From an optimization exercise on the open Yosys and OpenROAD flow, aimed at small area, a short achievable clock period and few clock cycles per item; shortcuts taken in it are not production practice.
Where RTL was checked, it was by simulation tests only, not by an equivalence proof against the original.
Not every run is shown, and edits may drop behaviour that the tests do not exercise.
For runs 2 to 4, only the layout was checked, not whether the RTL still works.

==> flow/run.sh <==
#!/bin/bash
# synth_recipe.tcl (not shown) runs the flow's synth.tcl, then flattens the netlist and writes it again
# the make line also repeats each setting of config.mk as NAME=value (left out here)
make -C /OpenROAD-flow-scripts/flow DESIGN_CONFIG=/design/flow/config.mk WORK_HOME=/design/flow/orfs CLKGATE_MAP_FILE= SYNTH_SCRIPT=/design/flow/synth_recipe.tcl finish
==> flow/config.mk <==
export PLATFORM = sky130hd
export DESIGN_NAME = complex_multiplier
export DESIGN_NICKNAME = complex_multiplier
export VERILOG_FILES = /design/flow/design.v
export SDC_FILE = /design/flow/constraint.sdc
export NUM_CORES = 4
export LEC_CHECK = 0
export CAP_MARGIN = 20
export CORE_MARGIN = 2
export CORE_UTILIZATION = 40
export SLEW_MARGIN = 20
==> flow/constraint.sdc <==
create_clock -name core_clock -period 10.0 [get_ports {clk}]
set_input_delay 2.0000 -clock core_clock [delete_from_list [all_inputs] [get_ports {clk}]]
set_output_delay 2.0000 -clock core_clock [all_outputs]
set_load 0.01 [all_outputs]
==> flow/design.v <==
`default_nettype none
`timescale 1ns / 1ps
module fixed_point_multiplier
#(
    parameter                                                           INTEGER_WIDTH = 3,
    parameter                                                           FRACTIONAL_WIDTH = 13
)
(
    input  wire signed             [INTEGER_WIDTH+FRACTIONAL_WIDTH-1:0] input_a,
    input  wire signed             [INTEGER_WIDTH+FRACTIONAL_WIDTH-1:0] input_b,
    output wire signed             [INTEGER_WIDTH+FRACTIONAL_WIDTH-1:0] output_prod
);
    reg signed                 [2*(INTEGER_WIDTH+FRACTIONAL_WIDTH)-1:0] product;
    assign output_prod[INTEGER_WIDTH+FRACTIONAL_WIDTH-1] = product[2*(INTEGER_WIDTH+FRACTIONAL_WIDTH)-1];
    assign output_prod[INTEGER_WIDTH+FRACTIONAL_WIDTH-2:0] = product[INTEGER_WIDTH+2*FRACTIONAL_WIDTH-2:FRACTIONAL_WIDTH];
    always@(*)
        product = input_a * input_b;
endmodule
`default_nettype none
`timescale 1ns / 1ps
module complex_multiplier
#(
    parameter                                                               INTEGER_WIDTH = 3,
    parameter                                                               FRACTIONAL_WIDTH = 13
)
(
    input  wire                                                             clk,
    input  wire                                                             rst_n,
    input  wire                                                             input_a_tvalid,
    output wire                                                             input_a_tready,
    input  wire                    [2*(INTEGER_WIDTH+FRACTIONAL_WIDTH)-1:0] input_a_tdata,
    input  wire                                                             input_b_tvalid,
    output wire                                                             input_b_tready,
    input  wire                    [2*(INTEGER_WIDTH+FRACTIONAL_WIDTH)-1:0] input_b_tdata,
    output reg                                                              output_prod_tvalid,
    input  wire                                                             output_prod_tready,
    output wire                    [2*(INTEGER_WIDTH+FRACTIONAL_WIDTH)-1:0] output_prod_tdata
);
    localparam                                                              MUL_STATE = 2'b00;
    localparam                                                              ADD_STATE = 2'b01;
    localparam                                                              WRITE_STATE = 2'b10;
    wire signed                        [INTEGER_WIDTH+FRACTIONAL_WIDTH-1:0] input_a_real;
    wire signed                        [INTEGER_WIDTH+FRACTIONAL_WIDTH-1:0] input_a_imag;
    wire signed                        [INTEGER_WIDTH+FRACTIONAL_WIDTH-1:0] input_b_real;
    wire signed                        [INTEGER_WIDTH+FRACTIONAL_WIDTH-1:0] input_b_imag;
    reg signed                         [INTEGER_WIDTH+FRACTIONAL_WIDTH-1:0] prod_real1;
    reg signed                         [INTEGER_WIDTH+FRACTIONAL_WIDTH-1:0] prod_real2;
    reg signed                         [INTEGER_WIDTH+FRACTIONAL_WIDTH-1:0] prod_imag1;
    reg signed                         [INTEGER_WIDTH+FRACTIONAL_WIDTH-1:0] prod_imag2;
    wire signed                        [INTEGER_WIDTH+FRACTIONAL_WIDTH-1:0] prod_real1_wire;
    wire signed                        [INTEGER_WIDTH+FRACTIONAL_WIDTH-1:0] prod_real2_wire;
    wire signed                        [INTEGER_WIDTH+FRACTIONAL_WIDTH-1:0] prod_imag1_wire;
    wire signed                        [INTEGER_WIDTH+FRACTIONAL_WIDTH-1:0] prod_imag2_wire;
    reg signed                         [INTEGER_WIDTH+FRACTIONAL_WIDTH-1:0] prod_real;
    reg signed                         [INTEGER_WIDTH+FRACTIONAL_WIDTH-1:0] prod_imag;
    wire                                                                    input_valid;
    reg                                                                     input_ready;
    reg                                                               [1:0] state;
    assign input_a_real = input_a_tdata[INTEGER_WIDTH+FRACTIONAL_WIDTH-1:0];
    assign input_a_imag = input_a_tdata[2*(INTEGER_WIDTH+FRACTIONAL_WIDTH)-1:INTEGER_WIDTH+FRACTIONAL_WIDTH];
    assign input_b_real = input_b_tdata[INTEGER_WIDTH+FRACTIONAL_WIDTH-1:0];
    assign input_b_imag = input_b_tdata[2*(INTEGER_WIDTH+FRACTIONAL_WIDTH)-1:INTEGER_WIDTH+FRACTIONAL_WIDTH];
    assign input_a_tready = rst_n & input_ready;
    assign input_b_tready = rst_n & input_ready;
    assign input_valid = input_a_tvalid & input_b_tvalid;
    assign output_prod_tdata[INTEGER_WIDTH+FRACTIONAL_WIDTH-1:0] = prod_real;
    assign output_prod_tdata[2*(INTEGER_WIDTH+FRACTIONAL_WIDTH)-1:INTEGER_WIDTH+FRACTIONAL_WIDTH] = prod_imag;
    always@(posedge clk)
    begin
        if(rst_n == 1'b0)
        begin
            output_prod_tvalid <= 1'b0;
            input_ready <= 1'b1;
            prod_real1 <=  'h0;
            prod_real2 <=  'h0;
            prod_imag1 <=  'h0;
            prod_imag2 <=  'h0;
            prod_real <=  'h0;
            prod_imag <=  'h0;
            state <= MUL_STATE;
        end
        else
        begin
            case(state)
                MUL_STATE  :    begin
                                    if(input_ready & input_valid)
                                    begin
                                        prod_real1 <= prod_real1_wire;
                                        prod_real2 <= prod_real2_wire;
                                        prod_imag1 <= prod_imag1_wire;
                                        prod_imag2 <= prod_imag2_wire;
                                        input_ready <= 1'b0;
                                        state <= ADD_STATE;
                                    end
                                    else
                                        state <= MUL_STATE;
                                end
                ADD_STATE   :   begin
                                    output_prod_tvalid <= 1'b1;
                                    prod_real <= prod_real1 - prod_real2;
                                    prod_imag <= prod_imag1 + prod_imag2;
                                    state <= WRITE_STATE;
                                end
                WRITE_STATE :   begin
                                    if(output_prod_tready == 1'b1)
                                    begin
                                        output_prod_tvalid <= 1'b0;
                                        input_ready <= 1'b1;
                                        state <= MUL_STATE;
                                    end
                                    else
                                        state <= WRITE_STATE;
                                end
            endcase
        end
    end
    fixed_point_multiplier
    #(
        .INTEGER_WIDTH                                                      (INTEGER_WIDTH),
        .FRACTIONAL_WIDTH                                                   (FRACTIONAL_WIDTH)
    )
    multiplier0
    (
        .input_a                                                            (input_a_real),
        .input_b                                                            (input_b_real),
        .output_prod                                                        (prod_real1_wire)
    );
    fixed_point_multiplier
    #(
        .INTEGER_WIDTH                                                      (INTEGER_WIDTH),
        .FRACTIONAL_WIDTH                                                   (FRACTIONAL_WIDTH)
    )
    multiplier1
    (
        .input_a                                                            (input_a_imag),
        .input_b                                                            (input_b_imag),
        .output_prod                                                        (prod_real2_wire)
    );
    fixed_point_multiplier
    #(
        .INTEGER_WIDTH                                                      (INTEGER_WIDTH),
        .FRACTIONAL_WIDTH                                                   (FRACTIONAL_WIDTH)
    )
    multiplier2
    (
        .input_a                                                            (input_a_real),
        .input_b                                                            (input_b_imag),
        .output_prod                                                        (prod_imag1_wire)
    );
    fixed_point_multiplier
    #(
        .INTEGER_WIDTH                                                      (INTEGER_WIDTH),
        .FRACTIONAL_WIDTH                                                   (FRACTIONAL_WIDTH)
    )
    multiplier3
    (
        .input_a                                                            (input_a_imag),
        .input_b                                                            (input_b_real),
        .output_prod                                                        (prod_imag2_wire)
    );
endmodule
==> results.yml, run 1 <==
critical_path:
  end_kind: "flip-flop"
  cp_cell_sequence: "clkdlybuf4s50_1, buf_4, nand2_1, fa_1, fa_1, fa_1, inv_1, fa_1, fa_1, inv_1, fa_1, inv_1, ha_1, nand3_1, a211oi_1, a211oi_1, o21ai_1, a31oi_1, o21ai_1, nand4_1, o21ai_0, nor3_1, nor3b_1"
  path_max_fanout: 23
finish:
  fin_nets: 6084
  area_share_clock_buf_inv_pct: 0.667
  drive_above_1_share_pct: 3.11
  n_all_buffers: 213
  multi_input_area_sq_um: 34800
  num_antenna_cells: 0
  area_dominant_class: "multi-input combinational cells"
  clock_buffers: 10
synthesis:
  synthCells: 4613
  yosys-top-cells-count: "inv_1, fa_1, nand2_1"
  yosysTopAreaCell: "fa_1"
  yosysMostFrequentCell: "inv_1"
  yosys_warnings: 2
  ys.flop_type: "dfxtp_1"
sta:
  period_needed_ns: 8.96
  hold_slack_ns: 0.479
  rsz0062_at_grt: "no"
  setup_violations: 0
  hold_viol_final: 0
  max_slew.worst_pin.slew_ns: 1.10
run_status:
  status: "no timing/DRC/antenna violations"
clock_network:
  post_cts_resize_count: 0
  clockRootBuffer: "clkbuf_16"
  cts_buffers: 9
  max-clock-path-buffers: 2
  postCtsHoldBufs: 0
  clock_sinks: 100
  cts_tree: "done"
place:
  io_buffers: 103
  dp_slack_ns: 0.812
  placedCellCount: 5988
  placed_area_sq_um: 44900
routing:
  drc: 0
  vias: 29500
  vias_per_cell: 4.92
  dr.max_layer_used: "met5"
floorplan:
  pin_count: 104
  n_tap_cell: 1380
hold_path:
  hp-class: "flip-flop to flip-flop"
grt:
  grt_pass1_wl_mm: 184
job:
  drv.max_cap_violation_count: 0
Testbench counts for the RTL of run 1, summed over its fixed seeds: cycles 36,000, items 12,000.
[run 1: tightest hold or removal path: cells and delay by family (launching register included)]
kind	cells	cell delay, ns
AO/OA/AOI/OAI	1	0.06
flip-flops	1	0.34
AND/OR/NAND/NOR	1	0.05
[run 1: per-layer routing]
| metal | global-route usage [%] | up-vias |
|---|---|---|
| li1 | - | 13300 |
| met1 | 31.3 | 15300 |
| met2 | 36.4 | 721 |
| met3 | 2.64 | 122 |
| met4 | 4.66 | 14 |
| met5 | 0 | - |
[run 1: path summary, 6_finish.rpt]
check / from / to / slack, ns / depth (start not counted)
max: input_b_tdata[17] / prod_real2[15]$_SDFFE_PN0P_ / 1.04 / 23
min: prod_imag2[14]$_SDFFE_PN0P_ / prod_imag2[14]$_SDFFE_PN0P_ / 0.48 / 2
max reg2reg: prod_real2[1]$_SDFFE_PN0P_ / prod_real[15]$_SDFFE_PN0P_ / 6.47 / 12
min reg2reg: prod_imag2[14]$_SDFFE_PN0P_ / prod_imag2[14]$_SDFFE_PN0P_ / 0.48 / 2
### Final layout, run 1

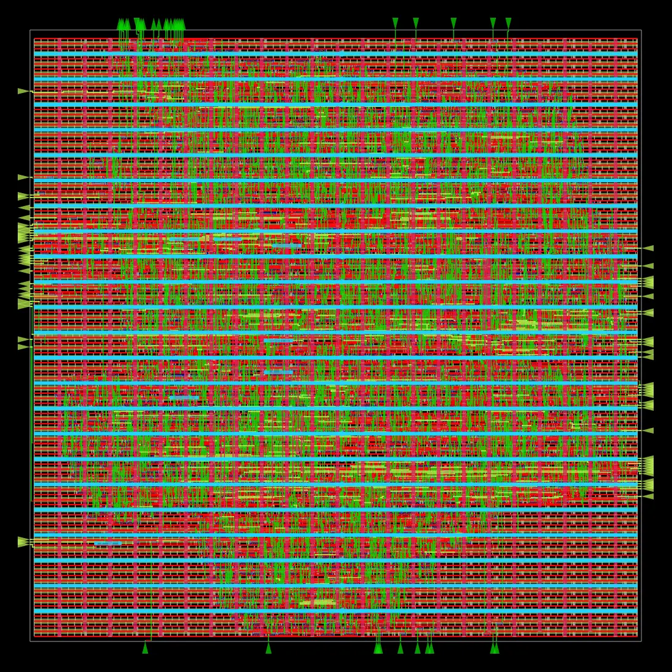
Post-Layout Inst Area: 45200 sq um
Post-Route WL: 111 mm

### Placed cells, one color a class, run 1

Drawn at 2 px/micron.
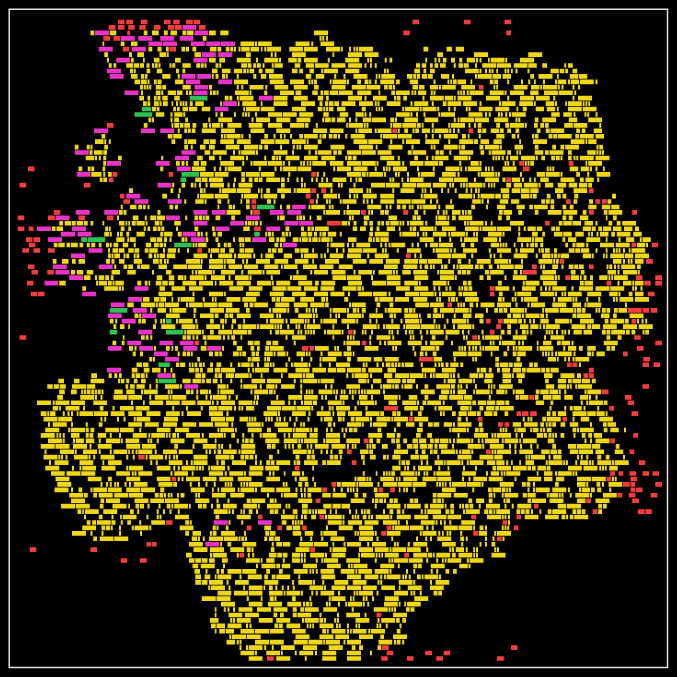
| color | class | cells | share of their area |
|---|---|---|---|
| yellow | remaining logic cells | 4295 | 90% |
| magenta | registers | 100 | 4.6% |
| green | clock drivers and dummy loads | 16 | 0.69% |
| red | remaining buffers and delay cells | 213 | 4.4% |
FP Rows: 118
Layout Utilization: 43.5%
sequential fraction of total cell area: 4.43%
core area: 104000 sq um

### PDN straps and rails, run 1

Drawn at 1 px/micron. Pins as bars on the die edge.
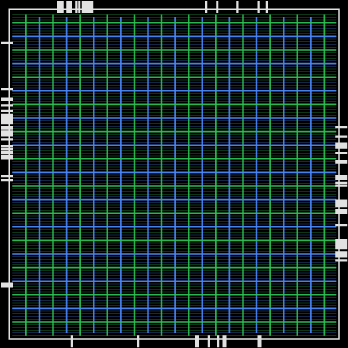
| color | net |
|---|---|
| blue | VDD |
| green | VSS |
met5 straps: 23
signal pins: 104
die width: 328 microns
Die H: 328 microns

--- run 2 (changed files replaced; the others as in run 1) ---
==> flow/design.v <==
`default_nettype none
`timescale 1ns / 1ps
module fixed_point_multiplier
#(
    parameter INTEGER_WIDTH = 3,
    parameter FRACTIONAL_WIDTH = 13
)
(
    input  wire [15:0] input_a,
    input  wire [15:0] input_b,
    output wire [15:0] output_prod
);
    wire [15:0] x = input_a;
    wire [15:0] y = input_b;
    wire pp0_0;
    wire pp0_1;
    wire pp0_2;
    wire pp0_3;
    wire pp0_4;
    wire pp0_5;
    wire pp0_6;
    wire pp0_7;
    wire pp0_8;
    wire pp0_9;
    wire pp0_10;
    wire pp0_11;
    wire pp0_12;
    wire pp0_13;
    wire pp0_14;
    wire pp0_15;
    wire pp1_0;
    wire pp1_1;
    wire pp1_2;
    wire pp1_3;
    wire pp1_4;
    wire pp1_5;
    wire pp1_6;
    wire pp1_7;
    wire pp1_8;
    wire pp1_9;
    wire pp1_10;
    wire pp1_11;
    wire pp1_12;
    wire pp1_13;
    wire pp1_14;
    wire pp1_15;
    wire pp2_0;
    wire pp2_1;
    wire pp2_2;
    wire pp2_3;
    wire pp2_4;
    wire pp2_5;
    wire pp2_6;
    wire pp2_7;
    wire pp2_8;
    wire pp2_9;
    wire pp2_10;
    wire pp2_11;
    wire pp2_12;
    wire pp2_13;
    wire pp2_14;
    wire pp2_15;
    wire pp3_0;
    wire pp3_1;
    wire pp3_2;
    wire pp3_3;
    wire pp3_4;
    wire pp3_5;
    wire pp3_6;
    wire pp3_7;
    wire pp3_8;
    wire pp3_9;
    wire pp3_10;
    wire pp3_11;
    wire pp3_12;
    wire pp3_13;
    wire pp3_14;
    wire pp3_15;
    wire pp4_0;
    wire pp4_1;
    wire pp4_2;
    wire pp4_3;
    wire pp4_4;
    wire pp4_5;
    wire pp4_6;
    wire pp4_7;
    wire pp4_8;
    wire pp4_9;
    wire pp4_10;
    wire pp4_11;
    wire pp4_12;
    wire pp4_13;
    wire pp4_14;
    wire pp4_15;
    wire pp5_0;
    wire pp5_1;
    wire pp5_2;
    wire pp5_3;
    wire pp5_4;
    wire pp5_5;
    wire pp5_6;
    wire pp5_7;
    wire pp5_8;
    wire pp5_9;
    wire pp5_10;
    wire pp5_11;
    wire pp5_12;
    wire pp5_13;
    wire pp5_14;
    wire pp5_15;
    wire pp6_0;
    wire pp6_1;
    wire pp6_2;
    wire pp6_3;
    wire pp6_4;
    wire pp6_5;
    wire pp6_6;
    wire pp6_7;
    wire pp6_8;
    wire pp6_9;
    wire pp6_10;
    wire pp6_11;
    wire pp6_12;
    wire pp6_13;
    wire pp6_14;
    wire pp6_15;
    wire pp7_0;
    wire pp7_1;
    wire pp7_2;
    wire pp7_3;
    wire pp7_4;
    wire pp7_5;
    wire pp7_6;
    wire pp7_7;
    wire pp7_8;
    wire pp7_9;
    wire pp7_10;
    wire pp7_11;
    wire pp7_12;
    wire pp7_13;
    wire pp7_14;
    wire pp7_15;
    wire pp8_0;
    wire pp8_1;
    wire pp8_2;
    wire pp8_3;
    wire pp8_4;
    wire pp8_5;
    wire pp8_6;
    wire pp8_7;
    wire pp8_8;
    wire pp8_9;
    wire pp8_10;
    wire pp8_11;
    wire pp8_12;
    wire pp8_13;
    wire pp8_14;
    wire pp8_15;
    wire pp9_0;
    wire pp9_1;
    wire pp9_2;
    wire pp9_3;
    wire pp9_4;
    wire pp9_5;
    wire pp9_6;
    wire pp9_7;
    wire pp9_8;
    wire pp9_9;
    wire pp9_10;
    wire pp9_11;
    wire pp9_12;
    wire pp9_13;
    wire pp9_14;
    wire pp9_15;
    wire pp10_0;
    wire pp10_1;
    wire pp10_2;
    wire pp10_3;
    wire pp10_4;
    wire pp10_5;
    wire pp10_6;
    wire pp10_7;
    wire pp10_8;
    wire pp10_9;
    wire pp10_10;
    wire pp10_11;
    wire pp10_12;
    wire pp10_13;
    wire pp10_14;
    wire pp10_15;
    wire pp11_0;
    wire pp11_1;
    wire pp11_2;
    wire pp11_3;
    wire pp11_4;
    wire pp11_5;
    wire pp11_6;
    wire pp11_7;
    wire pp11_8;
    wire pp11_9;
    wire pp11_10;
    wire pp11_11;
    wire pp11_12;
    wire pp11_13;
    wire pp11_14;
    wire pp11_15;
    wire pp12_0;
    wire pp12_1;
    wire pp12_2;
    wire pp12_3;
    wire pp12_4;
    wire pp12_5;
    wire pp12_6;
    wire pp12_7;
    wire pp12_8;
    wire pp12_9;
    wire pp12_10;
    wire pp12_11;
    wire pp12_12;
    wire pp12_13;
    wire pp12_14;
    wire pp12_15;
    wire pp13_0;
    wire pp13_1;
    wire pp13_2;
    wire pp13_3;
    wire pp13_4;
    wire pp13_5;
    wire pp13_6;
    wire pp13_7;
    wire pp13_8;
    wire pp13_9;
    wire pp13_10;
    wire pp13_11;
    wire pp13_12;
    wire pp13_13;
    wire pp13_14;
    wire pp14_0;
    wire pp14_1;
    wire pp14_2;
    wire pp14_3;
    wire pp14_4;
    wire pp14_5;
    wire pp14_6;
    wire pp14_7;
    wire pp14_8;
    wire pp14_9;
    wire pp14_10;
    wire pp14_11;
    wire pp14_12;
    wire pp14_13;
    wire pp15_0;
    wire pp15_1;
    wire pp15_2;
    wire pp15_3;
    wire pp15_4;
    wire pp15_5;
    wire pp15_6;
    wire pp15_7;
    wire pp15_8;
    wire pp15_9;
    wire pp15_10;
    wire pp15_11;
    wire pp15_12;
    wire s1;
    wire c2;
    wire s3;
    wire c4;
    wire s5;
    wire c6;
    wire s7;
    wire c8;
    wire s9;
    wire c10;
    wire s11;
    wire c12;
    wire s13;
    wire c14;
    wire s15;
    wire c16;
    wire s17;
    wire c18;
    wire s19;
    wire c20;
    wire s21;
    wire c22;
    wire s23;
    wire c24;
    wire s25;
    wire c26;
    wire s27;
    wire c28;
    wire s29;
    wire c30;
    wire s31;
    wire c32;
    wire s33;
    wire c34;
    wire s35;
    wire c36;
    wire s37;
    wire c38;
    wire s39;
    wire c40;
    wire s41;
    wire c42;
    wire s43;
    wire c44;
    wire s45;
    wire c46;
    wire s47;
    wire c48;
    wire s49;
    wire c50;
    wire s51;
    wire c52;
    wire s53;
    wire c54;
    wire s55;
    wire c56;
    wire s57;
    wire c58;
    wire s59;
    wire c60;
    wire s61;
    wire c62;
    wire s63;
    wire c64;
    wire s65;
    wire c66;
    wire s67;
    wire c68;
    wire s69;
    wire c70;
    wire s71;
    wire c72;
    wire s73;
    wire c74;
    wire s75;
    wire c76;
    wire s77;
    wire c78;
    wire s79;
    wire c80;
    wire s81;
    wire c82;
    wire s83;
    wire c84;
    wire s85;
    wire c86;
    wire s87;
    wire c88;
    wire s89;
    wire c90;
    wire s91;
    wire c92;
    wire s93;
    wire c94;
    wire s95;
    wire c96;
    wire s97;
    wire c98;
    wire s99;
    wire c100;
    wire s101;
    wire c102;
    wire s103;
    wire c104;
    wire s105;
    wire c106;
    wire s107;
    wire c108;
    wire s109;
    wire c110;
    wire s111;
    wire c112;
    wire s113;
    wire c114;
    wire s115;
    wire c116;
    wire s117;
    wire c118;
    wire s119;
    wire c120;
    wire s121;
    wire c122;
    wire s123;
    wire c124;
    wire s125;
    wire c126;
    wire s127;
    wire c128;
    wire s129;
    wire c130;
    wire s131;
    wire c132;
    wire s133;
    wire c134;
    wire s135;
    wire c136;
    wire s137;
    wire c138;
    wire s139;
    wire c140;
    wire s141;
    wire c142;
    wire s143;
    wire c144;
    wire s145;
    wire c146;
    wire s147;
    wire c148;
    wire s149;
    wire c150;
    wire s151;
    wire c152;
    wire s153;
    wire c154;
    wire s155;
    wire c156;
    wire s157;
    wire c158;
    wire s159;
    wire c160;
    wire s161;
    wire c162;
    wire s163;
    wire c164;
    wire s165;
    wire c166;
    wire s167;
    wire c168;
    wire s169;
    wire c170;
    wire s171;
    wire c172;
    wire s173;
    wire c174;
    wire s175;
    wire c176;
    wire s177;
    wire c178;
    wire s179;
    wire c180;
    wire s181;
    wire c182;
    wire s183;
    wire c184;
    wire s185;
    wire c186;
    wire s187;
    wire c188;
    wire s189;
    wire c190;
    wire s191;
    wire c192;
    wire s193;
    wire c194;
    wire s195;
    wire c196;
    wire s197;
    wire c198;
    wire s199;
    wire c200;
    wire s201;
    wire c202;
    wire s203;
    wire c204;
    wire s205;
    wire c206;
    wire s207;
    wire c208;
    wire s209;
    wire c210;
    wire s211;
    wire c212;
    wire s213;
    wire c214;
    wire s215;
    wire c216;
    wire s217;
    wire c218;
    wire s219;
    wire c220;
    wire s221;
    wire c222;
    wire s223;
    wire c224;
    wire s225;
    wire c226;
    wire s227;
    wire c228;
    wire s229;
    wire c230;
    wire s231;
    wire c232;
    wire s233;
    wire c234;
    wire s235;
    wire c236;
    wire s237;
    wire c238;
    wire s239;
    wire c240;
    wire s241;
    wire c242;
    wire s243;
    wire c244;
    wire s245;
    wire c246;
    wire s247;
    wire c248;
    wire s249;
    wire c250;
    wire s251;
    wire c252;
    wire s253;
    wire c254;
    wire s255;
    wire c256;
    wire s257;
    wire c258;
    wire s259;
    wire c260;
    wire s261;
    wire c262;
    wire s263;
    wire c264;
    wire s265;
    wire c266;
    wire s267;
    wire c268;
    wire s269;
    wire c270;
    wire s271;
    wire c272;
    wire s273;
    wire c274;
    wire s275;
    wire c276;
    wire s277;
    wire c278;
    wire s279;
    wire c280;
    wire s281;
    wire c282;
    wire s283;
    wire c284;
    wire s285;
    wire c286;
    wire s287;
    wire c288;
    wire s289;
    wire c290;
    wire s291;
    wire c292;
    wire s293;
    wire c294;
    wire s295;
    wire c296;
    wire s297;
    wire c298;
    wire s299;
    wire c300;
    wire s301;
    wire c302;
    wire s303;
    wire c304;
    wire s305;
    wire c306;
    wire s307;
    wire c308;
    wire s309;
    wire c310;
    wire s311;
    wire c312;
    wire s313;
    wire c314;
    wire s315;
    wire c316;
    wire s317;
    wire c318;
    wire s319;
    wire c320;
    wire s321;
    wire c322;
    wire s323;
    wire c324;
    wire s325;
    wire c326;
    wire s327;
    wire c328;
    wire s329;
    wire c330;
    wire s331;
    wire c332;
    wire s333;
    wire c334;
    wire s335;
    wire c336;
    wire s337;
    wire c338;
    wire s339;
    wire c340;
    wire s341;
    wire c342;
    wire s343;
    wire c344;
    wire s345;
    wire c346;
    wire s347;
    wire c348;
    wire s349;
    wire c350;
    wire s351;
    wire c352;
    wire s353;
    wire c354;
    wire s355;
    wire c356;
    wire s357;
    wire c358;
    wire s359;
    wire c360;
    wire s361;
    wire c362;
    wire s363;
    wire c364;
    wire s365;
    wire c366;
    wire s367;
    wire c368;
    wire s369;
    wire c370;
    wire s371;
    wire c372;
    wire s373;
    wire c374;
    wire s375;
    wire c376;
    wire s377;
    wire c378;
    wire s379;
    wire c380;
    wire s381;
    wire c382;
    wire s383;
    wire c384;
    wire s385;
    wire c386;
    wire s387;
    wire c388;
    wire s389;
    wire c390;
    wire s391;
    wire c392;
    wire s393;
    wire c394;
    wire s395;
    wire c396;
    wire s397;
    wire c398;
    wire s399;
    wire c400;
    wire s401;
    wire c402;
    wire s403;
    wire c404;
    wire s405;
    wire c406;
    wire s407;
    wire c408;
    wire s409;
    wire c410;
    wire s411;
    wire c412;
    wire s413;
    wire c414;
    assign pp0_0 = x[0] & y[0];
    assign pp0_1 = x[0] & y[1];
    assign pp0_2 = x[0] & y[2];
    assign pp0_3 = x[0] & y[3];
    assign pp0_4 = x[0] & y[4];
    assign pp0_5 = x[0] & y[5];
    assign pp0_6 = x[0] & y[6];
    assign pp0_7 = x[0] & y[7];
    assign pp0_8 = x[0] & y[8];
    assign pp0_9 = x[0] & y[9];
    assign pp0_10 = x[0] & y[10];
    assign pp0_11 = x[0] & y[11];
    assign pp0_12 = x[0] & y[12];
    assign pp0_13 = x[0] & y[13];
    assign pp0_14 = x[0] & y[14];
    assign pp0_15 = ~(x[0] & y[15]);
    assign pp1_0 = x[1] & y[0];
    assign pp1_1 = x[1] & y[1];
    assign pp1_2 = x[1] & y[2];
    assign pp1_3 = x[1] & y[3];
    assign pp1_4 = x[1] & y[4];
    assign pp1_5 = x[1] & y[5];
    assign pp1_6 = x[1] & y[6];
    assign pp1_7 = x[1] & y[7];
    assign pp1_8 = x[1] & y[8];
    assign pp1_9 = x[1] & y[9];
    assign pp1_10 = x[1] & y[10];
    assign pp1_11 = x[1] & y[11];
    assign pp1_12 = x[1] & y[12];
    assign pp1_13 = x[1] & y[13];
    assign pp1_14 = x[1] & y[14];
    assign pp1_15 = ~(x[1] & y[15]);
    assign pp2_0 = x[2] & y[0];
    assign pp2_1 = x[2] & y[1];
    assign pp2_2 = x[2] & y[2];
    assign pp2_3 = x[2] & y[3];
    assign pp2_4 = x[2] & y[4];
    assign pp2_5 = x[2] & y[5];
    assign pp2_6 = x[2] & y[6];
    assign pp2_7 = x[2] & y[7];
    assign pp2_8 = x[2] & y[8];
    assign pp2_9 = x[2] & y[9];
    assign pp2_10 = x[2] & y[10];
    assign pp2_11 = x[2] & y[11];
    assign pp2_12 = x[2] & y[12];
    assign pp2_13 = x[2] & y[13];
    assign pp2_14 = x[2] & y[14];
    assign pp2_15 = ~(x[2] & y[15]);
    assign pp3_0 = x[3] & y[0];
    assign pp3_1 = x[3] & y[1];
    assign pp3_2 = x[3] & y[2];
    assign pp3_3 = x[3] & y[3];
    assign pp3_4 = x[3] & y[4];
    assign pp3_5 = x[3] & y[5];
    assign pp3_6 = x[3] & y[6];
    assign pp3_7 = x[3] & y[7];
    assign pp3_8 = x[3] & y[8];
    assign pp3_9 = x[3] & y[9];
    assign pp3_10 = x[3] & y[10];
    assign pp3_11 = x[3] & y[11];
    assign pp3_12 = x[3] & y[12];
    assign pp3_13 = x[3] & y[13];
    assign pp3_14 = x[3] & y[14];
    assign pp3_15 = ~(x[3] & y[15]);
    assign pp4_0 = x[4] & y[0];
    assign pp4_1 = x[4] & y[1];
    assign pp4_2 = x[4] & y[2];
    assign pp4_3 = x[4] & y[3];
    assign pp4_4 = x[4] & y[4];
    assign pp4_5 = x[4] & y[5];
    assign pp4_6 = x[4] & y[6];
    assign pp4_7 = x[4] & y[7];
    assign pp4_8 = x[4] & y[8];
    assign pp4_9 = x[4] & y[9];
    assign pp4_10 = x[4] & y[10];
    assign pp4_11 = x[4] & y[11];
    assign pp4_12 = x[4] & y[12];
    assign pp4_13 = x[4] & y[13];
    assign pp4_14 = x[4] & y[14];
    assign pp4_15 = ~(x[4] & y[15]);
    assign pp5_0 = x[5] & y[0];
    assign pp5_1 = x[5] & y[1];
    assign pp5_2 = x[5] & y[2];
    assign pp5_3 = x[5] & y[3];
    assign pp5_4 = x[5] & y[4];
    assign pp5_5 = x[5] & y[5];
    assign pp5_6 = x[5] & y[6];
    assign pp5_7 = x[5] & y[7];
    assign pp5_8 = x[5] & y[8];
    assign pp5_9 = x[5] & y[9];
    assign pp5_10 = x[5] & y[10];
    assign pp5_11 = x[5] & y[11];
    assign pp5_12 = x[5] & y[12];
    assign pp5_13 = x[5] & y[13];
    assign pp5_14 = x[5] & y[14];
    assign pp5_15 = ~(x[5] & y[15]);
    assign pp6_0 = x[6] & y[0];
    assign pp6_1 = x[6] & y[1];
    assign pp6_2 = x[6] & y[2];
    assign pp6_3 = x[6] & y[3];
    assign pp6_4 = x[6] & y[4];
    assign pp6_5 = x[6] & y[5];
    assign pp6_6 = x[6] & y[6];
    assign pp6_7 = x[6] & y[7];
    assign pp6_8 = x[6] & y[8];
    assign pp6_9 = x[6] & y[9];
    assign pp6_10 = x[6] & y[10];
    assign pp6_11 = x[6] & y[11];
    assign pp6_12 = x[6] & y[12];
    assign pp6_13 = x[6] & y[13];
    assign pp6_14 = x[6] & y[14];
    assign pp6_15 = ~(x[6] & y[15]);
    assign pp7_0 = x[7] & y[0];
    assign pp7_1 = x[7] & y[1];
    assign pp7_2 = x[7] & y[2];
    assign pp7_3 = x[7] & y[3];
    assign pp7_4 = x[7] & y[4];
    assign pp7_5 = x[7] & y[5];
    assign pp7_6 = x[7] & y[6];
    assign pp7_7 = x[7] & y[7];
    assign pp7_8 = x[7] & y[8];
    assign pp7_9 = x[7] & y[9];
    assign pp7_10 = x[7] & y[10];
    assign pp7_11 = x[7] & y[11];
    assign pp7_12 = x[7] & y[12];
    assign pp7_13 = x[7] & y[13];
    assign pp7_14 = x[7] & y[14];
    assign pp7_15 = ~(x[7] & y[15]);
    assign pp8_0 = x[8] & y[0];
    assign pp8_1 = x[8] & y[1];
    assign pp8_2 = x[8] & y[2];
    assign pp8_3 = x[8] & y[3];
    assign pp8_4 = x[8] & y[4];
    assign pp8_5 = x[8] & y[5];
    assign pp8_6 = x[8] & y[6];
    assign pp8_7 = x[8] & y[7];
    assign pp8_8 = x[8] & y[8];
    assign pp8_9 = x[8] & y[9];
    assign pp8_10 = x[8] & y[10];
    assign pp8_11 = x[8] & y[11];
    assign pp8_12 = x[8] & y[12];
    assign pp8_13 = x[8] & y[13];
    assign pp8_14 = x[8] & y[14];
    assign pp8_15 = ~(x[8] & y[15]);
    assign pp9_0 = x[9] & y[0];
    assign pp9_1 = x[9] & y[1];
    assign pp9_2 = x[9] & y[2];
    assign pp9_3 = x[9] & y[3];
    assign pp9_4 = x[9] & y[4];
    assign pp9_5 = x[9] & y[5];
    assign pp9_6 = x[9] & y[6];
    assign pp9_7 = x[9] & y[7];
    assign pp9_8 = x[9] & y[8];
    assign pp9_9 = x[9] & y[9];
    assign pp9_10 = x[9] & y[10];
    assign pp9_11 = x[9] & y[11];
    assign pp9_12 = x[9] & y[12];
    assign pp9_13 = x[9] & y[13];
    assign pp9_14 = x[9] & y[14];
    assign pp9_15 = ~(x[9] & y[15]);
    assign pp10_0 = x[10] & y[0];
    assign pp10_1 = x[10] & y[1];
    assign pp10_2 = x[10] & y[2];
    assign pp10_3 = x[10] & y[3];
    assign pp10_4 = x[10] & y[4];
    assign pp10_5 = x[10] & y[5];
    assign pp10_6 = x[10] & y[6];
    assign pp10_7 = x[10] & y[7];
    assign pp10_8 = x[10] & y[8];
    assign pp10_9 = x[10] & y[9];
    assign pp10_10 = x[10] & y[10];
    assign pp10_11 = x[10] & y[11];
    assign pp10_12 = x[10] & y[12];
    assign pp10_13 = x[10] & y[13];
    assign pp10_14 = x[10] & y[14];
    assign pp10_15 = ~(x[10] & y[15]);
    assign pp11_0 = x[11] & y[0];
    assign pp11_1 = x[11] & y[1];
    assign pp11_2 = x[11] & y[2];
    assign pp11_3 = x[11] & y[3];
    assign pp11_4 = x[11] & y[4];
    assign pp11_5 = x[11] & y[5];
    assign pp11_6 = x[11] & y[6];
    assign pp11_7 = x[11] & y[7];
    assign pp11_8 = x[11] & y[8];
    assign pp11_9 = x[11] & y[9];
    assign pp11_10 = x[11] & y[10];
    assign pp11_11 = x[11] & y[11];
    assign pp11_12 = x[11] & y[12];
    assign pp11_13 = x[11] & y[13];
    assign pp11_14 = x[11] & y[14];
    assign pp11_15 = ~(x[11] & y[15]);
    assign pp12_0 = x[12] & y[0];
    assign pp12_1 = x[12] & y[1];
    assign pp12_2 = x[12] & y[2];
    assign pp12_3 = x[12] & y[3];
    assign pp12_4 = x[12] & y[4];
    assign pp12_5 = x[12] & y[5];
    assign pp12_6 = x[12] & y[6];
    assign pp12_7 = x[12] & y[7];
    assign pp12_8 = x[12] & y[8];
    assign pp12_9 = x[12] & y[9];
    assign pp12_10 = x[12] & y[10];
    assign pp12_11 = x[12] & y[11];
    assign pp12_12 = x[12] & y[12];
    assign pp12_13 = x[12] & y[13];
    assign pp12_14 = x[12] & y[14];
    assign pp12_15 = ~(x[12] & y[15]);
    assign pp13_0 = x[13] & y[0];
    assign pp13_1 = x[13] & y[1];
    assign pp13_2 = x[13] & y[2];
    assign pp13_3 = x[13] & y[3];
    assign pp13_4 = x[13] & y[4];
    assign pp13_5 = x[13] & y[5];
    assign pp13_6 = x[13] & y[6];
    assign pp13_7 = x[13] & y[7];
    assign pp13_8 = x[13] & y[8];
    assign pp13_9 = x[13] & y[9];
    assign pp13_10 = x[13] & y[10];
    assign pp13_11 = x[13] & y[11];
    assign pp13_12 = x[13] & y[12];
    assign pp13_13 = x[13] & y[13];
    assign pp13_14 = x[13] & y[14];
    assign pp14_0 = x[14] & y[0];
    assign pp14_1 = x[14] & y[1];
    assign pp14_2 = x[14] & y[2];
    assign pp14_3 = x[14] & y[3];
    assign pp14_4 = x[14] & y[4];
    assign pp14_5 = x[14] & y[5];
    assign pp14_6 = x[14] & y[6];
    assign pp14_7 = x[14] & y[7];
    assign pp14_8 = x[14] & y[8];
    assign pp14_9 = x[14] & y[9];
    assign pp14_10 = x[14] & y[10];
    assign pp14_11 = x[14] & y[11];
    assign pp14_12 = x[14] & y[12];
    assign pp14_13 = x[14] & y[13];
    assign pp15_0 = ~(x[15] & y[0]);
    assign pp15_1 = ~(x[15] & y[1]);
    assign pp15_2 = ~(x[15] & y[2]);
    assign pp15_3 = ~(x[15] & y[3]);
    assign pp15_4 = ~(x[15] & y[4]);
    assign pp15_5 = ~(x[15] & y[5]);
    assign pp15_6 = ~(x[15] & y[6]);
    assign pp15_7 = ~(x[15] & y[7]);
    assign pp15_8 = ~(x[15] & y[8]);
    assign pp15_9 = ~(x[15] & y[9]);
    assign pp15_10 = ~(x[15] & y[10]);
    assign pp15_11 = ~(x[15] & y[11]);
    assign pp15_12 = ~(x[15] & y[12]);
    assign s1 = pp0_13 ^ pp1_12;
    assign c2 = pp0_13 & pp1_12;
    assign s3 = pp0_14 ^ pp1_13 ^ pp2_12;
    assign c4 = (pp0_14 & pp1_13) | (pp0_14 & pp2_12) | (pp1_13 & pp2_12);
    assign s5 = pp3_11 ^ pp4_10;
    assign c6 = pp3_11 & pp4_10;
    assign s7 = pp0_15 ^ pp1_14 ^ pp2_13;
    assign c8 = (pp0_15 & pp1_14) | (pp0_15 & pp2_13) | (pp1_14 & pp2_13);
    assign s9 = pp3_12 ^ pp4_11 ^ pp5_10;
    assign c10 = (pp3_12 & pp4_11) | (pp3_12 & pp5_10) | (pp4_11 & pp5_10);
    assign s11 = pp6_9 ^ pp7_8;
    assign c12 = pp6_9 & pp7_8;
    assign s13 = pp1_15 ^ pp2_14 ^ pp3_13;
    assign c14 = (pp1_15 & pp2_14) | (pp1_15 & pp3_13) | (pp2_14 & pp3_13);
    assign s15 = pp4_12 ^ pp5_11 ^ pp6_10;
    assign c16 = (pp4_12 & pp5_11) | (pp4_12 & pp6_10) | (pp5_11 & pp6_10);
    assign s17 = pp7_9 ^ pp8_8 ^ pp9_7;
    assign c18 = (pp7_9 & pp8_8) | (pp7_9 & pp9_7) | (pp8_8 & pp9_7);
    assign s19 = pp2_15 ^ pp3_14 ^ pp4_13;
    assign c20 = (pp2_15 & pp3_14) | (pp2_15 & pp4_13) | (pp3_14 & pp4_13);
    assign s21 = pp5_12 ^ pp6_11 ^ pp7_10;
    assign c22 = (pp5_12 & pp6_11) | (pp5_12 & pp7_10) | (pp6_11 & pp7_10);
    assign s23 = pp3_15 ^ pp4_14 ^ pp5_13;
    assign c24 = (pp3_15 & pp4_14) | (pp3_15 & pp5_13) | (pp4_14 & pp5_13);
    assign s25 = pp0_9 ^ pp1_8;
    assign c26 = pp0_9 & pp1_8;
    assign s27 = pp0_10 ^ pp1_9 ^ pp2_8;
    assign c28 = (pp0_10 & pp1_9) | (pp0_10 & pp2_8) | (pp1_9 & pp2_8);
    assign s29 = pp3_7 ^ pp4_6;
    assign c30 = pp3_7 & pp4_6;
    assign s31 = pp0_11 ^ pp1_10 ^ pp2_9;
    assign c32 = (pp0_11 & pp1_10) | (pp0_11 & pp2_9) | (pp1_10 & pp2_9);
    assign s33 = pp3_8 ^ pp4_7 ^ pp5_6;
    assign c34 = (pp3_8 & pp4_7) | (pp3_8 & pp5_6) | (pp4_7 & pp5_6);
    assign s35 = pp6_5 ^ pp7_4;
    assign c36 = pp6_5 & pp7_4;
    assign s37 = pp0_12 ^ pp1_11 ^ pp2_10;
    assign c38 = (pp0_12 & pp1_11) | (pp0_12 & pp2_10) | (pp1_11 & pp2_10);
    assign s39 = pp3_9 ^ pp4_8 ^ pp5_7;
    assign c40 = (pp3_9 & pp4_8) | (pp3_9 & pp5_7) | (pp4_8 & pp5_7);
    assign s41 = pp6_6 ^ pp7_5 ^ pp8_4;
    assign c42 = (pp6_6 & pp7_5) | (pp6_6 & pp8_4) | (pp7_5 & pp8_4);
    assign s43 = pp9_3 ^ pp10_2;
    assign c44 = pp9_3 & pp10_2;
    assign s45 = s1 ^ pp2_11 ^ pp3_10;
    assign c46 = (s1 & pp2_11) | (s1 & pp3_10) | (pp2_11 & pp3_10);
    assign s47 = pp4_9 ^ pp5_8 ^ pp6_7;
    assign c48 = (pp4_9 & pp5_8) | (pp4_9 & pp6_7) | (pp5_8 & pp6_7);
    assign s49 = pp7_6 ^ pp8_5 ^ pp9_4;
    assign c50 = (pp7_6 & pp8_5) | (pp7_6 & pp9_4) | (pp8_5 & pp9_4);
    assign s51 = pp10_3 ^ pp11_2 ^ pp12_1;
    assign c52 = (pp10_3 & pp11_2) | (pp10_3 & pp12_1) | (pp11_2 & pp12_1);
    assign s53 = s3 ^ s5 ^ pp5_9;
    assign c54 = (s3 & s5) | (s3 & pp5_9) | (s5 & pp5_9);
    assign s55 = pp6_8 ^ pp7_7 ^ pp8_6;
    assign c56 = (pp6_8 & pp7_7) | (pp6_8 & pp8_6) | (pp7_7 & pp8_6);
    assign s57 = pp9_5 ^ pp10_4 ^ pp11_3;
    assign c58 = (pp9_5 & pp10_4) | (pp9_5 & pp11_3) | (pp10_4 & pp11_3);
    assign s59 = pp12_2 ^ pp13_1 ^ pp14_0;
    assign c60 = (pp12_2 & pp13_1) | (pp12_2 & pp14_0) | (pp13_1 & pp14_0);
    assign s61 = s7 ^ s9 ^ s11;
    assign c62 = (s7 & s9) | (s7 & s11) | (s9 & s11);
    assign s63 = pp8_7 ^ pp9_6 ^ pp10_5;
    assign c64 = (pp8_7 & pp9_6) | (pp8_7 & pp10_5) | (pp9_6 & pp10_5);
    assign s65 = pp11_4 ^ pp12_3 ^ pp13_2;
    assign c66 = (pp11_4 & pp12_3) | (pp11_4 & pp13_2) | (pp12_3 & pp13_2);
    assign s67 = pp14_1 ^ pp15_0 ^ c4;
    assign c68 = (pp14_1 & pp15_0) | (pp14_1 & c4) | (pp15_0 & c4);
    assign s69 = s13 ^ s15 ^ s17;
    assign c70 = (s13 & s15) | (s13 & s17) | (s15 & s17);
    assign s71 = pp10_6 ^ pp11_5 ^ pp12_4;
    assign c72 = (pp10_6 & pp11_5) | (pp10_6 & pp12_4) | (pp11_5 & pp12_4);
    assign s73 = pp13_3 ^ pp14_2 ^ pp15_1;
    assign c74 = (pp13_3 & pp14_2) | (pp13_3 & pp15_1) | (pp14_2 & pp15_1);
    assign s75 = 1'b1 ^ c8 ^ c10;
    assign c76 = (1'b1 & c8) | (1'b1 & c10) | (c8 & c10);
    assign s77 = s19 ^ s21 ^ pp8_9;
    assign c78 = (s19 & s21) | (s19 & pp8_9) | (s21 & pp8_9);
    assign s79 = pp9_8 ^ pp10_7 ^ pp11_6;
    assign c80 = (pp9_8 & pp10_7) | (pp9_8 & pp11_6) | (pp10_7 & pp11_6);
    assign s81 = pp12_5 ^ pp13_4 ^ pp14_3;
    assign c82 = (pp12_5 & pp13_4) | (pp12_5 & pp14_3) | (pp13_4 & pp14_3);
    assign s83 = pp15_2 ^ c14 ^ c16;
    assign c84 = (pp15_2 & c14) | (pp15_2 & c16) | (c14 & c16);
    assign s85 = s23 ^ pp6_12 ^ pp7_11;
    assign c86 = (s23 & pp6_12) | (s23 & pp7_11) | (pp6_12 & pp7_11);
    assign s87 = pp8_10 ^ pp9_9 ^ pp10_8;
    assign c88 = (pp8_10 & pp9_9) | (pp8_10 & pp10_8) | (pp9_9 & pp10_8);
    assign s89 = pp11_7 ^ pp12_6 ^ pp13_5;
    assign c90 = (pp11_7 & pp12_6) | (pp11_7 & pp13_5) | (pp12_6 & pp13_5);
    assign s91 = pp14_4 ^ pp15_3 ^ c20;
    assign c92 = (pp14_4 & pp15_3) | (pp14_4 & c20) | (pp15_3 & c20);
    assign s93 = pp4_15 ^ pp5_14 ^ pp6_13;
    assign c94 = (pp4_15 & pp5_14) | (pp4_15 & pp6_13) | (pp5_14 & pp6_13);
    assign s95 = pp7_12 ^ pp8_11 ^ pp9_10;
    assign c96 = (pp7_12 & pp8_11) | (pp7_12 & pp9_10) | (pp8_11 & pp9_10);
    assign s97 = pp10_9 ^ pp11_8 ^ pp12_7;
    assign c98 = (pp10_9 & pp11_8) | (pp10_9 & pp12_7) | (pp11_8 & pp12_7);
    assign s99 = pp13_6 ^ pp14_5 ^ pp15_4;
    assign c100 = (pp13_6 & pp14_5) | (pp13_6 & pp15_4) | (pp14_5 & pp15_4);
    assign s101 = pp5_15 ^ pp6_14 ^ pp7_13;
    assign c102 = (pp5_15 & pp6_14) | (pp5_15 & pp7_13) | (pp6_14 & pp7_13);
    assign s103 = pp8_12 ^ pp9_11 ^ pp10_10;
    assign c104 = (pp8_12 & pp9_11) | (pp8_12 & pp10_10) | (pp9_11 & pp10_10);
    assign s105 = pp11_9 ^ pp12_8 ^ pp13_7;
    assign c106 = (pp11_9 & pp12_8) | (pp11_9 & pp13_7) | (pp12_8 & pp13_7);
    assign s107 = pp6_15 ^ pp7_14 ^ pp8_13;
    assign c108 = (pp6_15 & pp7_14) | (pp6_15 & pp8_13) | (pp7_14 & pp8_13);
    assign s109 = pp9_12 ^ pp10_11 ^ pp11_10;
    assign c110 = (pp9_12 & pp10_11) | (pp9_12 & pp11_10) | (pp10_11 & pp11_10);
    assign s111 = pp7_15 ^ pp8_14 ^ pp9_13;
    assign c112 = (pp7_15 & pp8_14) | (pp7_15 & pp9_13) | (pp8_14 & pp9_13);
    assign s113 = pp0_6 ^ pp1_5;
    assign c114 = pp0_6 & pp1_5;
    assign s115 = pp0_7 ^ pp1_6 ^ pp2_5;
    assign c116 = (pp0_7 & pp1_6) | (pp0_7 & pp2_5) | (pp1_6 & pp2_5);
    assign s117 = pp3_4 ^ pp4_3;
    assign c118 = pp3_4 & pp4_3;
    assign s119 = pp0_8 ^ pp1_7 ^ pp2_6;
    assign c120 = (pp0_8 & pp1_7) | (pp0_8 & pp2_6) | (pp1_7 & pp2_6);
    assign s121 = pp3_5 ^ pp4_4 ^ pp5_3;
    assign c122 = (pp3_5 & pp4_4) | (pp3_5 & pp5_3) | (pp4_4 & pp5_3);
    assign s123 = pp6_2 ^ pp7_1;
    assign c124 = pp6_2 & pp7_1;
    assign s125 = s25 ^ pp2_7 ^ pp3_6;
    assign c126 = (s25 & pp2_7) | (s25 & pp3_6) | (pp2_7 & pp3_6);
    assign s127 = pp4_5 ^ pp5_4 ^ pp6_3;
    assign c128 = (pp4_5 & pp5_4) | (pp4_5 & pp6_3) | (pp5_4 & pp6_3);
    assign s129 = pp7_2 ^ pp8_1 ^ pp9_0;
    assign c130 = (pp7_2 & pp8_1) | (pp7_2 & pp9_0) | (pp8_1 & pp9_0);
    assign s131 = s27 ^ s29 ^ pp5_5;
    assign c132 = (s27 & s29) | (s27 & pp5_5) | (s29 & pp5_5);
    assign s133 = pp6_4 ^ pp7_3 ^ pp8_2;
    assign c134 = (pp6_4 & pp7_3) | (pp6_4 & pp8_2) | (pp7_3 & pp8_2);
    assign s135 = pp9_1 ^ pp10_0 ^ c26;
    assign c136 = (pp9_1 & pp10_0) | (pp9_1 & c26) | (pp10_0 & c26);
    assign s137 = s31 ^ s33 ^ s35;
    assign c138 = (s31 & s33) | (s31 & s35) | (s33 & s35);
    assign s139 = pp8_3 ^ pp9_2 ^ pp10_1;
    assign c140 = (pp8_3 & pp9_2) | (pp8_3 & pp10_1) | (pp9_2 & pp10_1);
    assign s141 = pp11_0 ^ c28 ^ c30;
    assign c142 = (pp11_0 & c28) | (pp11_0 & c30) | (c28 & c30);
    assign s143 = s37 ^ s39 ^ s41;
    assign c144 = (s37 & s39) | (s37 & s41) | (s39 & s41);
    assign s145 = s43 ^ pp11_1 ^ pp12_0;
    assign c146 = (s43 & pp11_1) | (s43 & pp12_0) | (pp11_1 & pp12_0);
    assign s147 = c32 ^ c34 ^ c36;
    assign c148 = (c32 & c34) | (c32 & c36) | (c34 & c36);
    assign s149 = s45 ^ s47 ^ s49;
    assign c150 = (s45 & s47) | (s45 & s49) | (s47 & s49);
    assign s151 = s51 ^ pp13_0 ^ c38;
    assign c152 = (s51 & pp13_0) | (s51 & c38) | (pp13_0 & c38);
    assign s153 = c40 ^ c42 ^ c44;
    assign c154 = (c40 & c42) | (c40 & c44) | (c42 & c44);
    assign s155 = s53 ^ s55 ^ s57;
    assign c156 = (s53 & s55) | (s53 & s57) | (s55 & s57);
    assign s157 = s59 ^ c2 ^ c46;
    assign c158 = (s59 & c2) | (s59 & c46) | (c2 & c46);
    assign s159 = c48 ^ c50 ^ c52;
    assign c160 = (c48 & c50) | (c48 & c52) | (c50 & c52);
    assign s161 = s61 ^ s63 ^ s65;
    assign c162 = (s61 & s63) | (s61 & s65) | (s63 & s65);
    assign s163 = s67 ^ c6 ^ c54;
    assign c164 = (s67 & c6) | (s67 & c54) | (c6 & c54);
    assign s165 = c56 ^ c58 ^ c60;
    assign c166 = (c56 & c58) | (c56 & c60) | (c58 & c60);
    assign s167 = s69 ^ s71 ^ s73;
    assign c168 = (s69 & s71) | (s69 & s73) | (s71 & s73);
    assign s169 = s75 ^ c12 ^ c62;
    assign c170 = (s75 & c12) | (s75 & c62) | (c12 & c62);
    assign s171 = c64 ^ c66 ^ c68;
    assign c172 = (c64 & c66) | (c64 & c68) | (c66 & c68);
    assign s173 = s77 ^ s79 ^ s81;
    assign c174 = (s77 & s79) | (s77 & s81) | (s79 & s81);
    assign s175 = s83 ^ c18 ^ c70;
    assign c176 = (s83 & c18) | (s83 & c70) | (c18 & c70);
    assign s177 = c72 ^ c74 ^ c76;
    assign c178 = (c72 & c74) | (c72 & c76) | (c74 & c76);
    assign s179 = s85 ^ s87 ^ s89;
    assign c180 = (s85 & s87) | (s85 & s89) | (s87 & s89);
    assign s181 = s91 ^ c22 ^ c78;
    assign c182 = (s91 & c22) | (s91 & c78) | (c22 & c78);
    assign s183 = c80 ^ c82 ^ c84;
    assign c184 = (c80 & c82) | (c80 & c84) | (c82 & c84);
    assign s185 = s93 ^ s95 ^ s97;
    assign c186 = (s93 & s95) | (s93 & s97) | (s95 & s97);
    assign s187 = s99 ^ c24 ^ c86;
    assign c188 = (s99 & c24) | (s99 & c86) | (c24 & c86);
    assign s189 = c88 ^ c90 ^ c92;
    assign c190 = (c88 & c90) | (c88 & c92) | (c90 & c92);
    assign s191 = s101 ^ s103 ^ s105;
    assign c192 = (s101 & s103) | (s101 & s105) | (s103 & s105);
    assign s193 = pp14_6 ^ pp15_5 ^ c94;
    assign c194 = (pp14_6 & pp15_5) | (pp14_6 & c94) | (pp15_5 & c94);
    assign s195 = c96 ^ c98 ^ c100;
    assign c196 = (c96 & c98) | (c96 & c100) | (c98 & c100);
    assign s197 = s107 ^ s109 ^ pp12_9;
    assign c198 = (s107 & s109) | (s107 & pp12_9) | (s109 & pp12_9);
    assign s199 = pp13_8 ^ pp14_7 ^ pp15_6;
    assign c200 = (pp13_8 & pp14_7) | (pp13_8 & pp15_6) | (pp14_7 & pp15_6);
    assign s201 = c102 ^ c104 ^ c106;
    assign c202 = (c102 & c104) | (c102 & c106) | (c104 & c106);
    assign s203 = s111 ^ pp10_12 ^ pp11_11;
    assign c204 = (s111 & pp10_12) | (s111 & pp11_11) | (pp10_12 & pp11_11);
    assign s205 = pp12_10 ^ pp13_9 ^ pp14_8;
    assign c206 = (pp12_10 & pp13_9) | (pp12_10 & pp14_8) | (pp13_9 & pp14_8);
    assign s207 = pp15_7 ^ c108 ^ c110;
    assign c208 = (pp15_7 & c108) | (pp15_7 & c110) | (c108 & c110);
    assign s209 = pp8_15 ^ pp9_14 ^ pp10_13;
    assign c210 = (pp8_15 & pp9_14) | (pp8_15 & pp10_13) | (pp9_14 & pp10_13);
    assign s211 = pp11_12 ^ pp12_11 ^ pp13_10;
    assign c212 = (pp11_12 & pp12_11) | (pp11_12 & pp13_10) | (pp12_11 & pp13_10);
    assign s213 = pp14_9 ^ pp15_8 ^ c112;
    assign c214 = (pp14_9 & pp15_8) | (pp14_9 & c112) | (pp15_8 & c112);
    assign s215 = pp9_15 ^ pp10_14 ^ pp11_13;
    assign c216 = (pp9_15 & pp10_14) | (pp9_15 & pp11_13) | (pp10_14 & pp11_13);
    assign s217 = pp12_12 ^ pp13_11 ^ pp14_10;
    assign c218 = (pp12_12 & pp13_11) | (pp12_12 & pp14_10) | (pp13_11 & pp14_10);
    assign s219 = pp10_15 ^ pp11_14 ^ pp12_13;
    assign c220 = (pp10_15 & pp11_14) | (pp10_15 & pp12_13) | (pp11_14 & pp12_13);
    assign s221 = pp0_4 ^ pp1_3;
    assign c222 = pp0_4 & pp1_3;
    assign s223 = pp0_5 ^ pp1_4 ^ pp2_3;
    assign c224 = (pp0_5 & pp1_4) | (pp0_5 & pp2_3) | (pp1_4 & pp2_3);
    assign s225 = pp3_2 ^ pp4_1;
    assign c226 = pp3_2 & pp4_1;
    assign s227 = s113 ^ pp2_4 ^ pp3_3;
    assign c228 = (s113 & pp2_4) | (s113 & pp3_3) | (pp2_4 & pp3_3);
    assign s229 = pp4_2 ^ pp5_1 ^ pp6_0;
    assign c230 = (pp4_2 & pp5_1) | (pp4_2 & pp6_0) | (pp5_1 & pp6_0);
    assign s231 = s115 ^ s117 ^ pp5_2;
    assign c232 = (s115 & s117) | (s115 & pp5_2) | (s117 & pp5_2);
    assign s233 = pp6_1 ^ pp7_0 ^ c114;
    assign c234 = (pp6_1 & pp7_0) | (pp6_1 & c114) | (pp7_0 & c114);
    assign s235 = s119 ^ s121 ^ s123;
    assign c236 = (s119 & s121) | (s119 & s123) | (s121 & s123);
    assign s237 = pp8_0 ^ c116 ^ c118;
    assign c238 = (pp8_0 & c116) | (pp8_0 & c118) | (c116 & c118);
    assign s239 = s125 ^ s127 ^ s129;
    assign c240 = (s125 & s127) | (s125 & s129) | (s127 & s129);
    assign s241 = c120 ^ c122 ^ c124;
    assign c242 = (c120 & c122) | (c120 & c124) | (c122 & c124);
    assign s243 = s131 ^ s133 ^ s135;
    assign c244 = (s131 & s133) | (s131 & s135) | (s133 & s135);
    assign s245 = c126 ^ c128 ^ c130;
    assign c246 = (c126 & c128) | (c126 & c130) | (c128 & c130);
    assign s247 = s137 ^ s139 ^ s141;
    assign c248 = (s137 & s139) | (s137 & s141) | (s139 & s141);
    assign s249 = c132 ^ c134 ^ c136;
    assign c250 = (c132 & c134) | (c132 & c136) | (c134 & c136);
    assign s251 = s143 ^ s145 ^ s147;
    assign c252 = (s143 & s145) | (s143 & s147) | (s145 & s147);
    assign s253 = c138 ^ c140 ^ c142;
    assign c254 = (c138 & c140) | (c138 & c142) | (c140 & c142);
    assign s255 = s149 ^ s151 ^ s153;
    assign c256 = (s149 & s151) | (s149 & s153) | (s151 & s153);
    assign s257 = c144 ^ c146 ^ c148;
    assign c258 = (c144 & c146) | (c144 & c148) | (c146 & c148);
    assign s259 = s155 ^ s157 ^ s159;
    assign c260 = (s155 & s157) | (s155 & s159) | (s157 & s159);
    assign s261 = c150 ^ c152 ^ c154;
    assign c262 = (c150 & c152) | (c150 & c154) | (c152 & c154);
    assign s263 = s161 ^ s163 ^ s165;
    assign c264 = (s161 & s163) | (s161 & s165) | (s163 & s165);
    assign s265 = c156 ^ c158 ^ c160;
    assign c266 = (c156 & c158) | (c156 & c160) | (c158 & c160);
    assign s267 = s167 ^ s169 ^ s171;
    assign c268 = (s167 & s169) | (s167 & s171) | (s169 & s171);
    assign s269 = c162 ^ c164 ^ c166;
    assign c270 = (c162 & c164) | (c162 & c166) | (c164 & c166);
    assign s271 = s173 ^ s175 ^ s177;
    assign c272 = (s173 & s175) | (s173 & s177) | (s175 & s177);
    assign s273 = c168 ^ c170 ^ c172;
    assign c274 = (c168 & c170) | (c168 & c172) | (c170 & c172);
    assign s275 = s179 ^ s181 ^ s183;
    assign c276 = (s179 & s181) | (s179 & s183) | (s181 & s183);
    assign s277 = c174 ^ c176 ^ c178;
    assign c278 = (c174 & c176) | (c174 & c178) | (c176 & c178);
    assign s279 = s185 ^ s187 ^ s189;
    assign c280 = (s185 & s187) | (s185 & s189) | (s187 & s189);
    assign s281 = c180 ^ c182 ^ c184;
    assign c282 = (c180 & c182) | (c180 & c184) | (c182 & c184);
    assign s283 = s191 ^ s193 ^ s195;
    assign c284 = (s191 & s193) | (s191 & s195) | (s193 & s195);
    assign s285 = c186 ^ c188 ^ c190;
    assign c286 = (c186 & c188) | (c186 & c190) | (c188 & c190);
    assign s287 = s197 ^ s199 ^ s201;
    assign c288 = (s197 & s199) | (s197 & s201) | (s199 & s201);
    assign s289 = c192 ^ c194 ^ c196;
    assign c290 = (c192 & c194) | (c192 & c196) | (c194 & c196);
    assign s291 = s203 ^ s205 ^ s207;
    assign c292 = (s203 & s205) | (s203 & s207) | (s205 & s207);
    assign s293 = c198 ^ c200 ^ c202;
    assign c294 = (c198 & c200) | (c198 & c202) | (c200 & c202);
    assign s295 = s209 ^ s211 ^ s213;
    assign c296 = (s209 & s211) | (s209 & s213) | (s211 & s213);
    assign s297 = c204 ^ c206 ^ c208;
    assign c298 = (c204 & c206) | (c204 & c208) | (c206 & c208);
    assign s299 = s215 ^ s217 ^ pp15_9;
    assign c300 = (s215 & s217) | (s215 & pp15_9) | (s217 & pp15_9);
    assign s301 = c210 ^ c212 ^ c214;
    assign c302 = (c210 & c212) | (c210 & c214) | (c212 & c214);
    assign s303 = s219 ^ pp13_12 ^ pp14_11;
    assign c304 = (s219 & pp13_12) | (s219 & pp14_11) | (pp13_12 & pp14_11);
    assign s305 = pp15_10 ^ c216 ^ c218;
    assign c306 = (pp15_10 & c216) | (pp15_10 & c218) | (c216 & c218);
    assign s307 = pp11_15 ^ pp12_14 ^ pp13_13;
    assign c308 = (pp11_15 & pp12_14) | (pp11_15 & pp13_13) | (pp12_14 & pp13_13);
    assign s309 = pp14_12 ^ pp15_11 ^ c220;
    assign c310 = (pp14_12 & pp15_11) | (pp14_12 & c220) | (pp15_11 & c220);
    assign s311 = pp12_15 ^ pp13_14 ^ pp14_13;
    assign c312 = (pp12_15 & pp13_14) | (pp12_15 & pp14_13) | (pp13_14 & pp14_13);
    assign s313 = pp0_3 ^ pp1_2;
    assign c314 = pp0_3 & pp1_2;
    assign s315 = s221 ^ pp2_2 ^ pp3_1;
    assign c316 = (s221 & pp2_2) | (s221 & pp3_1) | (pp2_2 & pp3_1);
    assign s317 = s223 ^ s225 ^ pp5_0;
    assign c318 = (s223 & s225) | (s223 & pp5_0) | (s225 & pp5_0);
    assign s319 = s227 ^ s229 ^ c224;
    assign c320 = (s227 & s229) | (s227 & c224) | (s229 & c224);
    assign s321 = s231 ^ s233 ^ c228;
    assign c322 = (s231 & s233) | (s231 & c228) | (s233 & c228);
    assign s323 = s235 ^ s237 ^ c232;
    assign c324 = (s235 & s237) | (s235 & c232) | (s237 & c232);
    assign s325 = s239 ^ s241 ^ c236;
    assign c326 = (s239 & s241) | (s239 & c236) | (s241 & c236);
    assign s327 = s243 ^ s245 ^ c240;
    assign c328 = (s243 & s245) | (s243 & c240) | (s245 & c240);
    assign s329 = s247 ^ s249 ^ c244;
    assign c330 = (s247 & s249) | (s247 & c244) | (s249 & c244);
    assign s331 = s251 ^ s253 ^ c248;
    assign c332 = (s251 & s253) | (s251 & c248) | (s253 & c248);
    assign s333 = s255 ^ s257 ^ c252;
    assign c334 = (s255 & s257) | (s255 & c252) | (s257 & c252);
    assign s335 = s259 ^ s261 ^ c256;
    assign c336 = (s259 & s261) | (s259 & c256) | (s261 & c256);
    assign s337 = s263 ^ s265 ^ c260;
    assign c338 = (s263 & s265) | (s263 & c260) | (s265 & c260);
    assign s339 = s267 ^ s269 ^ c264;
    assign c340 = (s267 & s269) | (s267 & c264) | (s269 & c264);
    assign s341 = s271 ^ s273 ^ c268;
    assign c342 = (s271 & s273) | (s271 & c268) | (s273 & c268);
    assign s343 = s275 ^ s277 ^ c272;
    assign c344 = (s275 & s277) | (s275 & c272) | (s277 & c272);
    assign s345 = s279 ^ s281 ^ c276;
    assign c346 = (s279 & s281) | (s279 & c276) | (s281 & c276);
    assign s347 = s283 ^ s285 ^ c280;
    assign c348 = (s283 & s285) | (s283 & c280) | (s285 & c280);
    assign s349 = s287 ^ s289 ^ c284;
    assign c350 = (s287 & s289) | (s287 & c284) | (s289 & c284);
    assign s351 = s291 ^ s293 ^ c288;
    assign c352 = (s291 & s293) | (s291 & c288) | (s293 & c288);
    assign s353 = s295 ^ s297 ^ c292;
    assign c354 = (s295 & s297) | (s295 & c292) | (s297 & c292);
    assign s355 = s299 ^ s301 ^ c296;
    assign c356 = (s299 & s301) | (s299 & c296) | (s301 & c296);
    assign s357 = s303 ^ s305 ^ c300;
    assign c358 = (s303 & s305) | (s303 & c300) | (s305 & c300);
    assign s359 = s307 ^ s309 ^ c304;
    assign c360 = (s307 & s309) | (s307 & c304) | (s309 & c304);
    assign s361 = s311 ^ pp15_12 ^ c308;
    assign c362 = (s311 & pp15_12) | (s311 & c308) | (pp15_12 & c308);
    assign s363 = pp0_2 ^ pp1_1;
    assign c364 = pp0_2 & pp1_1;
    assign s365 = s313 ^ pp2_1 ^ pp3_0;
    assign c366 = (s313 & pp2_1) | (s313 & pp3_0) | (pp2_1 & pp3_0);
    assign s367 = s315 ^ pp4_0 ^ c314;
    assign c368 = (s315 & pp4_0) | (s315 & c314) | (pp4_0 & c314);
    assign s369 = s317 ^ c222 ^ c316;
    assign c370 = (s317 & c222) | (s317 & c316) | (c222 & c316);
    assign s371 = s319 ^ c226 ^ c318;
    assign c372 = (s319 & c226) | (s319 & c318) | (c226 & c318);
    assign s373 = s321 ^ c230 ^ c320;
    assign c374 = (s321 & c230) | (s321 & c320) | (c230 & c320);
    assign s375 = s323 ^ c234 ^ c322;
    assign c376 = (s323 & c234) | (s323 & c322) | (c234 & c322);
    assign s377 = s325 ^ c238 ^ c324;
    assign c378 = (s325 & c238) | (s325 & c324) | (c238 & c324);
    assign s379 = s327 ^ c242 ^ c326;
    assign c380 = (s327 & c242) | (s327 & c326) | (c242 & c326);
    assign s381 = s329 ^ c246 ^ c328;
    assign c382 = (s329 & c246) | (s329 & c328) | (c246 & c328);
    assign s383 = s331 ^ c250 ^ c330;
    assign c384 = (s331 & c250) | (s331 & c330) | (c250 & c330);
    assign s385 = s333 ^ c254 ^ c332;
    assign c386 = (s333 & c254) | (s333 & c332) | (c254 & c332);
    assign s387 = s335 ^ c258 ^ c334;
    assign c388 = (s335 & c258) | (s335 & c334) | (c258 & c334);
    assign s389 = s337 ^ c262 ^ c336;
    assign c390 = (s337 & c262) | (s337 & c336) | (c262 & c336);
    assign s391 = s339 ^ c266 ^ c338;
    assign c392 = (s339 & c266) | (s339 & c338) | (c266 & c338);
    assign s393 = s341 ^ c270 ^ c340;
    assign c394 = (s341 & c270) | (s341 & c340) | (c270 & c340);
    assign s395 = s343 ^ c274 ^ c342;
    assign c396 = (s343 & c274) | (s343 & c342) | (c274 & c342);
    assign s397 = s345 ^ c278 ^ c344;
    assign c398 = (s345 & c278) | (s345 & c344) | (c278 & c344);
    assign s399 = s347 ^ c282 ^ c346;
    assign c400 = (s347 & c282) | (s347 & c346) | (c282 & c346);
    assign s401 = s349 ^ c286 ^ c348;
    assign c402 = (s349 & c286) | (s349 & c348) | (c286 & c348);
    assign s403 = s351 ^ c290 ^ c350;
    assign c404 = (s351 & c290) | (s351 & c350) | (c290 & c350);
    assign s405 = s353 ^ c294 ^ c352;
    assign c406 = (s353 & c294) | (s353 & c352) | (c294 & c352);
    assign s407 = s355 ^ c298 ^ c354;
    assign c408 = (s355 & c298) | (s355 & c354) | (c298 & c354);
    assign s409 = s357 ^ c302 ^ c356;
    assign c410 = (s357 & c302) | (s357 & c356) | (c302 & c356);
    assign s411 = s359 ^ c306 ^ c358;
    assign c412 = (s359 & c306) | (s359 & c358) | (c306 & c358);
    assign s413 = s361 ^ c310 ^ c360;
    assign c414 = (s361 & c310) | (s361 & c360) | (c310 & c360);
    wire [27:0] ra = {s413, s411, s409, s407, s405, s403, s401, s399, s397, s395, s393, s391, s389, s387, s385, s383, s381, s379, s377, s375, s373, s371, s369, s367, s365, s363, pp0_1, pp0_0};
    wire [27:0] rb = {c412, c410, c408, c406, c404, c402, c400, c398, c396, c394, c392, c390, c388, c386, c384, c382, c380, c378, c376, c374, c372, c370, c368, c366, c364, pp2_0, pp1_0, 1'b0};
    wire [27:0] p = ra + rb;
    wire sgn = (x[15] ^ y[15]) & (|x) & (|y);
    assign output_prod = {sgn, p[27:13]};
endmodule
`default_nettype none
`timescale 1ns / 1ps
module complex_multiplier
#(
    parameter INTEGER_WIDTH = 3,
    parameter FRACTIONAL_WIDTH = 13
)
(
    input  wire                                          clk,
    input  wire                                          rst_n,
    input  wire                                          input_a_tvalid,
    output wire                                          input_a_tready,
    input  wire [2*(INTEGER_WIDTH+FRACTIONAL_WIDTH)-1:0] input_a_tdata,
    input  wire                                          input_b_tvalid,
    output wire                                          input_b_tready,
    input  wire [2*(INTEGER_WIDTH+FRACTIONAL_WIDTH)-1:0] input_b_tdata,
    output reg                                           output_prod_tvalid,
    input  wire                                          output_prod_tready,
    output wire [2*(INTEGER_WIDTH+FRACTIONAL_WIDTH)-1:0] output_prod_tdata
);
    localparam W = INTEGER_WIDTH + FRACTIONAL_WIDTH;
    reg          v0, v1;
    reg  [W-1:0] ar, ai, br, bi;
    reg  [W-1:0] rr1, rr2, ri1, ri2;
    reg  [W-1:0] prod_real, prod_imag;
    wire en2 = ~output_prod_tvalid | output_prod_tready;
    wire en1 = ~v1 | en2;
    wire en0 = ~v0 | en1;
    assign input_a_tready = en0;
    assign input_b_tready = en0;
    assign output_prod_tdata = {prod_imag, prod_real};
    wire [W-1:0] m_rr1, m_rr2, m_ri1, m_ri2;
    always @(posedge clk) begin
        if (!rst_n) begin
            v0 <= 1'b0;
            v1 <= 1'b0;
            output_prod_tvalid <= 1'b0;
        end else begin
            if (en0) v0 <= input_a_tvalid & input_b_tvalid;
            if (en1) v1 <= v0;
            if (en2) output_prod_tvalid <= v1;
        end
    end
    always @(posedge clk) begin
        if (en0) begin
            ar <= input_a_tdata[W-1:0];
            ai <= input_a_tdata[2*W-1:W];
            br <= input_b_tdata[W-1:0];
            bi <= input_b_tdata[2*W-1:W];
        end
        if (en1) begin
            rr1 <= m_rr1;
            rr2 <= m_rr2;
            ri1 <= m_ri1;
            ri2 <= m_ri2;
        end
        if (en2) begin
            prod_real <= rr1 - rr2;
            prod_imag <= ri1 + ri2;
        end
    end
    fixed_point_multiplier #(.INTEGER_WIDTH(INTEGER_WIDTH), .FRACTIONAL_WIDTH(FRACTIONAL_WIDTH))
        mul_rr1 (.input_a(ar), .input_b(br), .output_prod(m_rr1));
    fixed_point_multiplier #(.INTEGER_WIDTH(INTEGER_WIDTH), .FRACTIONAL_WIDTH(FRACTIONAL_WIDTH))
        mul_rr2 (.input_a(ai), .input_b(bi), .output_prod(m_rr2));
    fixed_point_multiplier #(.INTEGER_WIDTH(INTEGER_WIDTH), .FRACTIONAL_WIDTH(FRACTIONAL_WIDTH))
        mul_ri1 (.input_a(ar), .input_b(bi), .output_prod(m_ri1));
    fixed_point_multiplier #(.INTEGER_WIDTH(INTEGER_WIDTH), .FRACTIONAL_WIDTH(FRACTIONAL_WIDTH))
        mul_ri2 (.input_a(ai), .input_b(br), .output_prod(m_ri2));
endmodule
### Placed cells, one color a class, run 2

Drawn at 2 px/micron.
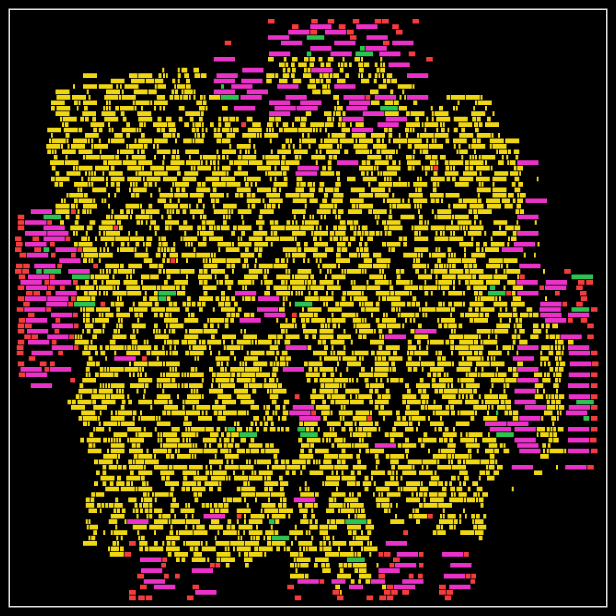
| color | class | cells | share of their area |
|---|---|---|---|
| yellow | remaining logic cells | 3172 | 81% |
| green | clock drivers and dummy loads | 32 | 1.7% |
| magenta | registers | 163 | 14% |
| red | remaining buffers and delay cells | 168 | 4.2% |
Post-Layout Inst Area: 37400 sq um
sequential fraction of total cell area: 13.0%
FP Rows: 107
core area: 85400 sq um

### Cells by drive strength, run 2

Drawn at 2 px/micron.
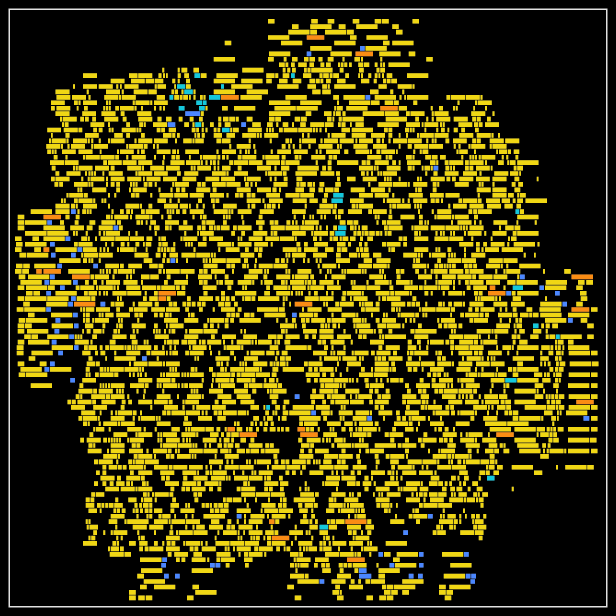
| color | size | cells |
|---|---|---|
| blue | x3 and x4 | 72 |
| cyan | x2 | 25 |
| orange | x6 and larger | 27 |
| yellow | x1 and smaller | 3411 |
PnR worst setup slack: 3.22 ns
P&R area growth vs syn: 8.27%
bufs w/o clock: 168

==> run 2 against run 1 <==
Net effect:
- critical path depth fell by 3
- synthesized cell count is 24% lower
- routed wire length down 13%
- worst setup slack improved by 2.2 ns
- clock-buffer cell count grew 7
- hold slack better by 0.073 ns
- register-to-register slack worse by 3.3 ns
- via count is 19% lower
- critical endpoint is now ri2[14]$_DFFE_PP_
==> results.yml, run 2 <==
clock_network:
  postCtsHoldBufs: 0
  max-clock-path-buffers: 2
  clock_sinks: 163
  cts_tree: "done"
  clk_pin_slew_ns: 0.08
  h-tree-depth: 4
  cts_buffers: 17
  clockRootBuffer: "clkbuf_16"
  post_cts_resize_count: 0
  post-cts-setup-buffer-count: 0
routing:
  dr.max_layer_used: "met4"
  met2_length_mm: 46.1
  vias: 24000
  vias_per_cell: 5.13
  first_pass_iters: 6
  wl_mm: 95.8
  drc: 0
  wl_met3_mm: 5.97
  wl_met1_mm: 41.3
  drtAntennaViolNets: 0
  wl_per_cell_microns: 20.5
  drtIter0Drc: 1393
critical_path:
  crit_buf_inv: 4
  end_kind: "flip-flop"
  cp_slowest_cell: "edfxtp_1"
  ff2ff_path_depth: 20
  r2r-end: "ri2[14]$_DFFE_PP_"
  critPathTopFamily: "adder cells"
  cp_cell_sequence: "buf_4, nand2_1, fa_1, inv_1, fa_1, fa_1, fa_1, inv_1, fa_1, inv_1, fa_1, ha_1, o21ai_0, a21oi_1, a21oi_2, nor3b_2, a211oi_1, or3_1, a21oi_2, xnor2_1"
  cp-start-kind: "flip-flop"
  required_ns: 10.25
  worst_ep_arrival_time_ns: 7.04
  reg2reg_from: "br[11]$_DFFE_PP_"
  rrSetupSlack_ns: 3.22
  critical_path_class: "flip-flop to flip-flop"
  path_max_fanout: 18
  worst-path-stages: 20
hold_path:
  hp-class: "flip-flop to flip-flop"
  holdPathEnd: "v1$_SDFFE_PN0P_"
  whs_path_depth: 2
  min_from: "v0$_SDFFE_PN0P_"
sta:
  period_needed_ns: 6.78
  rsz0062_at_grt: "no"
  maxSlewHeadroom_pct: 30.5
  fmax_mhz: 147
  fin_crit_sh_pct: 67.8
  hold_slack_ns: 0.552
  setup_violations: 0
  max_slew.worst_pin.slew_ns: 1.04
  tns_ns: 0
  hold_viol_final: 0
run_status:
  status: "no timing/DRC/antenna violations"
floorplan:
  initial_core_util_pct: 40.5
  die_area_sq_um: 88800
  pin_count: 104
  chipWidth_microns: 298
synthesis:
  synth_top_family_by_area: "adder cells"
  synthAdderAreaFrac_pct: 50.8
  ys_seq_area_share_pct: 14.1
  synthMuxAreaShare_pct: 0
  yosys-top-cells-count: "fa_1, inv_1, and2_1"
  synth_area_leaders: "fa_1, edfxtp_1, and2_1, inv_1, ha_1"
  yosysTopAreaCell: "fa_1"
  synth_compound_area_share_pct: 4.29
  synth-xor-area-share_pct: 2.76
  syn-num-nets: 4545
  ys.flop_type: "edfxtp_1"
  netlist_area_sq_um: 34600
  synth-simple-area-share_pct: 18.4
  yosys_warnings: 1
  ys_types: 73
  synth_edf_count: 160
  synthCells: 3528
  syn_area_per_cell_sq_um: 9.80
  yosysMostFrequentCell: "fa_1"
  synth_top_area_share_pct: 43.9
  synth-seq-cells: 163
finish:
  final_common_cell: "fa_1"
  fin_util_pct: 43.8
  final_cell_mix: "fa_1, inv_1, and2_1"
  fin_nets: 4539
  drive_above_1_share_pct: 3.51
  num_antenna_cells: 0
grt:
  track_usage_pct: 22.7
  grt_pass1_wl_mm: 153
  grt_pass1_vias: 26400
  antenna_found_initial: 3
  overflow: 0
place:
  placed_area_sq_um: 36800
  placedCellCount: 4647
  io_buffers: 103
  routabilityCongestion: 0.860
  dp_slack_ns: 3.28
job:
  drv.max_cap_violation_count: 0
### PDN straps and rails, run 2

Drawn at 1 px/micron. Pins as bars on the die edge.
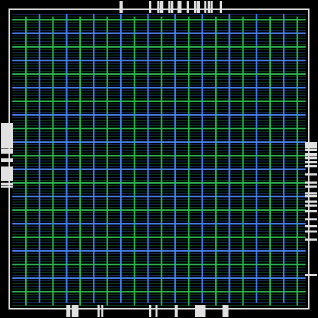
| color | net |
|---|---|
| blue | VDD |
| green | VSS |
met5 straps: 21
met4 straps: 21
signal pins: 104
met1 rails: 108
rows: 107
Die H: 298 microns

-- run 2: cell count changes after synthesis, sizes merged, moves of 97 or more --
| cell | change |
|---|---|
| nand2 | -164 |
| ha | -160 |
| inv | -468 |
| edfxtp | +160 |
| fa | -288 |
| and2 | +118 |
| dfxtp | -97 |
-- run 2: layout make-up --
class / count / area (sq um)
fill: 8333 / 48000
multi-input combinational: 2471 / 26400
sequential: 163 / 4860
inverter: 701 / 2630
timing repair buffer: 168 / 1520
tap: 1144 / 1430
clock buffer: 17 / 425
clock inverter: 15 / 191
-- run 2: worst max path at each step --
stage / from / to
global route: br[11]$_DFFE_PP_ / ri2[14]$_DFFE_PP_
CTS: br[11]$_DFFE_PP_ / ri2[14]$_DFFE_PP_
global placement: br[11]$_DFFE_PP_ / ri2[14]$_DFFE_PP_
floorplan: output_prod_tready / input_b_tready
detailed placement: br[11]$_DFFE_PP_ / ri2[14]$_DFFE_PP_
finish: br[11]$_DFFE_PP_ / ri2[14]$_DFFE_PP_
-- run 2: metal layers --
layer | GRT usage (%) | vias to the layer above
met5 | 0 | -
met2 | 38.2 | 796
met1 | 30.7 | 12500
li1 | - | 10500
met4 | 6.66 | 0
met3 | 3.04 | 129
## Run 3: large edit since run 2, in outline
flow/design.v: 1418 -> 1220 lines; modules unchanged: 1
  fixed_point_multiplier: edited, 1346 -> 1140 lines
  cm_fa: new, 4 lines
  cm_ha: new, 4 lines
==> module cm_fa as of run 3 <==
module cm_fa (input wire a, input wire b, input wire ci, output wire s, output wire co);
    assign s = a ^ b ^ ci;
    assign co = (a & b) | (a & ci) | (b & ci);
endmodule
==> module cm_ha as of run 3 <==
module cm_ha (input wire a, input wire b, output wire s, output wire co);
    assign s = a ^ b;
    assign co = a & b;
endmodule
--- a/flow/config.mk
+++ b/flow/config.mk
@@ -10,2 +10,4 @@
 export CORE_UTILIZATION = 40
 export SLEW_MARGIN = 20
+export SYNTH_HIERARCHICAL = 1
+export SYNTH_MINIMUM_KEEP_SIZE = 0
### PDN straps and rails, run 3

Drawn at 1 px/micron. Pins as bars on the die edge.
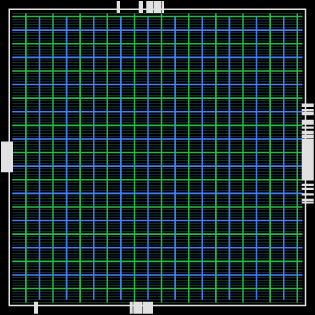
| color | net |
|---|---|
| green | VSS |
| blue | VDD |
signal pins: 104
met4 straps: 21
die width: 295 microns
Die H: 295 microns
core area: 83700 sq um

### Signal metal coverage by tile, run 3

Drawn at 1 px/micron. 29 x 29 tiles, from dark blue (low) to red (high), scaled to the fullest tile. Values are wire area over tile area, all layers added.
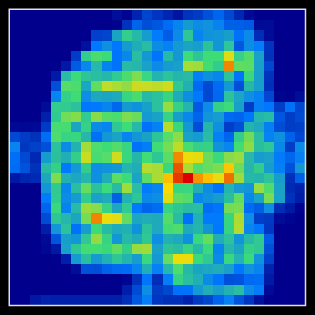
densest ninth of the die: center
tiles over half the peak: 14%
emptiest ninth of the die: north-west
mean over tiles: 0.19
fullest tile: 0.67
nearly empty tiles: 22%
via count: 23300
Routed WL per cell: 23.6 microns
GRT Overall Usage: 24.0%
Post-Route WL: 99.2 mm

==> run 3 against run 2 <==
Net effect:
- clock skew decreased by 0.0098 ns
- core utilization increased by 0.16 points
- fmax increased by 5.1%
- sequential share of layout area increased by 0.22 points
- critical path type is now primary input to output port
- largest cell class unchanged
==> results.yml, run 3 <==
synthesis:
  yosys_warnings: 7
  yosysMostFrequentCell: "and2_1"
  synth_area_leaders: "fa_1, and2_1, edfxtp_1, ha_1, nand2_1"
  synth-simple-area-share_pct: 21.6
  ys.flop_type: "edfxtp_1"
  synth_top_area_share_pct: 45.6
  synthCells: 3019
  synthMuxAreaShare_pct: 0.133
  synthAdderAreaFrac_pct: 52.6
  synth-seq-cells: 163
  synth_edf_count: 160
  syn-num-nets: 4048
  synth_top_family_by_area: "adder cells"
  syn_area_per_cell_sq_um: 11.2
  yosysTopAreaCell: "fa_1"
  ys_seq_area_share_pct: 14.4
  synth_compound_area_share_pct: 6.71
  netlist_area_sq_um: 33800
  ys_types: 55
  yosys-top-cells-count: "and2_1, fa_1, nand2_1"
  synth-xor-area-share_pct: 2.28
run_status:
  status: "no timing/DRC/antenna violations"
sta:
  hold_slack_ns: 0.545
  fmax_mhz: 155
  period_needed_ns: 6.46
  rsz0062_at_grt: "no"
  fin_crit_sh_pct: 64.6
  skew_ns: 0.0221
  max_slew.worst_pin.slew_ns: 0.886
  maxSlewHeadroom_pct: 40.9
  setup_violations: 0
  tns_ns: 0
  setup_ws_ns: 3.54
  hold_viol_final: 0
critical_path:
  startpoint: "output_prod_tready"
  cp-start-kind: "primary input"
  reg2reg_from: "bi[7]$_DFFE_PP_"
  end_kind: "output port"
  critical_path_class: "primary input to output port"
  path_max_fanout: 37
  timing.critical_path.to: "input_b_tready"
  cp_slowest_cell: "clkdlybuf4s50_1"
  rrSetupSlack_ns: 3.65
  required_ns: 8.00
  cp_cell_sequence: "clkdlybuf4s50_1, nor2b_1, nand3_4, buf_4, clkdlybuf4s50_1"
  worst_ep_arrival_time_ns: 4.46
  r2r-end: "ri1[12]$_DFFE_PP_"
  ff2ff_path_depth: 16
place:
  dp_hpwl_mm: 67.6
  placedCellCount: 4173
  dp_slack_ns: 3.57
  routabilityCongestion: 0.904
  io_buffers: 103
finish:
  fill_cells: 7850
  final_common_cell: "and2_1"
  final_cell_mix: "and2_1, fa_1, nand2_1"
  fin_nets: 4087
  areaGrowthSynthToFinish_pct: 8.77
  drive_above_1_share_pct: 4.72
clock_network:
  post_cts_resize_count: 0
  clockRootBuffer: "clkbuf_16"
  clk_pin_slew_ns: 0.07
  max-clock-path-buffers: 2
  post-cts-setup-buffer-count: 0
  h-tree-depth: 4
  clock_sinks: 163
  cts_tree: "done"
  postCtsHoldBufs: 0
  cts_buffers: 17
routing:
  drc: 0
  first_pass_iters: 5
  met2_length_mm: 45.5
  wl_met3_mm: 8.57
  vias_per_cell: 5.53
  dr.max_layer_used: "met5"
  wl_met1_mm: 42.5
  drtIter0Drc: 1436
  drtAntennaViolNets: 0
grt:
  grt_pass1_vias: 25500
  antenna_found_initial: 2
  overflow: 0
  grt_pass1_wl_mm: 155
hold_path:
  holdPathEnd: "v1$_SDFFE_PN0P_"
  whs_path_depth: 2
  min_from: "v0$_SDFFE_PN0P_"
  hp-class: "flip-flop to flip-flop"
job:
  drv.max_cap_violation_count: 0
floorplan:
  initial_core_util_pct: 40.4
### Final layout, run 3

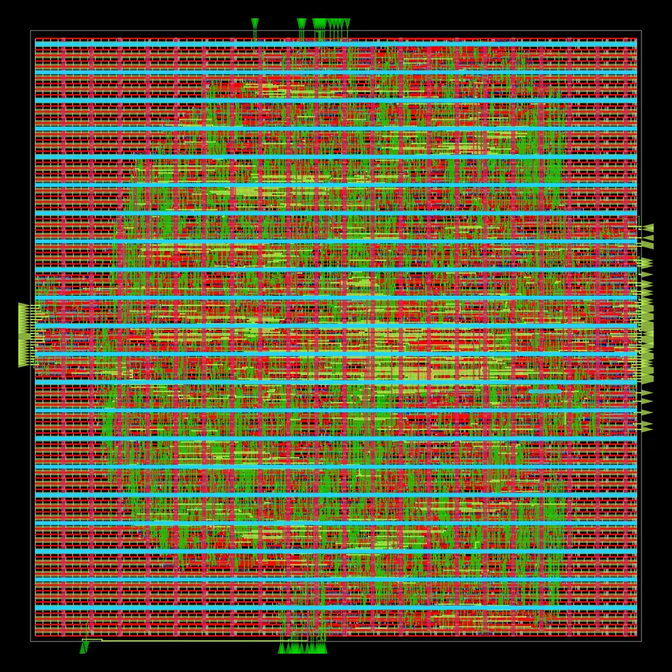
final std cells w/o fill: 4207
Layout Utilization: 44.0%
FP Rows: 106
Top Ports: 104
die area: 86900 sq um

run 3: cell count changes after synthesis, sizes merged, moves of 13 or more:
cell,before,now
inv,701,52
and2,631,887
nand2,399,201
clkbuf,190,140
a21oi,69,106
nand3,15,40
xnor2,80,55
a31oi,6,23
nor2,46,62
o21ai,41,55
o21bai,4,17
run 3: through the flow:
stage | instance area, sq um
floorplan | 33800
global placement | 36200
detailed placement | 36200
CTS | 36800
global route | 36800
finish | 36800
run 3: critical path: cells and delay by family:
| family | cells | cell delay [ns] |
|---|---|---|
| buffers and inverters | 3 | 1.48 |
| AND/OR/NAND/NOR | 2 | 0.92 |
run 3: final cells by class:
cell class,count,area (sq um),share of cell area [%]
Multi-Input combinational cell,2655,28200,76.6
Inverter,52,195,0.530
Timing Repair Buffer,169,1530,4.15
Tap cell,1134,1420,3.85
Sequential cell,163,4860,13.2
Clock inverter,14,163,0.442
Clock buffer,18,429,1.17
Antenna cell,2,5.00,0.0136
run 3: metal layers:
layer | global-route usage (%) | vias to the layer above
met5 | 0 | -
met4 | 6.78 | 2
met3 | 6.24 | 155
met2 | 38.0 | 913
met1 | 32.6 | 12200
li1 | - | 9969
==> run 3 -> run 4 <==
--- a/flow/design.v
+++ b/flow/design.v
@@ -1,16 +1,5 @@
 `default_nettype none
 `timescale 1ns / 1ps
-module fixed_point_multiplier
-#(
-    parameter INTEGER_WIDTH = 3,
-    parameter FRACTIONAL_WIDTH = 13
-)
-(
-    input  wire [15:0] input_a,
-    input  wire [15:0] input_b,
-    output wire [15:0] output_prod
-);
-    wire [15:0] x = input_a;
-    wire [15:0] y = input_b;
+module cm_mul (input wire [15:0] x, input wire [15:0] y, output wire [15:0] p);
     wire pp0_0;
     wire pp0_1;
@@ -1137,7 +1126,7 @@
     wire [27:0] ra = {s413, s411, s409, s407, s405, s403, s401, s399, s397, s395, s393, s391, s389, s387, s385, s383, s381, s379, s377, s375, s373, s371, s369, s367, s365, s363, pp0_1, pp0_0};
     wire [27:0] rb = {c412, c410, c408, c406, c404, c402, c400, c398, c396, c394, c392, c390, c388, c386, c384, c382, c380, c378, c376, c374, c372, c370, c368, c366, c364, pp2_0, pp1_0, 1'b0};
-    wire [27:0] p = ra + rb;
+    wire [27:0] sum = ra + rb;
     wire sgn = (x[15] ^ y[15]) & (|x) & (|y);
-    assign output_prod = {sgn, p[27:13]};
+    assign p = {sgn, sum[27:13]};
 endmodule
 module cm_fa (input wire a, input wire b, input wire ci, output wire s, output wire co);
@@ -1169,9 +1158,7 @@
     output wire [2*(INTEGER_WIDTH+FRACTIONAL_WIDTH)-1:0] output_prod_tdata
 );
-    localparam W = INTEGER_WIDTH + FRACTIONAL_WIDTH;
-    reg          v0, v1;
-    reg  [W-1:0] ar, ai, br, bi;
-    reg  [W-1:0] rr1, rr2, ri1, ri2;
-    reg  [W-1:0] prod_real, prod_imag;
+    reg         v0, v1;
+    reg  [15:0] ar, ai, br, bi;
+    reg  [15:0] prod_real, prod_imag;
     wire en2 = ~output_prod_tvalid | output_prod_tready;
     wire en1 = ~v1 | en2;
@@ -1180,5 +1167,4 @@
     assign input_b_tready = en0;
     assign output_prod_tdata = {prod_imag, prod_real};
-    wire [W-1:0] m_rr1, m_rr2, m_ri1, m_ri2;
     always @(posedge clk) begin
         if (!rst_n) begin
@@ -1194,9 +1180,17 @@
     always @(posedge clk) begin
         if (en0) begin
-            ar <= input_a_tdata[W-1:0];
-            ai <= input_a_tdata[2*W-1:W];
-            br <= input_b_tdata[W-1:0];
-            bi <= input_b_tdata[2*W-1:W];
+            ar <= input_a_tdata[15:0];
+            ai <= input_a_tdata[31:16];
+            br <= input_b_tdata[15:0];
+            bi <= input_b_tdata[31:16];
         end
+    end
+    wire [15:0] m_rr1, m_rr2, m_ri1, m_ri2;
+    reg  [15:0] rr1, rr2, ri1, ri2;
+    cm_mul mul_rr1 (.x(ar), .y(br), .p(m_rr1));
+    cm_mul mul_rr2 (.x(ai), .y(bi), .p(m_rr2));
+    cm_mul mul_ri1 (.x(ar), .y(bi), .p(m_ri1));
+    cm_mul mul_ri2 (.x(ai), .y(br), .p(m_ri2));
+    always @(posedge clk) begin
         if (en1) begin
             rr1 <= m_rr1;
@@ -1210,11 +1204,3 @@
         end
     end
-    fixed_point_multiplier #(.INTEGER_WIDTH(INTEGER_WIDTH), .FRACTIONAL_WIDTH(FRACTIONAL_WIDTH))
-        mul_rr1 (.input_a(ar), .input_b(br), .output_prod(m_rr1));
-    fixed_point_multiplier #(.INTEGER_WIDTH(INTEGER_WIDTH), .FRACTIONAL_WIDTH(FRACTIONAL_WIDTH))
-        mul_rr2 (.input_a(ai), .input_b(bi), .output_prod(m_rr2));
-    fixed_point_multiplier #(.INTEGER_WIDTH(INTEGER_WIDTH), .FRACTIONAL_WIDTH(FRACTIONAL_WIDTH))
-        mul_ri1 (.input_a(ar), .input_b(bi), .output_prod(m_ri1));
-    fixed_point_multiplier #(.INTEGER_WIDTH(INTEGER_WIDTH), .FRACTIONAL_WIDTH(FRACTIONAL_WIDTH))
-        mul_ri2 (.input_a(ai), .input_b(br), .output_prod(m_ri2));
 endmodule
--- a/flow/config.mk
+++ b/flow/config.mk
@@ -6,7 +6,9 @@
 export NUM_CORES = 4
 export LEC_CHECK = 0
+export ABC_CLOCK_PERIOD_IN_PS = 4000
 export CAP_MARGIN = 20
 export CORE_MARGIN = 2
 export CORE_UTILIZATION = 40
+export SETUP_SLACK_MARGIN = 5
 export SLEW_MARGIN = 20
 export SYNTH_HIERARCHICAL = 1
### PDN straps and rails, run 4

Drawn at 1 px/micron. Pins as bars on the die edge.
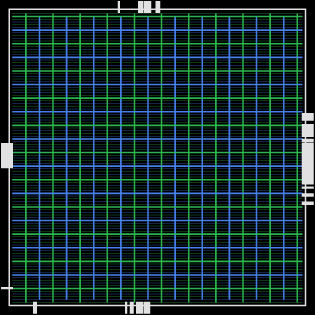
| color | net |
|---|---|
| green | VSS |
| blue | VDD |
met4 straps: 21
met5 straps: 21
met1 rails: 107

### Signal metal coverage by tile, run 4

Drawn at 1 px/micron. 29 x 29 tiles, from dark blue (low) to red (high), scaled to the fullest tile. Values are wire area over tile area, all layers added.
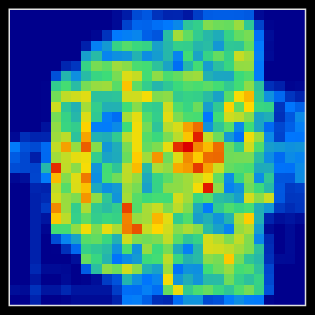
emptiest ninth of the die: north-west
tiles over half the peak: 34%
nearly empty tiles: 19%
densest ninth of the die: center

### Placed cells, one color a class, run 4

Drawn at 2 px/micron.
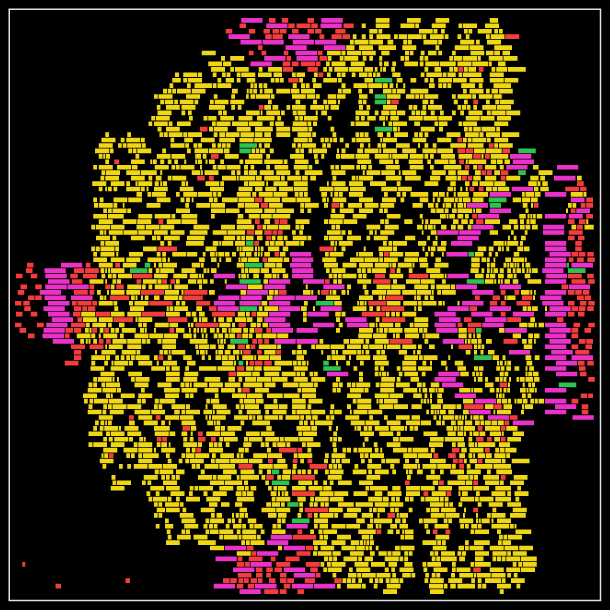
| color | class | cells | share of their area |
|---|---|---|---|
| yellow | remaining logic cells | 2707 | 76% |
| red | remaining buffers and delay cells | 363 | 11% |
| magenta | registers | 163 | 12% |
| green | clock drivers and dummy loads | 32 | 1.5% |

==> run 4 against run 3 <==
Net effect:
- via count up 9.2%
- register-to-register slack better by 0.77 ns
- clock-buffer cell count down 1
- largest cell class unchanged
- still clean
- first-iteration DRC count up 26%
- sequential share of layout area down 1.6 points
- fmax up 16%
- critical path type is now flip-flop to flip-flop
- highest routed layer unchanged
- clock skew down 0.0018 ns
==> results.yml, run 4 <==
run_status:
  status: "no timing/DRC/antenna violations"
synthesis:
  synthMuxAreaShare_pct: 0.133
  synth_area_leaders: "fa_1, and2_1, edfxtp_1, ha_1, nand2_1"
  yosysTopAreaCell: "fa_1"
  yosys_warnings: 7
  syn_area_per_cell_sq_um: 11.2
  synth-simple-area-share_pct: 21.6
  synthCells: 3019
  synth_top_area_share_pct: 45.6
  ys.flop_type: "edfxtp_1"
  synth_compound_area_share_pct: 6.71
  synth-seq-cells: 163
  yosysMostFrequentCell: "and2_1"
  ys_types: 55
  yosys-top-cells-count: "and2_1, fa_1, nand2_1"
  synth-xor-area-share_pct: 2.28
  synthAdderAreaFrac_pct: 52.6
  synth_edf_count: 160
  ys_seq_area_share_pct: 14.4
  syn-num-nets: 4048
place:
  io_buffers: 103
  placedCellCount: 4174
  placed_area_sq_um: 36700
  routabilityCongestion: 0.860
  dp_hpwl_mm: 70.6
  dp_slack_ns: 3.98
critical_path:
  end_kind: "flip-flop"
  path_max_fanout: 5
  startpoint: "br[13]$_DFFE_PP_"
  rrSetupSlack_ns: 4.42
  worst_ep_arrival_time_ns: 5.84
  r2r-end: "rr1[14]$_DFFE_PP_"
  ff2ff_path_depth: 17
  timing.critical_path.to: "rr1[14]$_DFFE_PP_"
  reg2reg_from: "br[13]$_DFFE_PP_"
  cp_cell_sequence: "buf_6, buf_16, and2_4, fa_1, fa_2, fa_2, fa_2, fa_1, fa_1, ha_4, nand2_4, nor2_4, nand3_2, a31oi_4, o2111ai_2, a31oi_2, xnor2_1"
  critPathTopFamily: "adder cells"
  critical_path_class: "flip-flop to flip-flop"
  cp_slowest_cell: "fa_2"
  worst-path-stages: 17
  required_ns: 10.26
  cp-start-kind: "flip-flop"
finish:
  fin_util_pct: 49.9
  final_common_cell: "and2_1"
  fill_cells: 7178
  fin_nets: 4281
  design_area_sq_um: 41700
  fin_cells: 4404
  areaGrowthSynthToFinish_pct: 23.3
  final_cell_mix: "and2_1, fa_1, nand2_1"
  drive_above_1_share_pct: 20.6
sta:
  rsz0062_at_grt: "yes"
  skew_ns: 0.0203
  hold_slack_ns: 0.573
  period_needed_ns: 5.58
  tns_ns: 0
  setup_ws_ns: 4.42
  fmax_mhz: 179
  hold_viol_final: 0
  fin_crit_sh_pct: 55.8
  maxSlewHeadroom_pct: 41.7
  max_slew.worst_pin.slew_ns: 0.875
  setup_violations: 0
routing:
  vias_per_cell: 5.77
  first_pass_iters: 5
  wl_mm: 115
  wl_per_cell_microns: 26.1
  met2_length_mm: 54.2
  drtAntennaViolNets: 0
  wl_met3_mm: 9.42
  wl_met1_mm: 45.9
  vias: 25400
  drtIter0Drc: 1804
floorplan:
  core-area_sq_um: 83700
  chipWidth_microns: 295
  die_area_sq_um: 86900
  die_h_microns: 295
  row_count: 106
  pin_count: 104
  initial_core_util_pct: 40.4
clock_network:
  postCtsHoldBufs: 0
  clk_pin_slew_ns: 0.08
  cts_tree: "done"
  post_cts_resize_count: 345
  cts_buffers: 17
  post-cts-setup-buffer-count: 119
  max-clock-path-buffers: 2
  h-tree-depth: 4
  clockRootBuffer: "clkbuf_16"
  clock_sinks: 163
grt:
  overflow: 0
  antenna_found_initial: 10
  grt_pass1_wl_mm: 172
  gr-max-usage-layer: "met2"
  track_usage_pct: 26.8
  met1_usage_pct: 35.1
  grt_pass1_vias: 28300
  met2_usage_pct: 43.5
job:
  drv.max_cap_violation_count: 0
hold_path:
  hp-class: "flip-flop to flip-flop"
[run 4: cell counts after synthesis]
No cell type changed its count.
[run 4: worst min path at each step]
stage                     start                endpoint  slack (ns)  cells past startpoint
2_1_floorplan  ri2[0]$_DFFE_PP_  prod_imag[0]$_DFFE_PP_        0.51                      1
3_3_place_gp    v0$_SDFFE_PN0P_         v1$_SDFFE_PN0P_        0.52                      2
3_5_place_dp    v0$_SDFFE_PN0P_         v1$_SDFFE_PN0P_        0.56                      2
4_1_cts         v0$_SDFFE_PN0P_         v1$_SDFFE_PN0P_        0.58                      2
5_1_grt         v0$_SDFFE_PN0P_         v1$_SDFFE_PN0P_        0.62                      2
6_report        v0$_SDFFE_PN0P_         v1$_SDFFE_PN0P_        0.57                      2
[run 4: cell type report]
| class | count | area, sq um | area share [%] |
|---|---|---|---|
| repair buffers | 363 | 4300 | 10.3 |
| well taps | 1134 | 1420 | 3.40 |
| inverters | 52 | 195 | 0.468 |
| multi-input cells | 2655 | 30300 | 72.7 |
| flip-flops and latches | 163 | 4860 | 11.7 |
| clock buffers | 17 | 425 | 1.02 |
| clock inverters | 15 | 191 | 0.459 |
| diodes | 5 | 12.5 | 0.0300 |
==> run 4 -> run 5 <==
--- a/flow/design.v
+++ b/flow/design.v
@@ -1158,24 +1158,25 @@
     output wire [2*(INTEGER_WIDTH+FRACTIONAL_WIDTH)-1:0] output_prod_tdata
 );
-    reg         v0, v1;
+    reg         v0;
     reg  [15:0] ar, ai, br, bi;
-    reg  [15:0] prod_real, prod_imag;
-    wire en2 = ~output_prod_tvalid | output_prod_tready;
-    wire en1 = ~v1 | en2;
+    reg  [15:0] rr1, rr2, ri1, ri2;
+    wire en1 = ~output_prod_tvalid | output_prod_tready;
     wire en0 = ~v0 | en1;
     assign input_a_tready = en0;
     assign input_b_tready = en0;
-    assign output_prod_tdata = {prod_imag, prod_real};
     always @(posedge clk) begin
         if (!rst_n) begin
             v0 <= 1'b0;
-            v1 <= 1'b0;
             output_prod_tvalid <= 1'b0;
         end else begin
             if (en0) v0 <= input_a_tvalid & input_b_tvalid;
-            if (en1) v1 <= v0;
-            if (en2) output_prod_tvalid <= v1;
+            if (en1) output_prod_tvalid <= v0;
         end
     end
+    wire [15:0] m_rr1, m_rr2, m_ri1, m_ri2;
+    cm_mul mul_rr1 (.x(ar), .y(br), .p(m_rr1));
+    cm_mul mul_rr2 (.x(ai), .y(bi), .p(m_rr2));
+    cm_mul mul_ri1 (.x(ar), .y(bi), .p(m_ri1));
+    cm_mul mul_ri2 (.x(ai), .y(br), .p(m_ri2));
     always @(posedge clk) begin
         if (en0) begin
@@ -1185,12 +1186,4 @@
             bi <= input_b_tdata[31:16];
         end
-    end
-    wire [15:0] m_rr1, m_rr2, m_ri1, m_ri2;
-    reg  [15:0] rr1, rr2, ri1, ri2;
-    cm_mul mul_rr1 (.x(ar), .y(br), .p(m_rr1));
-    cm_mul mul_rr2 (.x(ai), .y(bi), .p(m_rr2));
-    cm_mul mul_ri1 (.x(ar), .y(bi), .p(m_ri1));
-    cm_mul mul_ri2 (.x(ai), .y(br), .p(m_ri2));
-    always @(posedge clk) begin
         if (en1) begin
             rr1 <= m_rr1;
@@ -1199,8 +1192,7 @@
             ri2 <= m_ri2;
         end
-        if (en2) begin
-            prod_real <= rr1 - rr2;
-            prod_imag <= ri1 + ri2;
-        end
     end
+    wire [15:0] prod_real = rr1 - rr2;
+    wire [15:0] prod_imag = ri1 + ri2;
+    assign output_prod_tdata = {prod_imag, prod_real};
 endmodule
--- a/flow/config.mk
+++ b/flow/config.mk
@@ -6,9 +6,7 @@
 export NUM_CORES = 4
 export LEC_CHECK = 0
-export ABC_CLOCK_PERIOD_IN_PS = 4000
 export CAP_MARGIN = 20
 export CORE_MARGIN = 2
 export CORE_UTILIZATION = 40
-export SETUP_SLACK_MARGIN = 5
 export SLEW_MARGIN = 20
 export SYNTH_HIERARCHICAL = 1
### Final layout, run 5

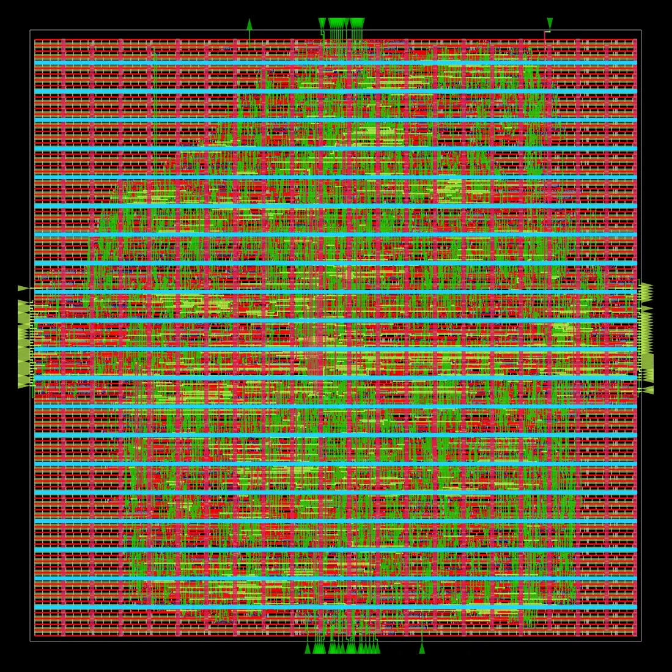
final std cells w/o fill: 4075
Post-Route WL: 99.6 mm
Die H: 290 microns
die width: 290 microns
die area: 84200 sq um

### Cells by drive strength, run 5

Drawn at 2 px/micron.
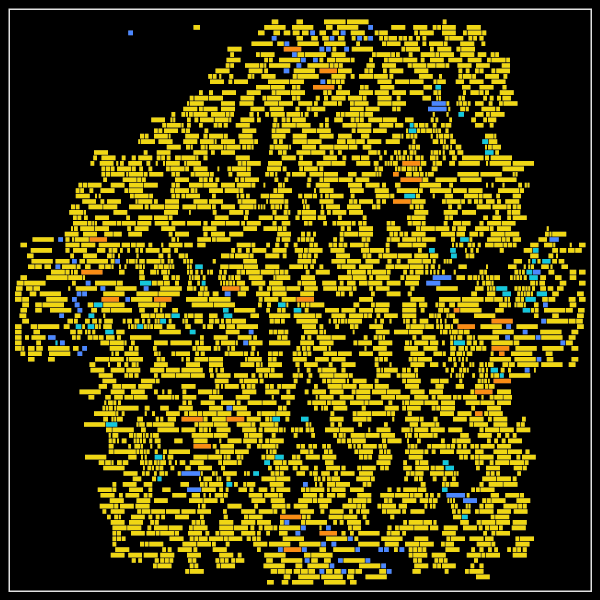
| color | size | cells |
|---|---|---|
| blue | x3 and x4 | 81 |
| yellow | x1 and smaller | 2851 |
| cyan | x2 | 54 |
| orange | x6 and larger | 27 |

==> run 5 against run 4 <==
Net effect:
- register-to-register slack got worse by 0.76 ns
- fmax is 12% lower
- cell area down 14%
- critical path depth down 1
- cell count shrank 7.5%
- worst setup slack worse by 0.76 ns
- die area shrank 3.1%
- hold slack worse by 0.035 ns
- still clean
- first-iteration DRC count is 6.4% higher
- highest routed layer is now met4
- global-route usage decreased by 2.4 points
- flip-flop and latch count is 33 lower
==> results.yml, run 5 <==
synthesis:
  synth-simple-area-share_pct: 22.2
  yosys-top-cells-count: "and2_1, fa_1, nand2_1"
  ys_seq_area_share_pct: 11.9
  yosysMostFrequentCell: "and2_1"
  synth-xor-area-share_pct: 2.43
  synth_top_family_by_area: "adder cells"
  ys.flop_type: "edfxtp_1"
  ys_types: 64
  yosysTopAreaCell: "fa_1"
  yosys_warnings: 7
  synth_top_area_share_pct: 47.0
  synthAdderAreaFrac_pct: 54.3
  synthMuxAreaShare_pct: 0.172
  synth_edf_count: 128
  syn_area_per_cell_sq_um: 11.1
  synth-seq-cells: 130
place:
  dp_hpwl_mm: 69.1
  placed_area_sq_um: 35000
  routabilityCongestion: 0.941
  placedCellCount: 4041
  io_buffers: 103
finish:
  fin_util_pct: 44.2
  drive_above_1_share_pct: 5.38
  final_cell_mix: "and2_1, fa_1, nand2_1"
  final_common_cell: "and2_1"
  fin_nets: 4029
critical_path:
  critical_path_class: "flip-flop to flip-flop"
  required_ns: 10.22
  cp_slowest_cell: "edfxtp_1"
  cp-start-kind: "flip-flop"
  end_kind: "flip-flop"
  cp_cell_sequence: "buf_4, and2_1, fa_1, fa_1, fa_1, fa_1, fa_1, fa_1, ha_1, a21oi_1, o21ai_0, a31oi_1, o21ai_0, o2111ai_1, a31oi_1, xnor2_1"
  critPathTopFamily: "adder cells"
  crit_buf_inv: 1
  path_max_fanout: 18
routing:
  met2_length_mm: 46.7
  first_pass_iters: 5
  drtAntennaViolNets: 0
  dr.max_layer_used: "met4"
  drtIter0Drc: 1920
  wl_met1_mm: 41.0
  drc: 0
grt:
  grtUsageMet3_pct: 6.16
  grt_pass1_vias: 26400
  antenna_found_initial: 3
  met1_usage_pct: 32.4
  met2_usage_pct: 39.0
  grt_pass1_wl_mm: 157
  gr-max-usage-layer: "met2"
floorplan:
  core-area_sq_um: 80800
  initial_core_util_pct: 40.5
  pin_count: 104
run_status:
  status: "no timing/DRC/antenna violations"
sta:
  rsz0062_at_grt: "no"
  fin_crit_sh_pct: 63.4
  hold_slack_ns: 0.538
  maxSlewHeadroom_pct: 32.9
  setup_violations: 0
  period_needed_ns: 6.34
  setup_ws_ns: 3.66
clock_network:
  cts_tree: "done"
  max-clock-path-buffers: 2
  post-cts-setup-buffer-count: 0
  clock_sinks: 130
  post_cts_resize_count: 0
hold_path:
  hp-class: "flip-flop to flip-flop"
Testbench counts for the RTL of run 5, summed over its fixed seeds: cycles 12,016, items 12,000.
### Signal metal coverage by tile, run 5

Drawn at 1 px/micron. 29 x 29 tiles, from dark blue (low) to red (high), scaled to the fullest tile. Values are wire area over tile area, all layers added.
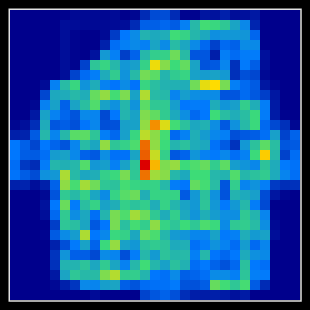
nearly empty tiles: 22%
mean over tiles: 0.19
fullest tile: 0.76
densest ninth of the die: center
Routed WL per cell: 24.4 microns
via count: 23300
GRT Overall Usage: 24.4%

run 5: cell types whose count changed after synthesis, moves of 5 or more:
cell and delta:
edfxtp_1 -32, o21ai_0 -7, a21oi_2 +6, o211ai_1 -5, nand4_1 -5, xnor2_1 +5, a21oi_1 -7
run 5: cells by family after synthesis:
logic type	after synthesis
flops	130
buf+inv	198
compound gates	300
xor+xnor	91
fa+ha+maj	960
simple gates	1275
mux	5
run 5: final timing paths:
check	depth (start not counted)	to	from	slack, ns
min reg2reg	1	output_prod_tvalid$_SDFFE_PN0P_	v0$_SDFFE_PN0P_	0.54
max	16	rr2[14]$_DFFE_PP_	bi[13]$_DFFE_PP_	3.66
min	1	output_prod_tvalid$_SDFFE_PN0P_	v0$_SDFFE_PN0P_	0.54
max reg2reg	16	rr2[14]$_DFFE_PP_	bi[13]$_DFFE_PP_	3.66
run 5: area by class of cell:
class | instances | area [sq um]
clock inverters | 14 | 251
flip-flops and latches | 130 | 3880
repair buffers | 169 | 1530
clock buffers | 18 | 429
diodes | 2 | 5.00
fillers | 7463 | 45100
well taps | 1060 | 1330
multi-input cells | 2631 | 28100
inverters | 51 | 191
==> run 5 -> run 6 <==
--- a/flow/config.mk
+++ b/flow/config.mk
@@ -6,7 +6,9 @@
 export NUM_CORES = 4
 export LEC_CHECK = 0
+export ABC_CLOCK_PERIOD_IN_PS = 4000
 export CAP_MARGIN = 20
 export CORE_MARGIN = 2
 export CORE_UTILIZATION = 40
+export SETUP_SLACK_MARGIN = 5
 export SLEW_MARGIN = 20
 export SYNTH_HIERARCHICAL = 1
### PDN straps and rails, run 6

Drawn at 1 px/micron. Pins as bars on the die edge.
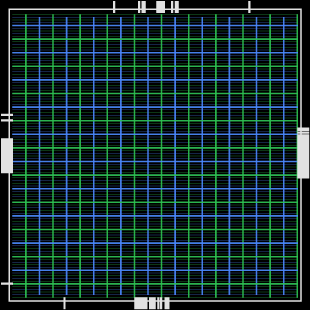
| color | net |
|---|---|
| green | VSS |
| blue | VDD |
rows: 104
signal pins: 104
met1 rails: 105

### Placed cells, one color a class, run 6

Drawn at 2 px/micron.
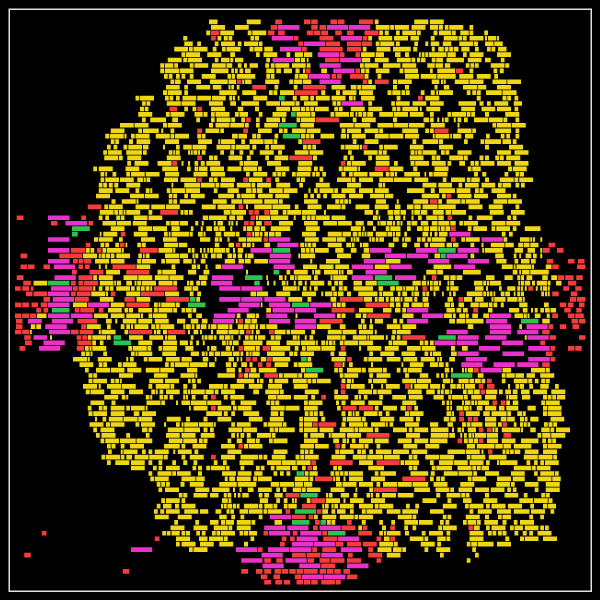
| color | class | cells | share of their area |
|---|---|---|---|
| green | clock drivers and dummy loads | 32 | 1.7% |
| red | remaining buffers and delay cells | 335 | 11% |
| magenta | registers | 130 | 10% |
| yellow | remaining logic cells | 2684 | 78% |

### Final layout, run 6

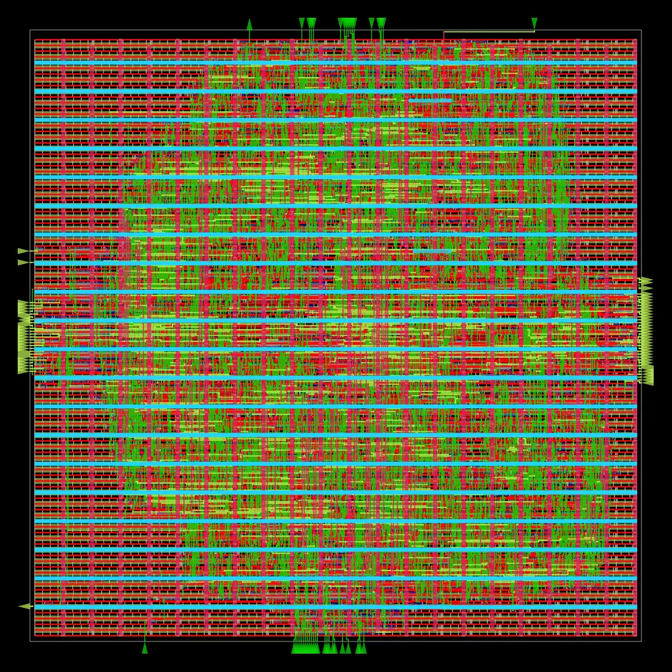
Post-Layout Inst Area: 40200 sq um
Layout Utilization: 49.7%
FP Rows: 104
Post-Route WL: 112 mm
final std cells w/o fill: 4244

==> run 6 against run 5 <==
Net effect:
- still clean on timing, DRC and antenna
- via count increased by 5.5%
- core utilization grew 5.5 points
- routed wire length rose by 13%
- global-route usage up 2.2 points
- cell count grew 4.1%
- critical path depth up 1
- critical path type unchanged
==> results.yml, run 6 <==
routing:
  wl_met3_mm: 10.5
  drtAntennaViolNets: 0
  wl_met1_mm: 43.9
  first_pass_iters: 5
  drc: 0
  met2_length_mm: 52.6
finish:
  area_dominant_class: "multi-input combinational cells"
  multi_input_area_share_pct: 74.6
  buf_share_pct: 10.3
  final_cell_mix: "and2_1, fa_1, nand2_1"
  fin_nets: 4197
  clock_buffers: 17
  final_common_cell: "and2_1"
  num_antenna_cells: 3
  multi_input_comb_cells: 2633
  multi_input_area_sq_um: 30000
  drive_above_1_share_pct: 19.2
  area_share_clock_buf_inv_pct: 1.60
  fill_cells: 6996
  n_all_buffers: 335
place:
  placed_area_sq_um: 35600
  io_buffers: 103
  dp_hpwl_mm: 67.0
  dp_slack_ns: 3.69
floorplan:
  core-area_sq_um: 80800
  die_area_sq_um: 84200
  n_tap_cell: 1060
  initial_core_util_pct: 40.5
  pin_count: 104
critical_path:
  end_kind: "flip-flop"
  reg2reg_from: "br[10]$_DFFE_PP_"
  path_max_fanout: 4
  cp_slowest_cell: "fa_2"
  r2r-end: "rr1[14]$_DFFE_PP_"
  rrSetupSlack_ns: 4.49
  worst_ep_arrival_time_ns: 5.72
  required_ns: 10.21
  crit_buf_inv: 2
  ff2ff_path_depth: 17
clock_network:
  postCtsHoldBufs: 0
  clockRootBuffer: "clkbuf_16"
  clk_pin_slew_ns: 0.08
  max-clock-path-buffers: 2
  cts_buffers: 17
sta:
  maxSlewHeadroom_pct: 41.0
  setup_violations: 0
  skew_ns: 0.0201
  fmax_mhz: 182
  setup_ws_ns: 4.49
  fin_crit_sh_pct: 55.1
  tns_ns: 0
grt:
  met2_usage_pct: 43.2
  grtUsageMet3_pct: 5.67
  met1_usage_pct: 34.6
  track_usage_pct: 26.6
  overflow: 0
synthesis:
  synth_area_leaders: "fa_1, and2_1, edfxtp_1, ha_1, nand2_1"
  yosys_warnings: 7
  synth_edf_count: 128
  syn-num-nets: 3988
  yosysTopAreaCell: "fa_1"
  yosys-top-cells-count: "and2_1, fa_1, nand2_1"
  ys.flop_type: "edfxtp_1"
  netlist_area_sq_um: 32800
  yosysMostFrequentCell: "and2_1"
  synth-seq-cells: 130
hold_path:
  whs_path_depth: 1
  hp-class: "flip-flop to flip-flop"
run_status:
  status: "no timing/DRC/antenna violations"
job:
  drv.max_cap_violation_count: 0
## run 6: repair_timing
action / in CTS / in global routing
cloned: 26 / 6
setup endpoints to repair: 74 / 73
resized for setup: 236 / 167
pin swaps: 72 / 104
endpoints found under the hold margin: 0 / 0
setup buffers: 82 / 54
## run 6: how the worst max path moves through the flow
stage | slack, ns | to | from | cells past startpoint
2_1_floorplan | 4.79 | rr1[14]$_DFFE_PP_ | br[12]$_DFFE_PP_ | 17
3_3_place_gp | 3.76 | input_a_tready | output_prod_tready | 5
3_5_place_dp | 3.69 | input_a_tready | output_prod_tready | 5
4_1_cts | 4.60 | ri2[14]$_DFFE_PP_ | br[13]$_DFFE_PP_ | 16
5_1_grt | 4.33 | ri1[11]$_DFFE_PP_ | bi[12]$_DFFE_PP_ | 17
6_report | 4.49 | rr1[14]$_DFFE_PP_ | br[10]$_DFFE_PP_ | 17
## run 6: cell families after synthesis
kind of cell | synth area share, %
compound gates | 6.66
fa+ha+maj | 54.3
buf+inv | 2.38
simple gates | 22.2
xor+xnor | 2.43
flops | 11.9
mux | 0.172
==> run 7: too many edits to list; what changed since run 6 <==
flow/design.v: 1198 -> 1236 lines; modules unchanged: 2
  cm_mul: edited, 1129 -> 1132 lines
  cm_bsel: new, 3 lines
  complex_multiplier: edited, 57 -> 89 lines
==> module cm_bsel as of run 7 <==
module cm_bsel (input wire one, input wire two, input wire neg, input wire xj, input wire xjm, output wire pp);
    assign pp = ((one & xj) | (two & xjm)) ^ neg;
endmodule
--- a/flow/config.mk
+++ b/flow/config.mk
@@ -6,5 +6,4 @@
 export NUM_CORES = 4
 export LEC_CHECK = 0
-export ABC_CLOCK_PERIOD_IN_PS = 4000
 export CAP_MARGIN = 20
 export CORE_MARGIN = 2
### Signal metal coverage by tile, run 7

Drawn at 1 px/micron. 31 x 31 tiles, from dark blue (low) to red (high), scaled to the fullest tile. Values are wire area over tile area, all layers added.
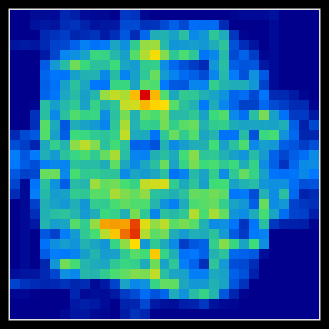
mean over tiles: 0.17
densest ninth of the die: center
tiles over half the peak: 13%
nearly empty tiles: 20%
fullest tile: 0.66

### Final layout, run 7

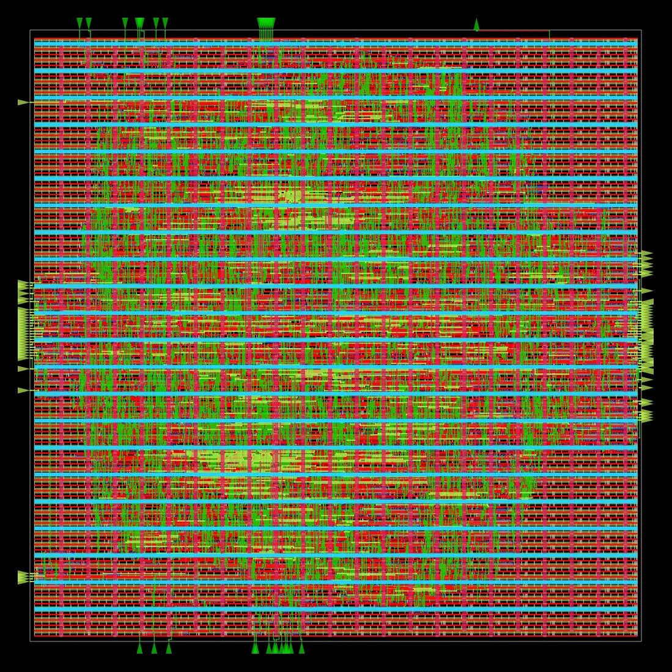
die width: 309 microns
Die H: 309 microns
Post-Route WL: 102 mm

### Where the registers sit, run 7

Drawn at 1.5 px/micron.
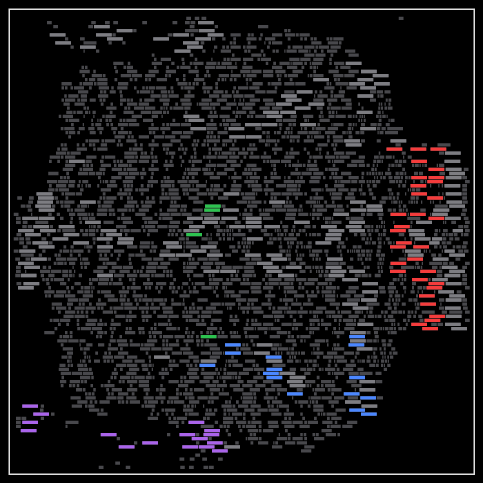
| color | netlist name | placed flops |
|---|---|---|
| green | c_s | 4 |
| red | q1 | 32 |
| purple | br | 16 |
| blue | c_b0 | 15 |
Layout Utilization: 43.4%
sequential fraction of total cell area: 19.5%
FF/Latch Area: 7770 sq um

==> run 7 against run 6 <==
Net effect:
- still clean on timing, DRC and antenna
- flip-flop and latch count is 130 higher
- die area rose by 13%
- fmax increased by 21%
- critical path type unchanged
- highest routed layer is now met4
==> results.yml, run 7 <==
run_status:
  status: "no timing/DRC/antenna violations"
clock_network:
  post-cts-setup-buffer-count: 0
  postCtsHoldBufs: 0
  clock_sinks: 260
  clockRootBuffer: "clkbuf_16"
  max-clock-path-buffers: 3
  post_cts_resize_count: 0
  cts_buffers: 35
  cts_tree: "done"
sta:
  setup_ws_ns: 5.45
  fmax_mhz: 220
  skew_ns: 0.0219
  rsz0062_at_grt: "no"
  max_slew.worst_pin.slew_ns: 0.966
  setup_violations: 0
  fin_crit_sh_pct: 45.5
  hold_viol_final: 0
finish:
  multi_input_area_sq_um: 27700
  n_all_buffers: 173
  clock_buffers: 42
  num_antenna_cells: 0
  drive_above_1_share_pct: 4.65
  final_common_cell: "and2_1"
  fin_cells: 4360
  inverters: 61
  areaGrowthSynthToFinish_pct: 7.24
  area_dominant_class: "multi-input combinational cells"
  fill_cells: 8596
  multi_input_area_share_pct: 69.5
  buf_share_pct: 3.90
  final_cell_mix: "and2_1, fa_1, edfxtp_1"
synthesis:
  synth-seq-cells: 260
  yosys-top-cells-count: "and2_1, fa_1, edfxtp_1"
  ys.flop_type: "edfxtp_1"
  syn_area_per_cell_sq_um: 11.8
  yosysMostFrequentCell: "and2_1"
  syn-num-nets: 4186
  synth_top_area_share_pct: 41.9
  yosysTopAreaCell: "fa_1"
  ys_types: 70
  yosys_warnings: 7
  ys_seq_area_share_pct: 20.9
  synth_edf_count: 256
  netlist_area_sq_um: 37200
  synthCells: 3153
place:
  dp_slack_ns: 5.36
  placedCellCount: 4300
  placed_area_sq_um: 38800
  io_buffers: 103
  dp_hpwl_mm: 66.2
  routabilityCongestion: 0.824
critical_path:
  cp_slowest_cell: "fa_1"
  cp_cell_sequence: "buf_4, and2_1, fa_1, fa_1, fa_1, fa_1, fa_1, ha_1, a21oi_1, nor2_1, a211oi_1, o21ai_1"
  worst-path-stages: 12
  ff2ff_path_depth: 12
  critPathTopFamily: "adder cells"
  end_kind: "flip-flop"
  worst_ep_arrival_time_ns: 4.86
  rrSetupSlack_ns: 5.45
  startpoint: "bi[9]$_DFFE_PP_"
  path_max_fanout: 34
  crit_buf_inv: 1
  timing.critical_path.to: "c_c[1]$_DFFE_PP_"
  cp-start-kind: "flip-flop"
  critical_path_class: "flip-flop to flip-flop"
grt:
  overflow: 0
  grt_pass1_wl_mm: 160
  grt_pass1_vias: 25800
  grtUsageMet3_pct: 5.44
  met1_usage_pct: 32.6
  met2_usage_pct: 33.5
  gr-max-usage-layer: "met2"
floorplan:
  core-area_sq_um: 91900
  die_area_sq_um: 95400
  initial_core_util_pct: 40.5
  row_count: 111
  n_tap_cell: 1243
  pin_count: 104
job:
  drv.max_cap_violation_count: 0
routing:
  first_pass_iters: 5
  drtAntennaViolNets: 0
  drtIter0Drc: 1785
  vias: 23600
  vias_per_cell: 5.41
  drc: 0
  wl_per_cell_microns: 23.4
hold_path:
  hp-class: "flip-flop to flip-flop"
Testbench counts for the RTL of run 7, summed over its fixed seeds: cycles 12,024, items 12,000.
## run 7: how the worst min path moves through the flow
stage	slack, ns	endpoint	cells after the start
2_1_floorplan	0.44	v1$_SDFFE_PN0P_	2
3_3_place_gp	0.46	v1$_SDFFE_PN0P_	2
3_5_place_dp	0.46	v1$_SDFFE_PN0P_	2
4_1_cts	0.49	v1$_SDFFE_PN0P_	2
5_1_grt	0.52	v1$_SDFFE_PN0P_	2
6_report	0.48	v1$_SDFFE_PN0P_	2
## run 7: layer usage
metal  wire length (microns)  vias up
li1                        -    10100
met1                   45900    12500
met2                   44800      956
met3                    8860      117
met4                    2300        0
met5                       0        -
## run 7: metrics by stage
step / hold WS (ns) / utilization, %
floorplan: 0.436 / -
global placement: 0.458 / 42.2
detailed placement: 0.464 / 42.2
CTS: 0.492 / 43.4
global route: 0.524 / 43.4
finish: 0.483 / 43.4
## run 7: logic make-up after synthesis
kind of cell,synth area share [%]
simple gates,19.5
fa+ha+maj,48.1
buf+inv,4.62
flops,20.9
compound gates,4.50
xor+xnor,1.84
mux,0.548

==> screenshots <==
Cells by drive strength.
image #1
Drawn at 2 px/micron.
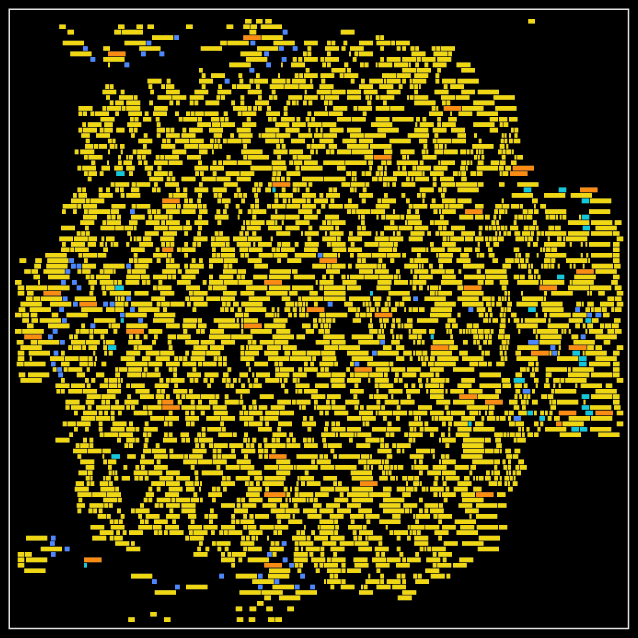
image #2
Drawn at 2 px/micron.
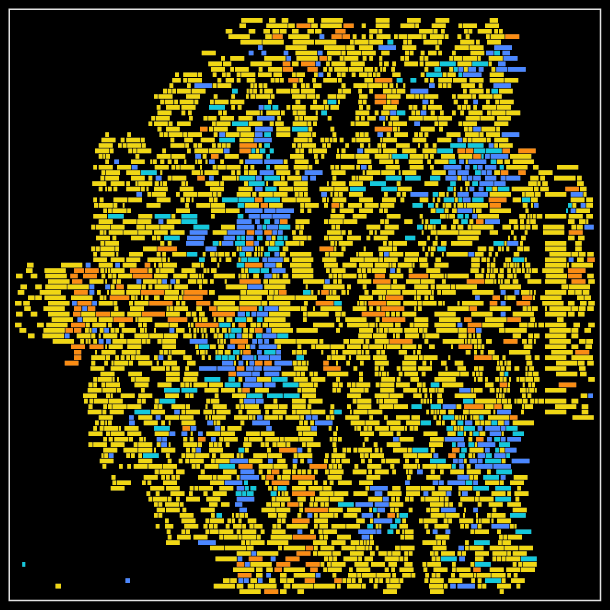
image #3
Drawn at 2 px/micron.
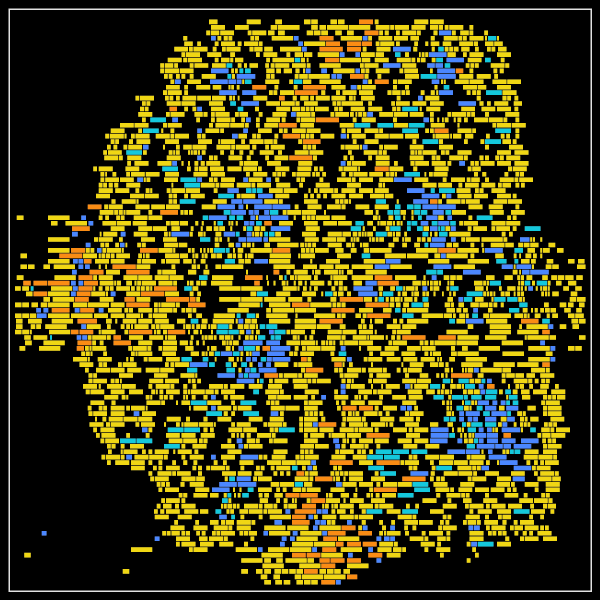
image #4
Drawn at 2 px/micron.
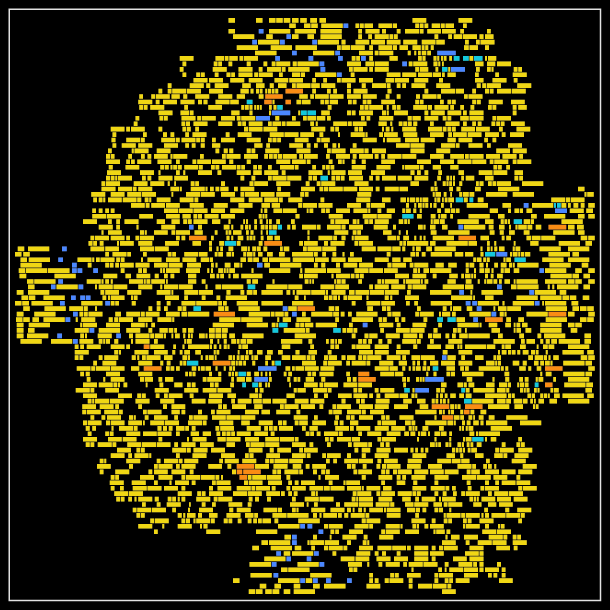
image #5
Drawn at 1.5 px/micron.
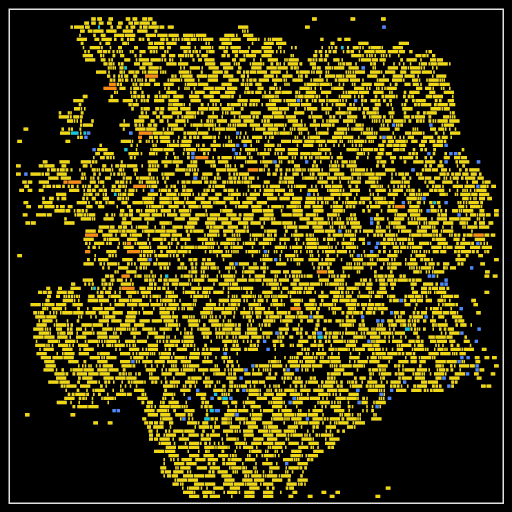
image #5: run 1
image #3: run 6
image #2: run 4
image #1: run 7
image #4: run 3
Of these, most cells: image #5


==> screenshots <==
Placed cells, one color a class.
Drawn at 2 px/micron.
Plate I
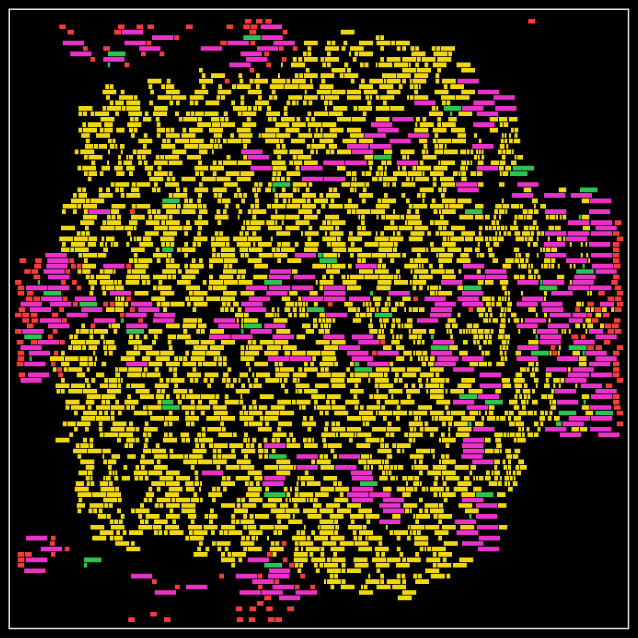
Plate II
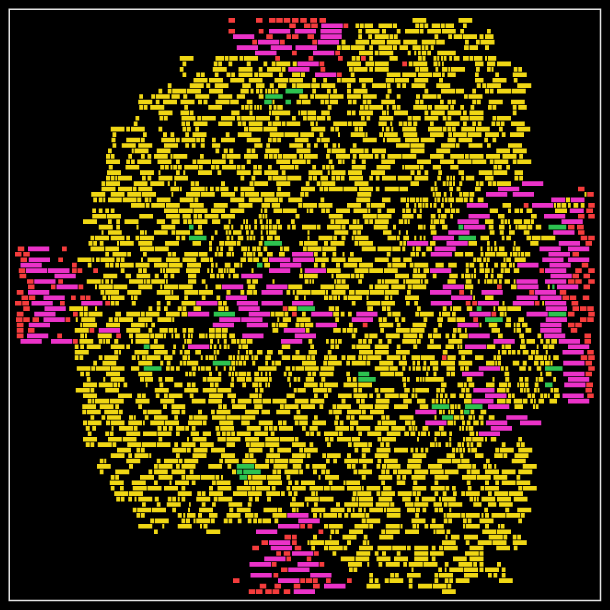
Plate III
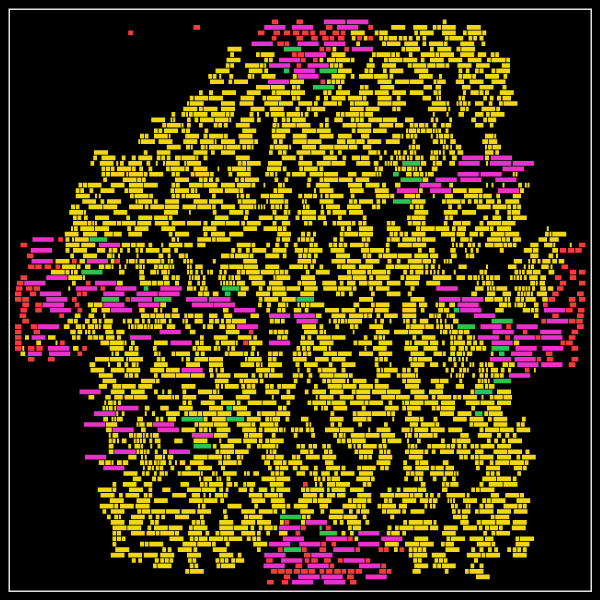
run 7: Plate I
run 5: Plate III
run 3: Plate II
The one with the fewest sequential cells is Plate III.
The one with the most sequential cells is Plate I.

Key to Plate II:
| color | class | cells | share of their area |
|---|---|---|---|
| yellow | remaining logic cells | 2707 | 80% |
| magenta | registers | 163 | 14% |
| green | clock drivers and dummy loads | 32 | 1.7% |
| red | remaining buffers and delay cells | 169 | 4.3% |

static timing again, ports no longer ideal:
In the flow no input, the clock included, has a driving cell. The finished layouts below were timed again as built, in two steps.
Step 1 sets driving cells, clkbuf_16 on the clock port and buf_2 on the other inputs (assumed; they add their load-dependent delay and slew).
Step 2 also shifts input and output timing later by t, the mid clock arrival at the registers, as if the neighbouring blocks saw the same clock.
a / b / c = ideal ports / drivers / drivers and shift; a / b = the first two.
| run | t (ns) | setup WS [ns] | worst register clock-pin slew, ns |
|---|---|---|---|
| run 1 | 0.417 | 1.044 / 1.063 / 0.646 | 0.08 / 0.08 |
| run 2 | 0.586 | 3.217 / 3.217 / 3.217 | 0.09 / 0.09 |
| run 3 | 0.557 | 3.543 / 3.517 / 3.517 | 0.09 / 0.09 |
| run 4 | 0.578 | 4.422 / 4.422 / 4.422 | 0.09 / 0.09 |
| run 5 | 0.560 | 3.664 / 3.664 / 3.664 | 0.08 / 0.08 |
| run 6 | 0.538 | 4.492 / 4.492 / 4.492 | 0.08 / 0.08 |
| run 7 | 0.637 | 5.453 / 5.453 / 5.367 | 0.07 / 0.07 |
After both steps every run listed still meets setup and hold. For run 1, which loses most, drivers alone change the setup slack by +0.019 ns; drivers and shift together by -0.398 ns.
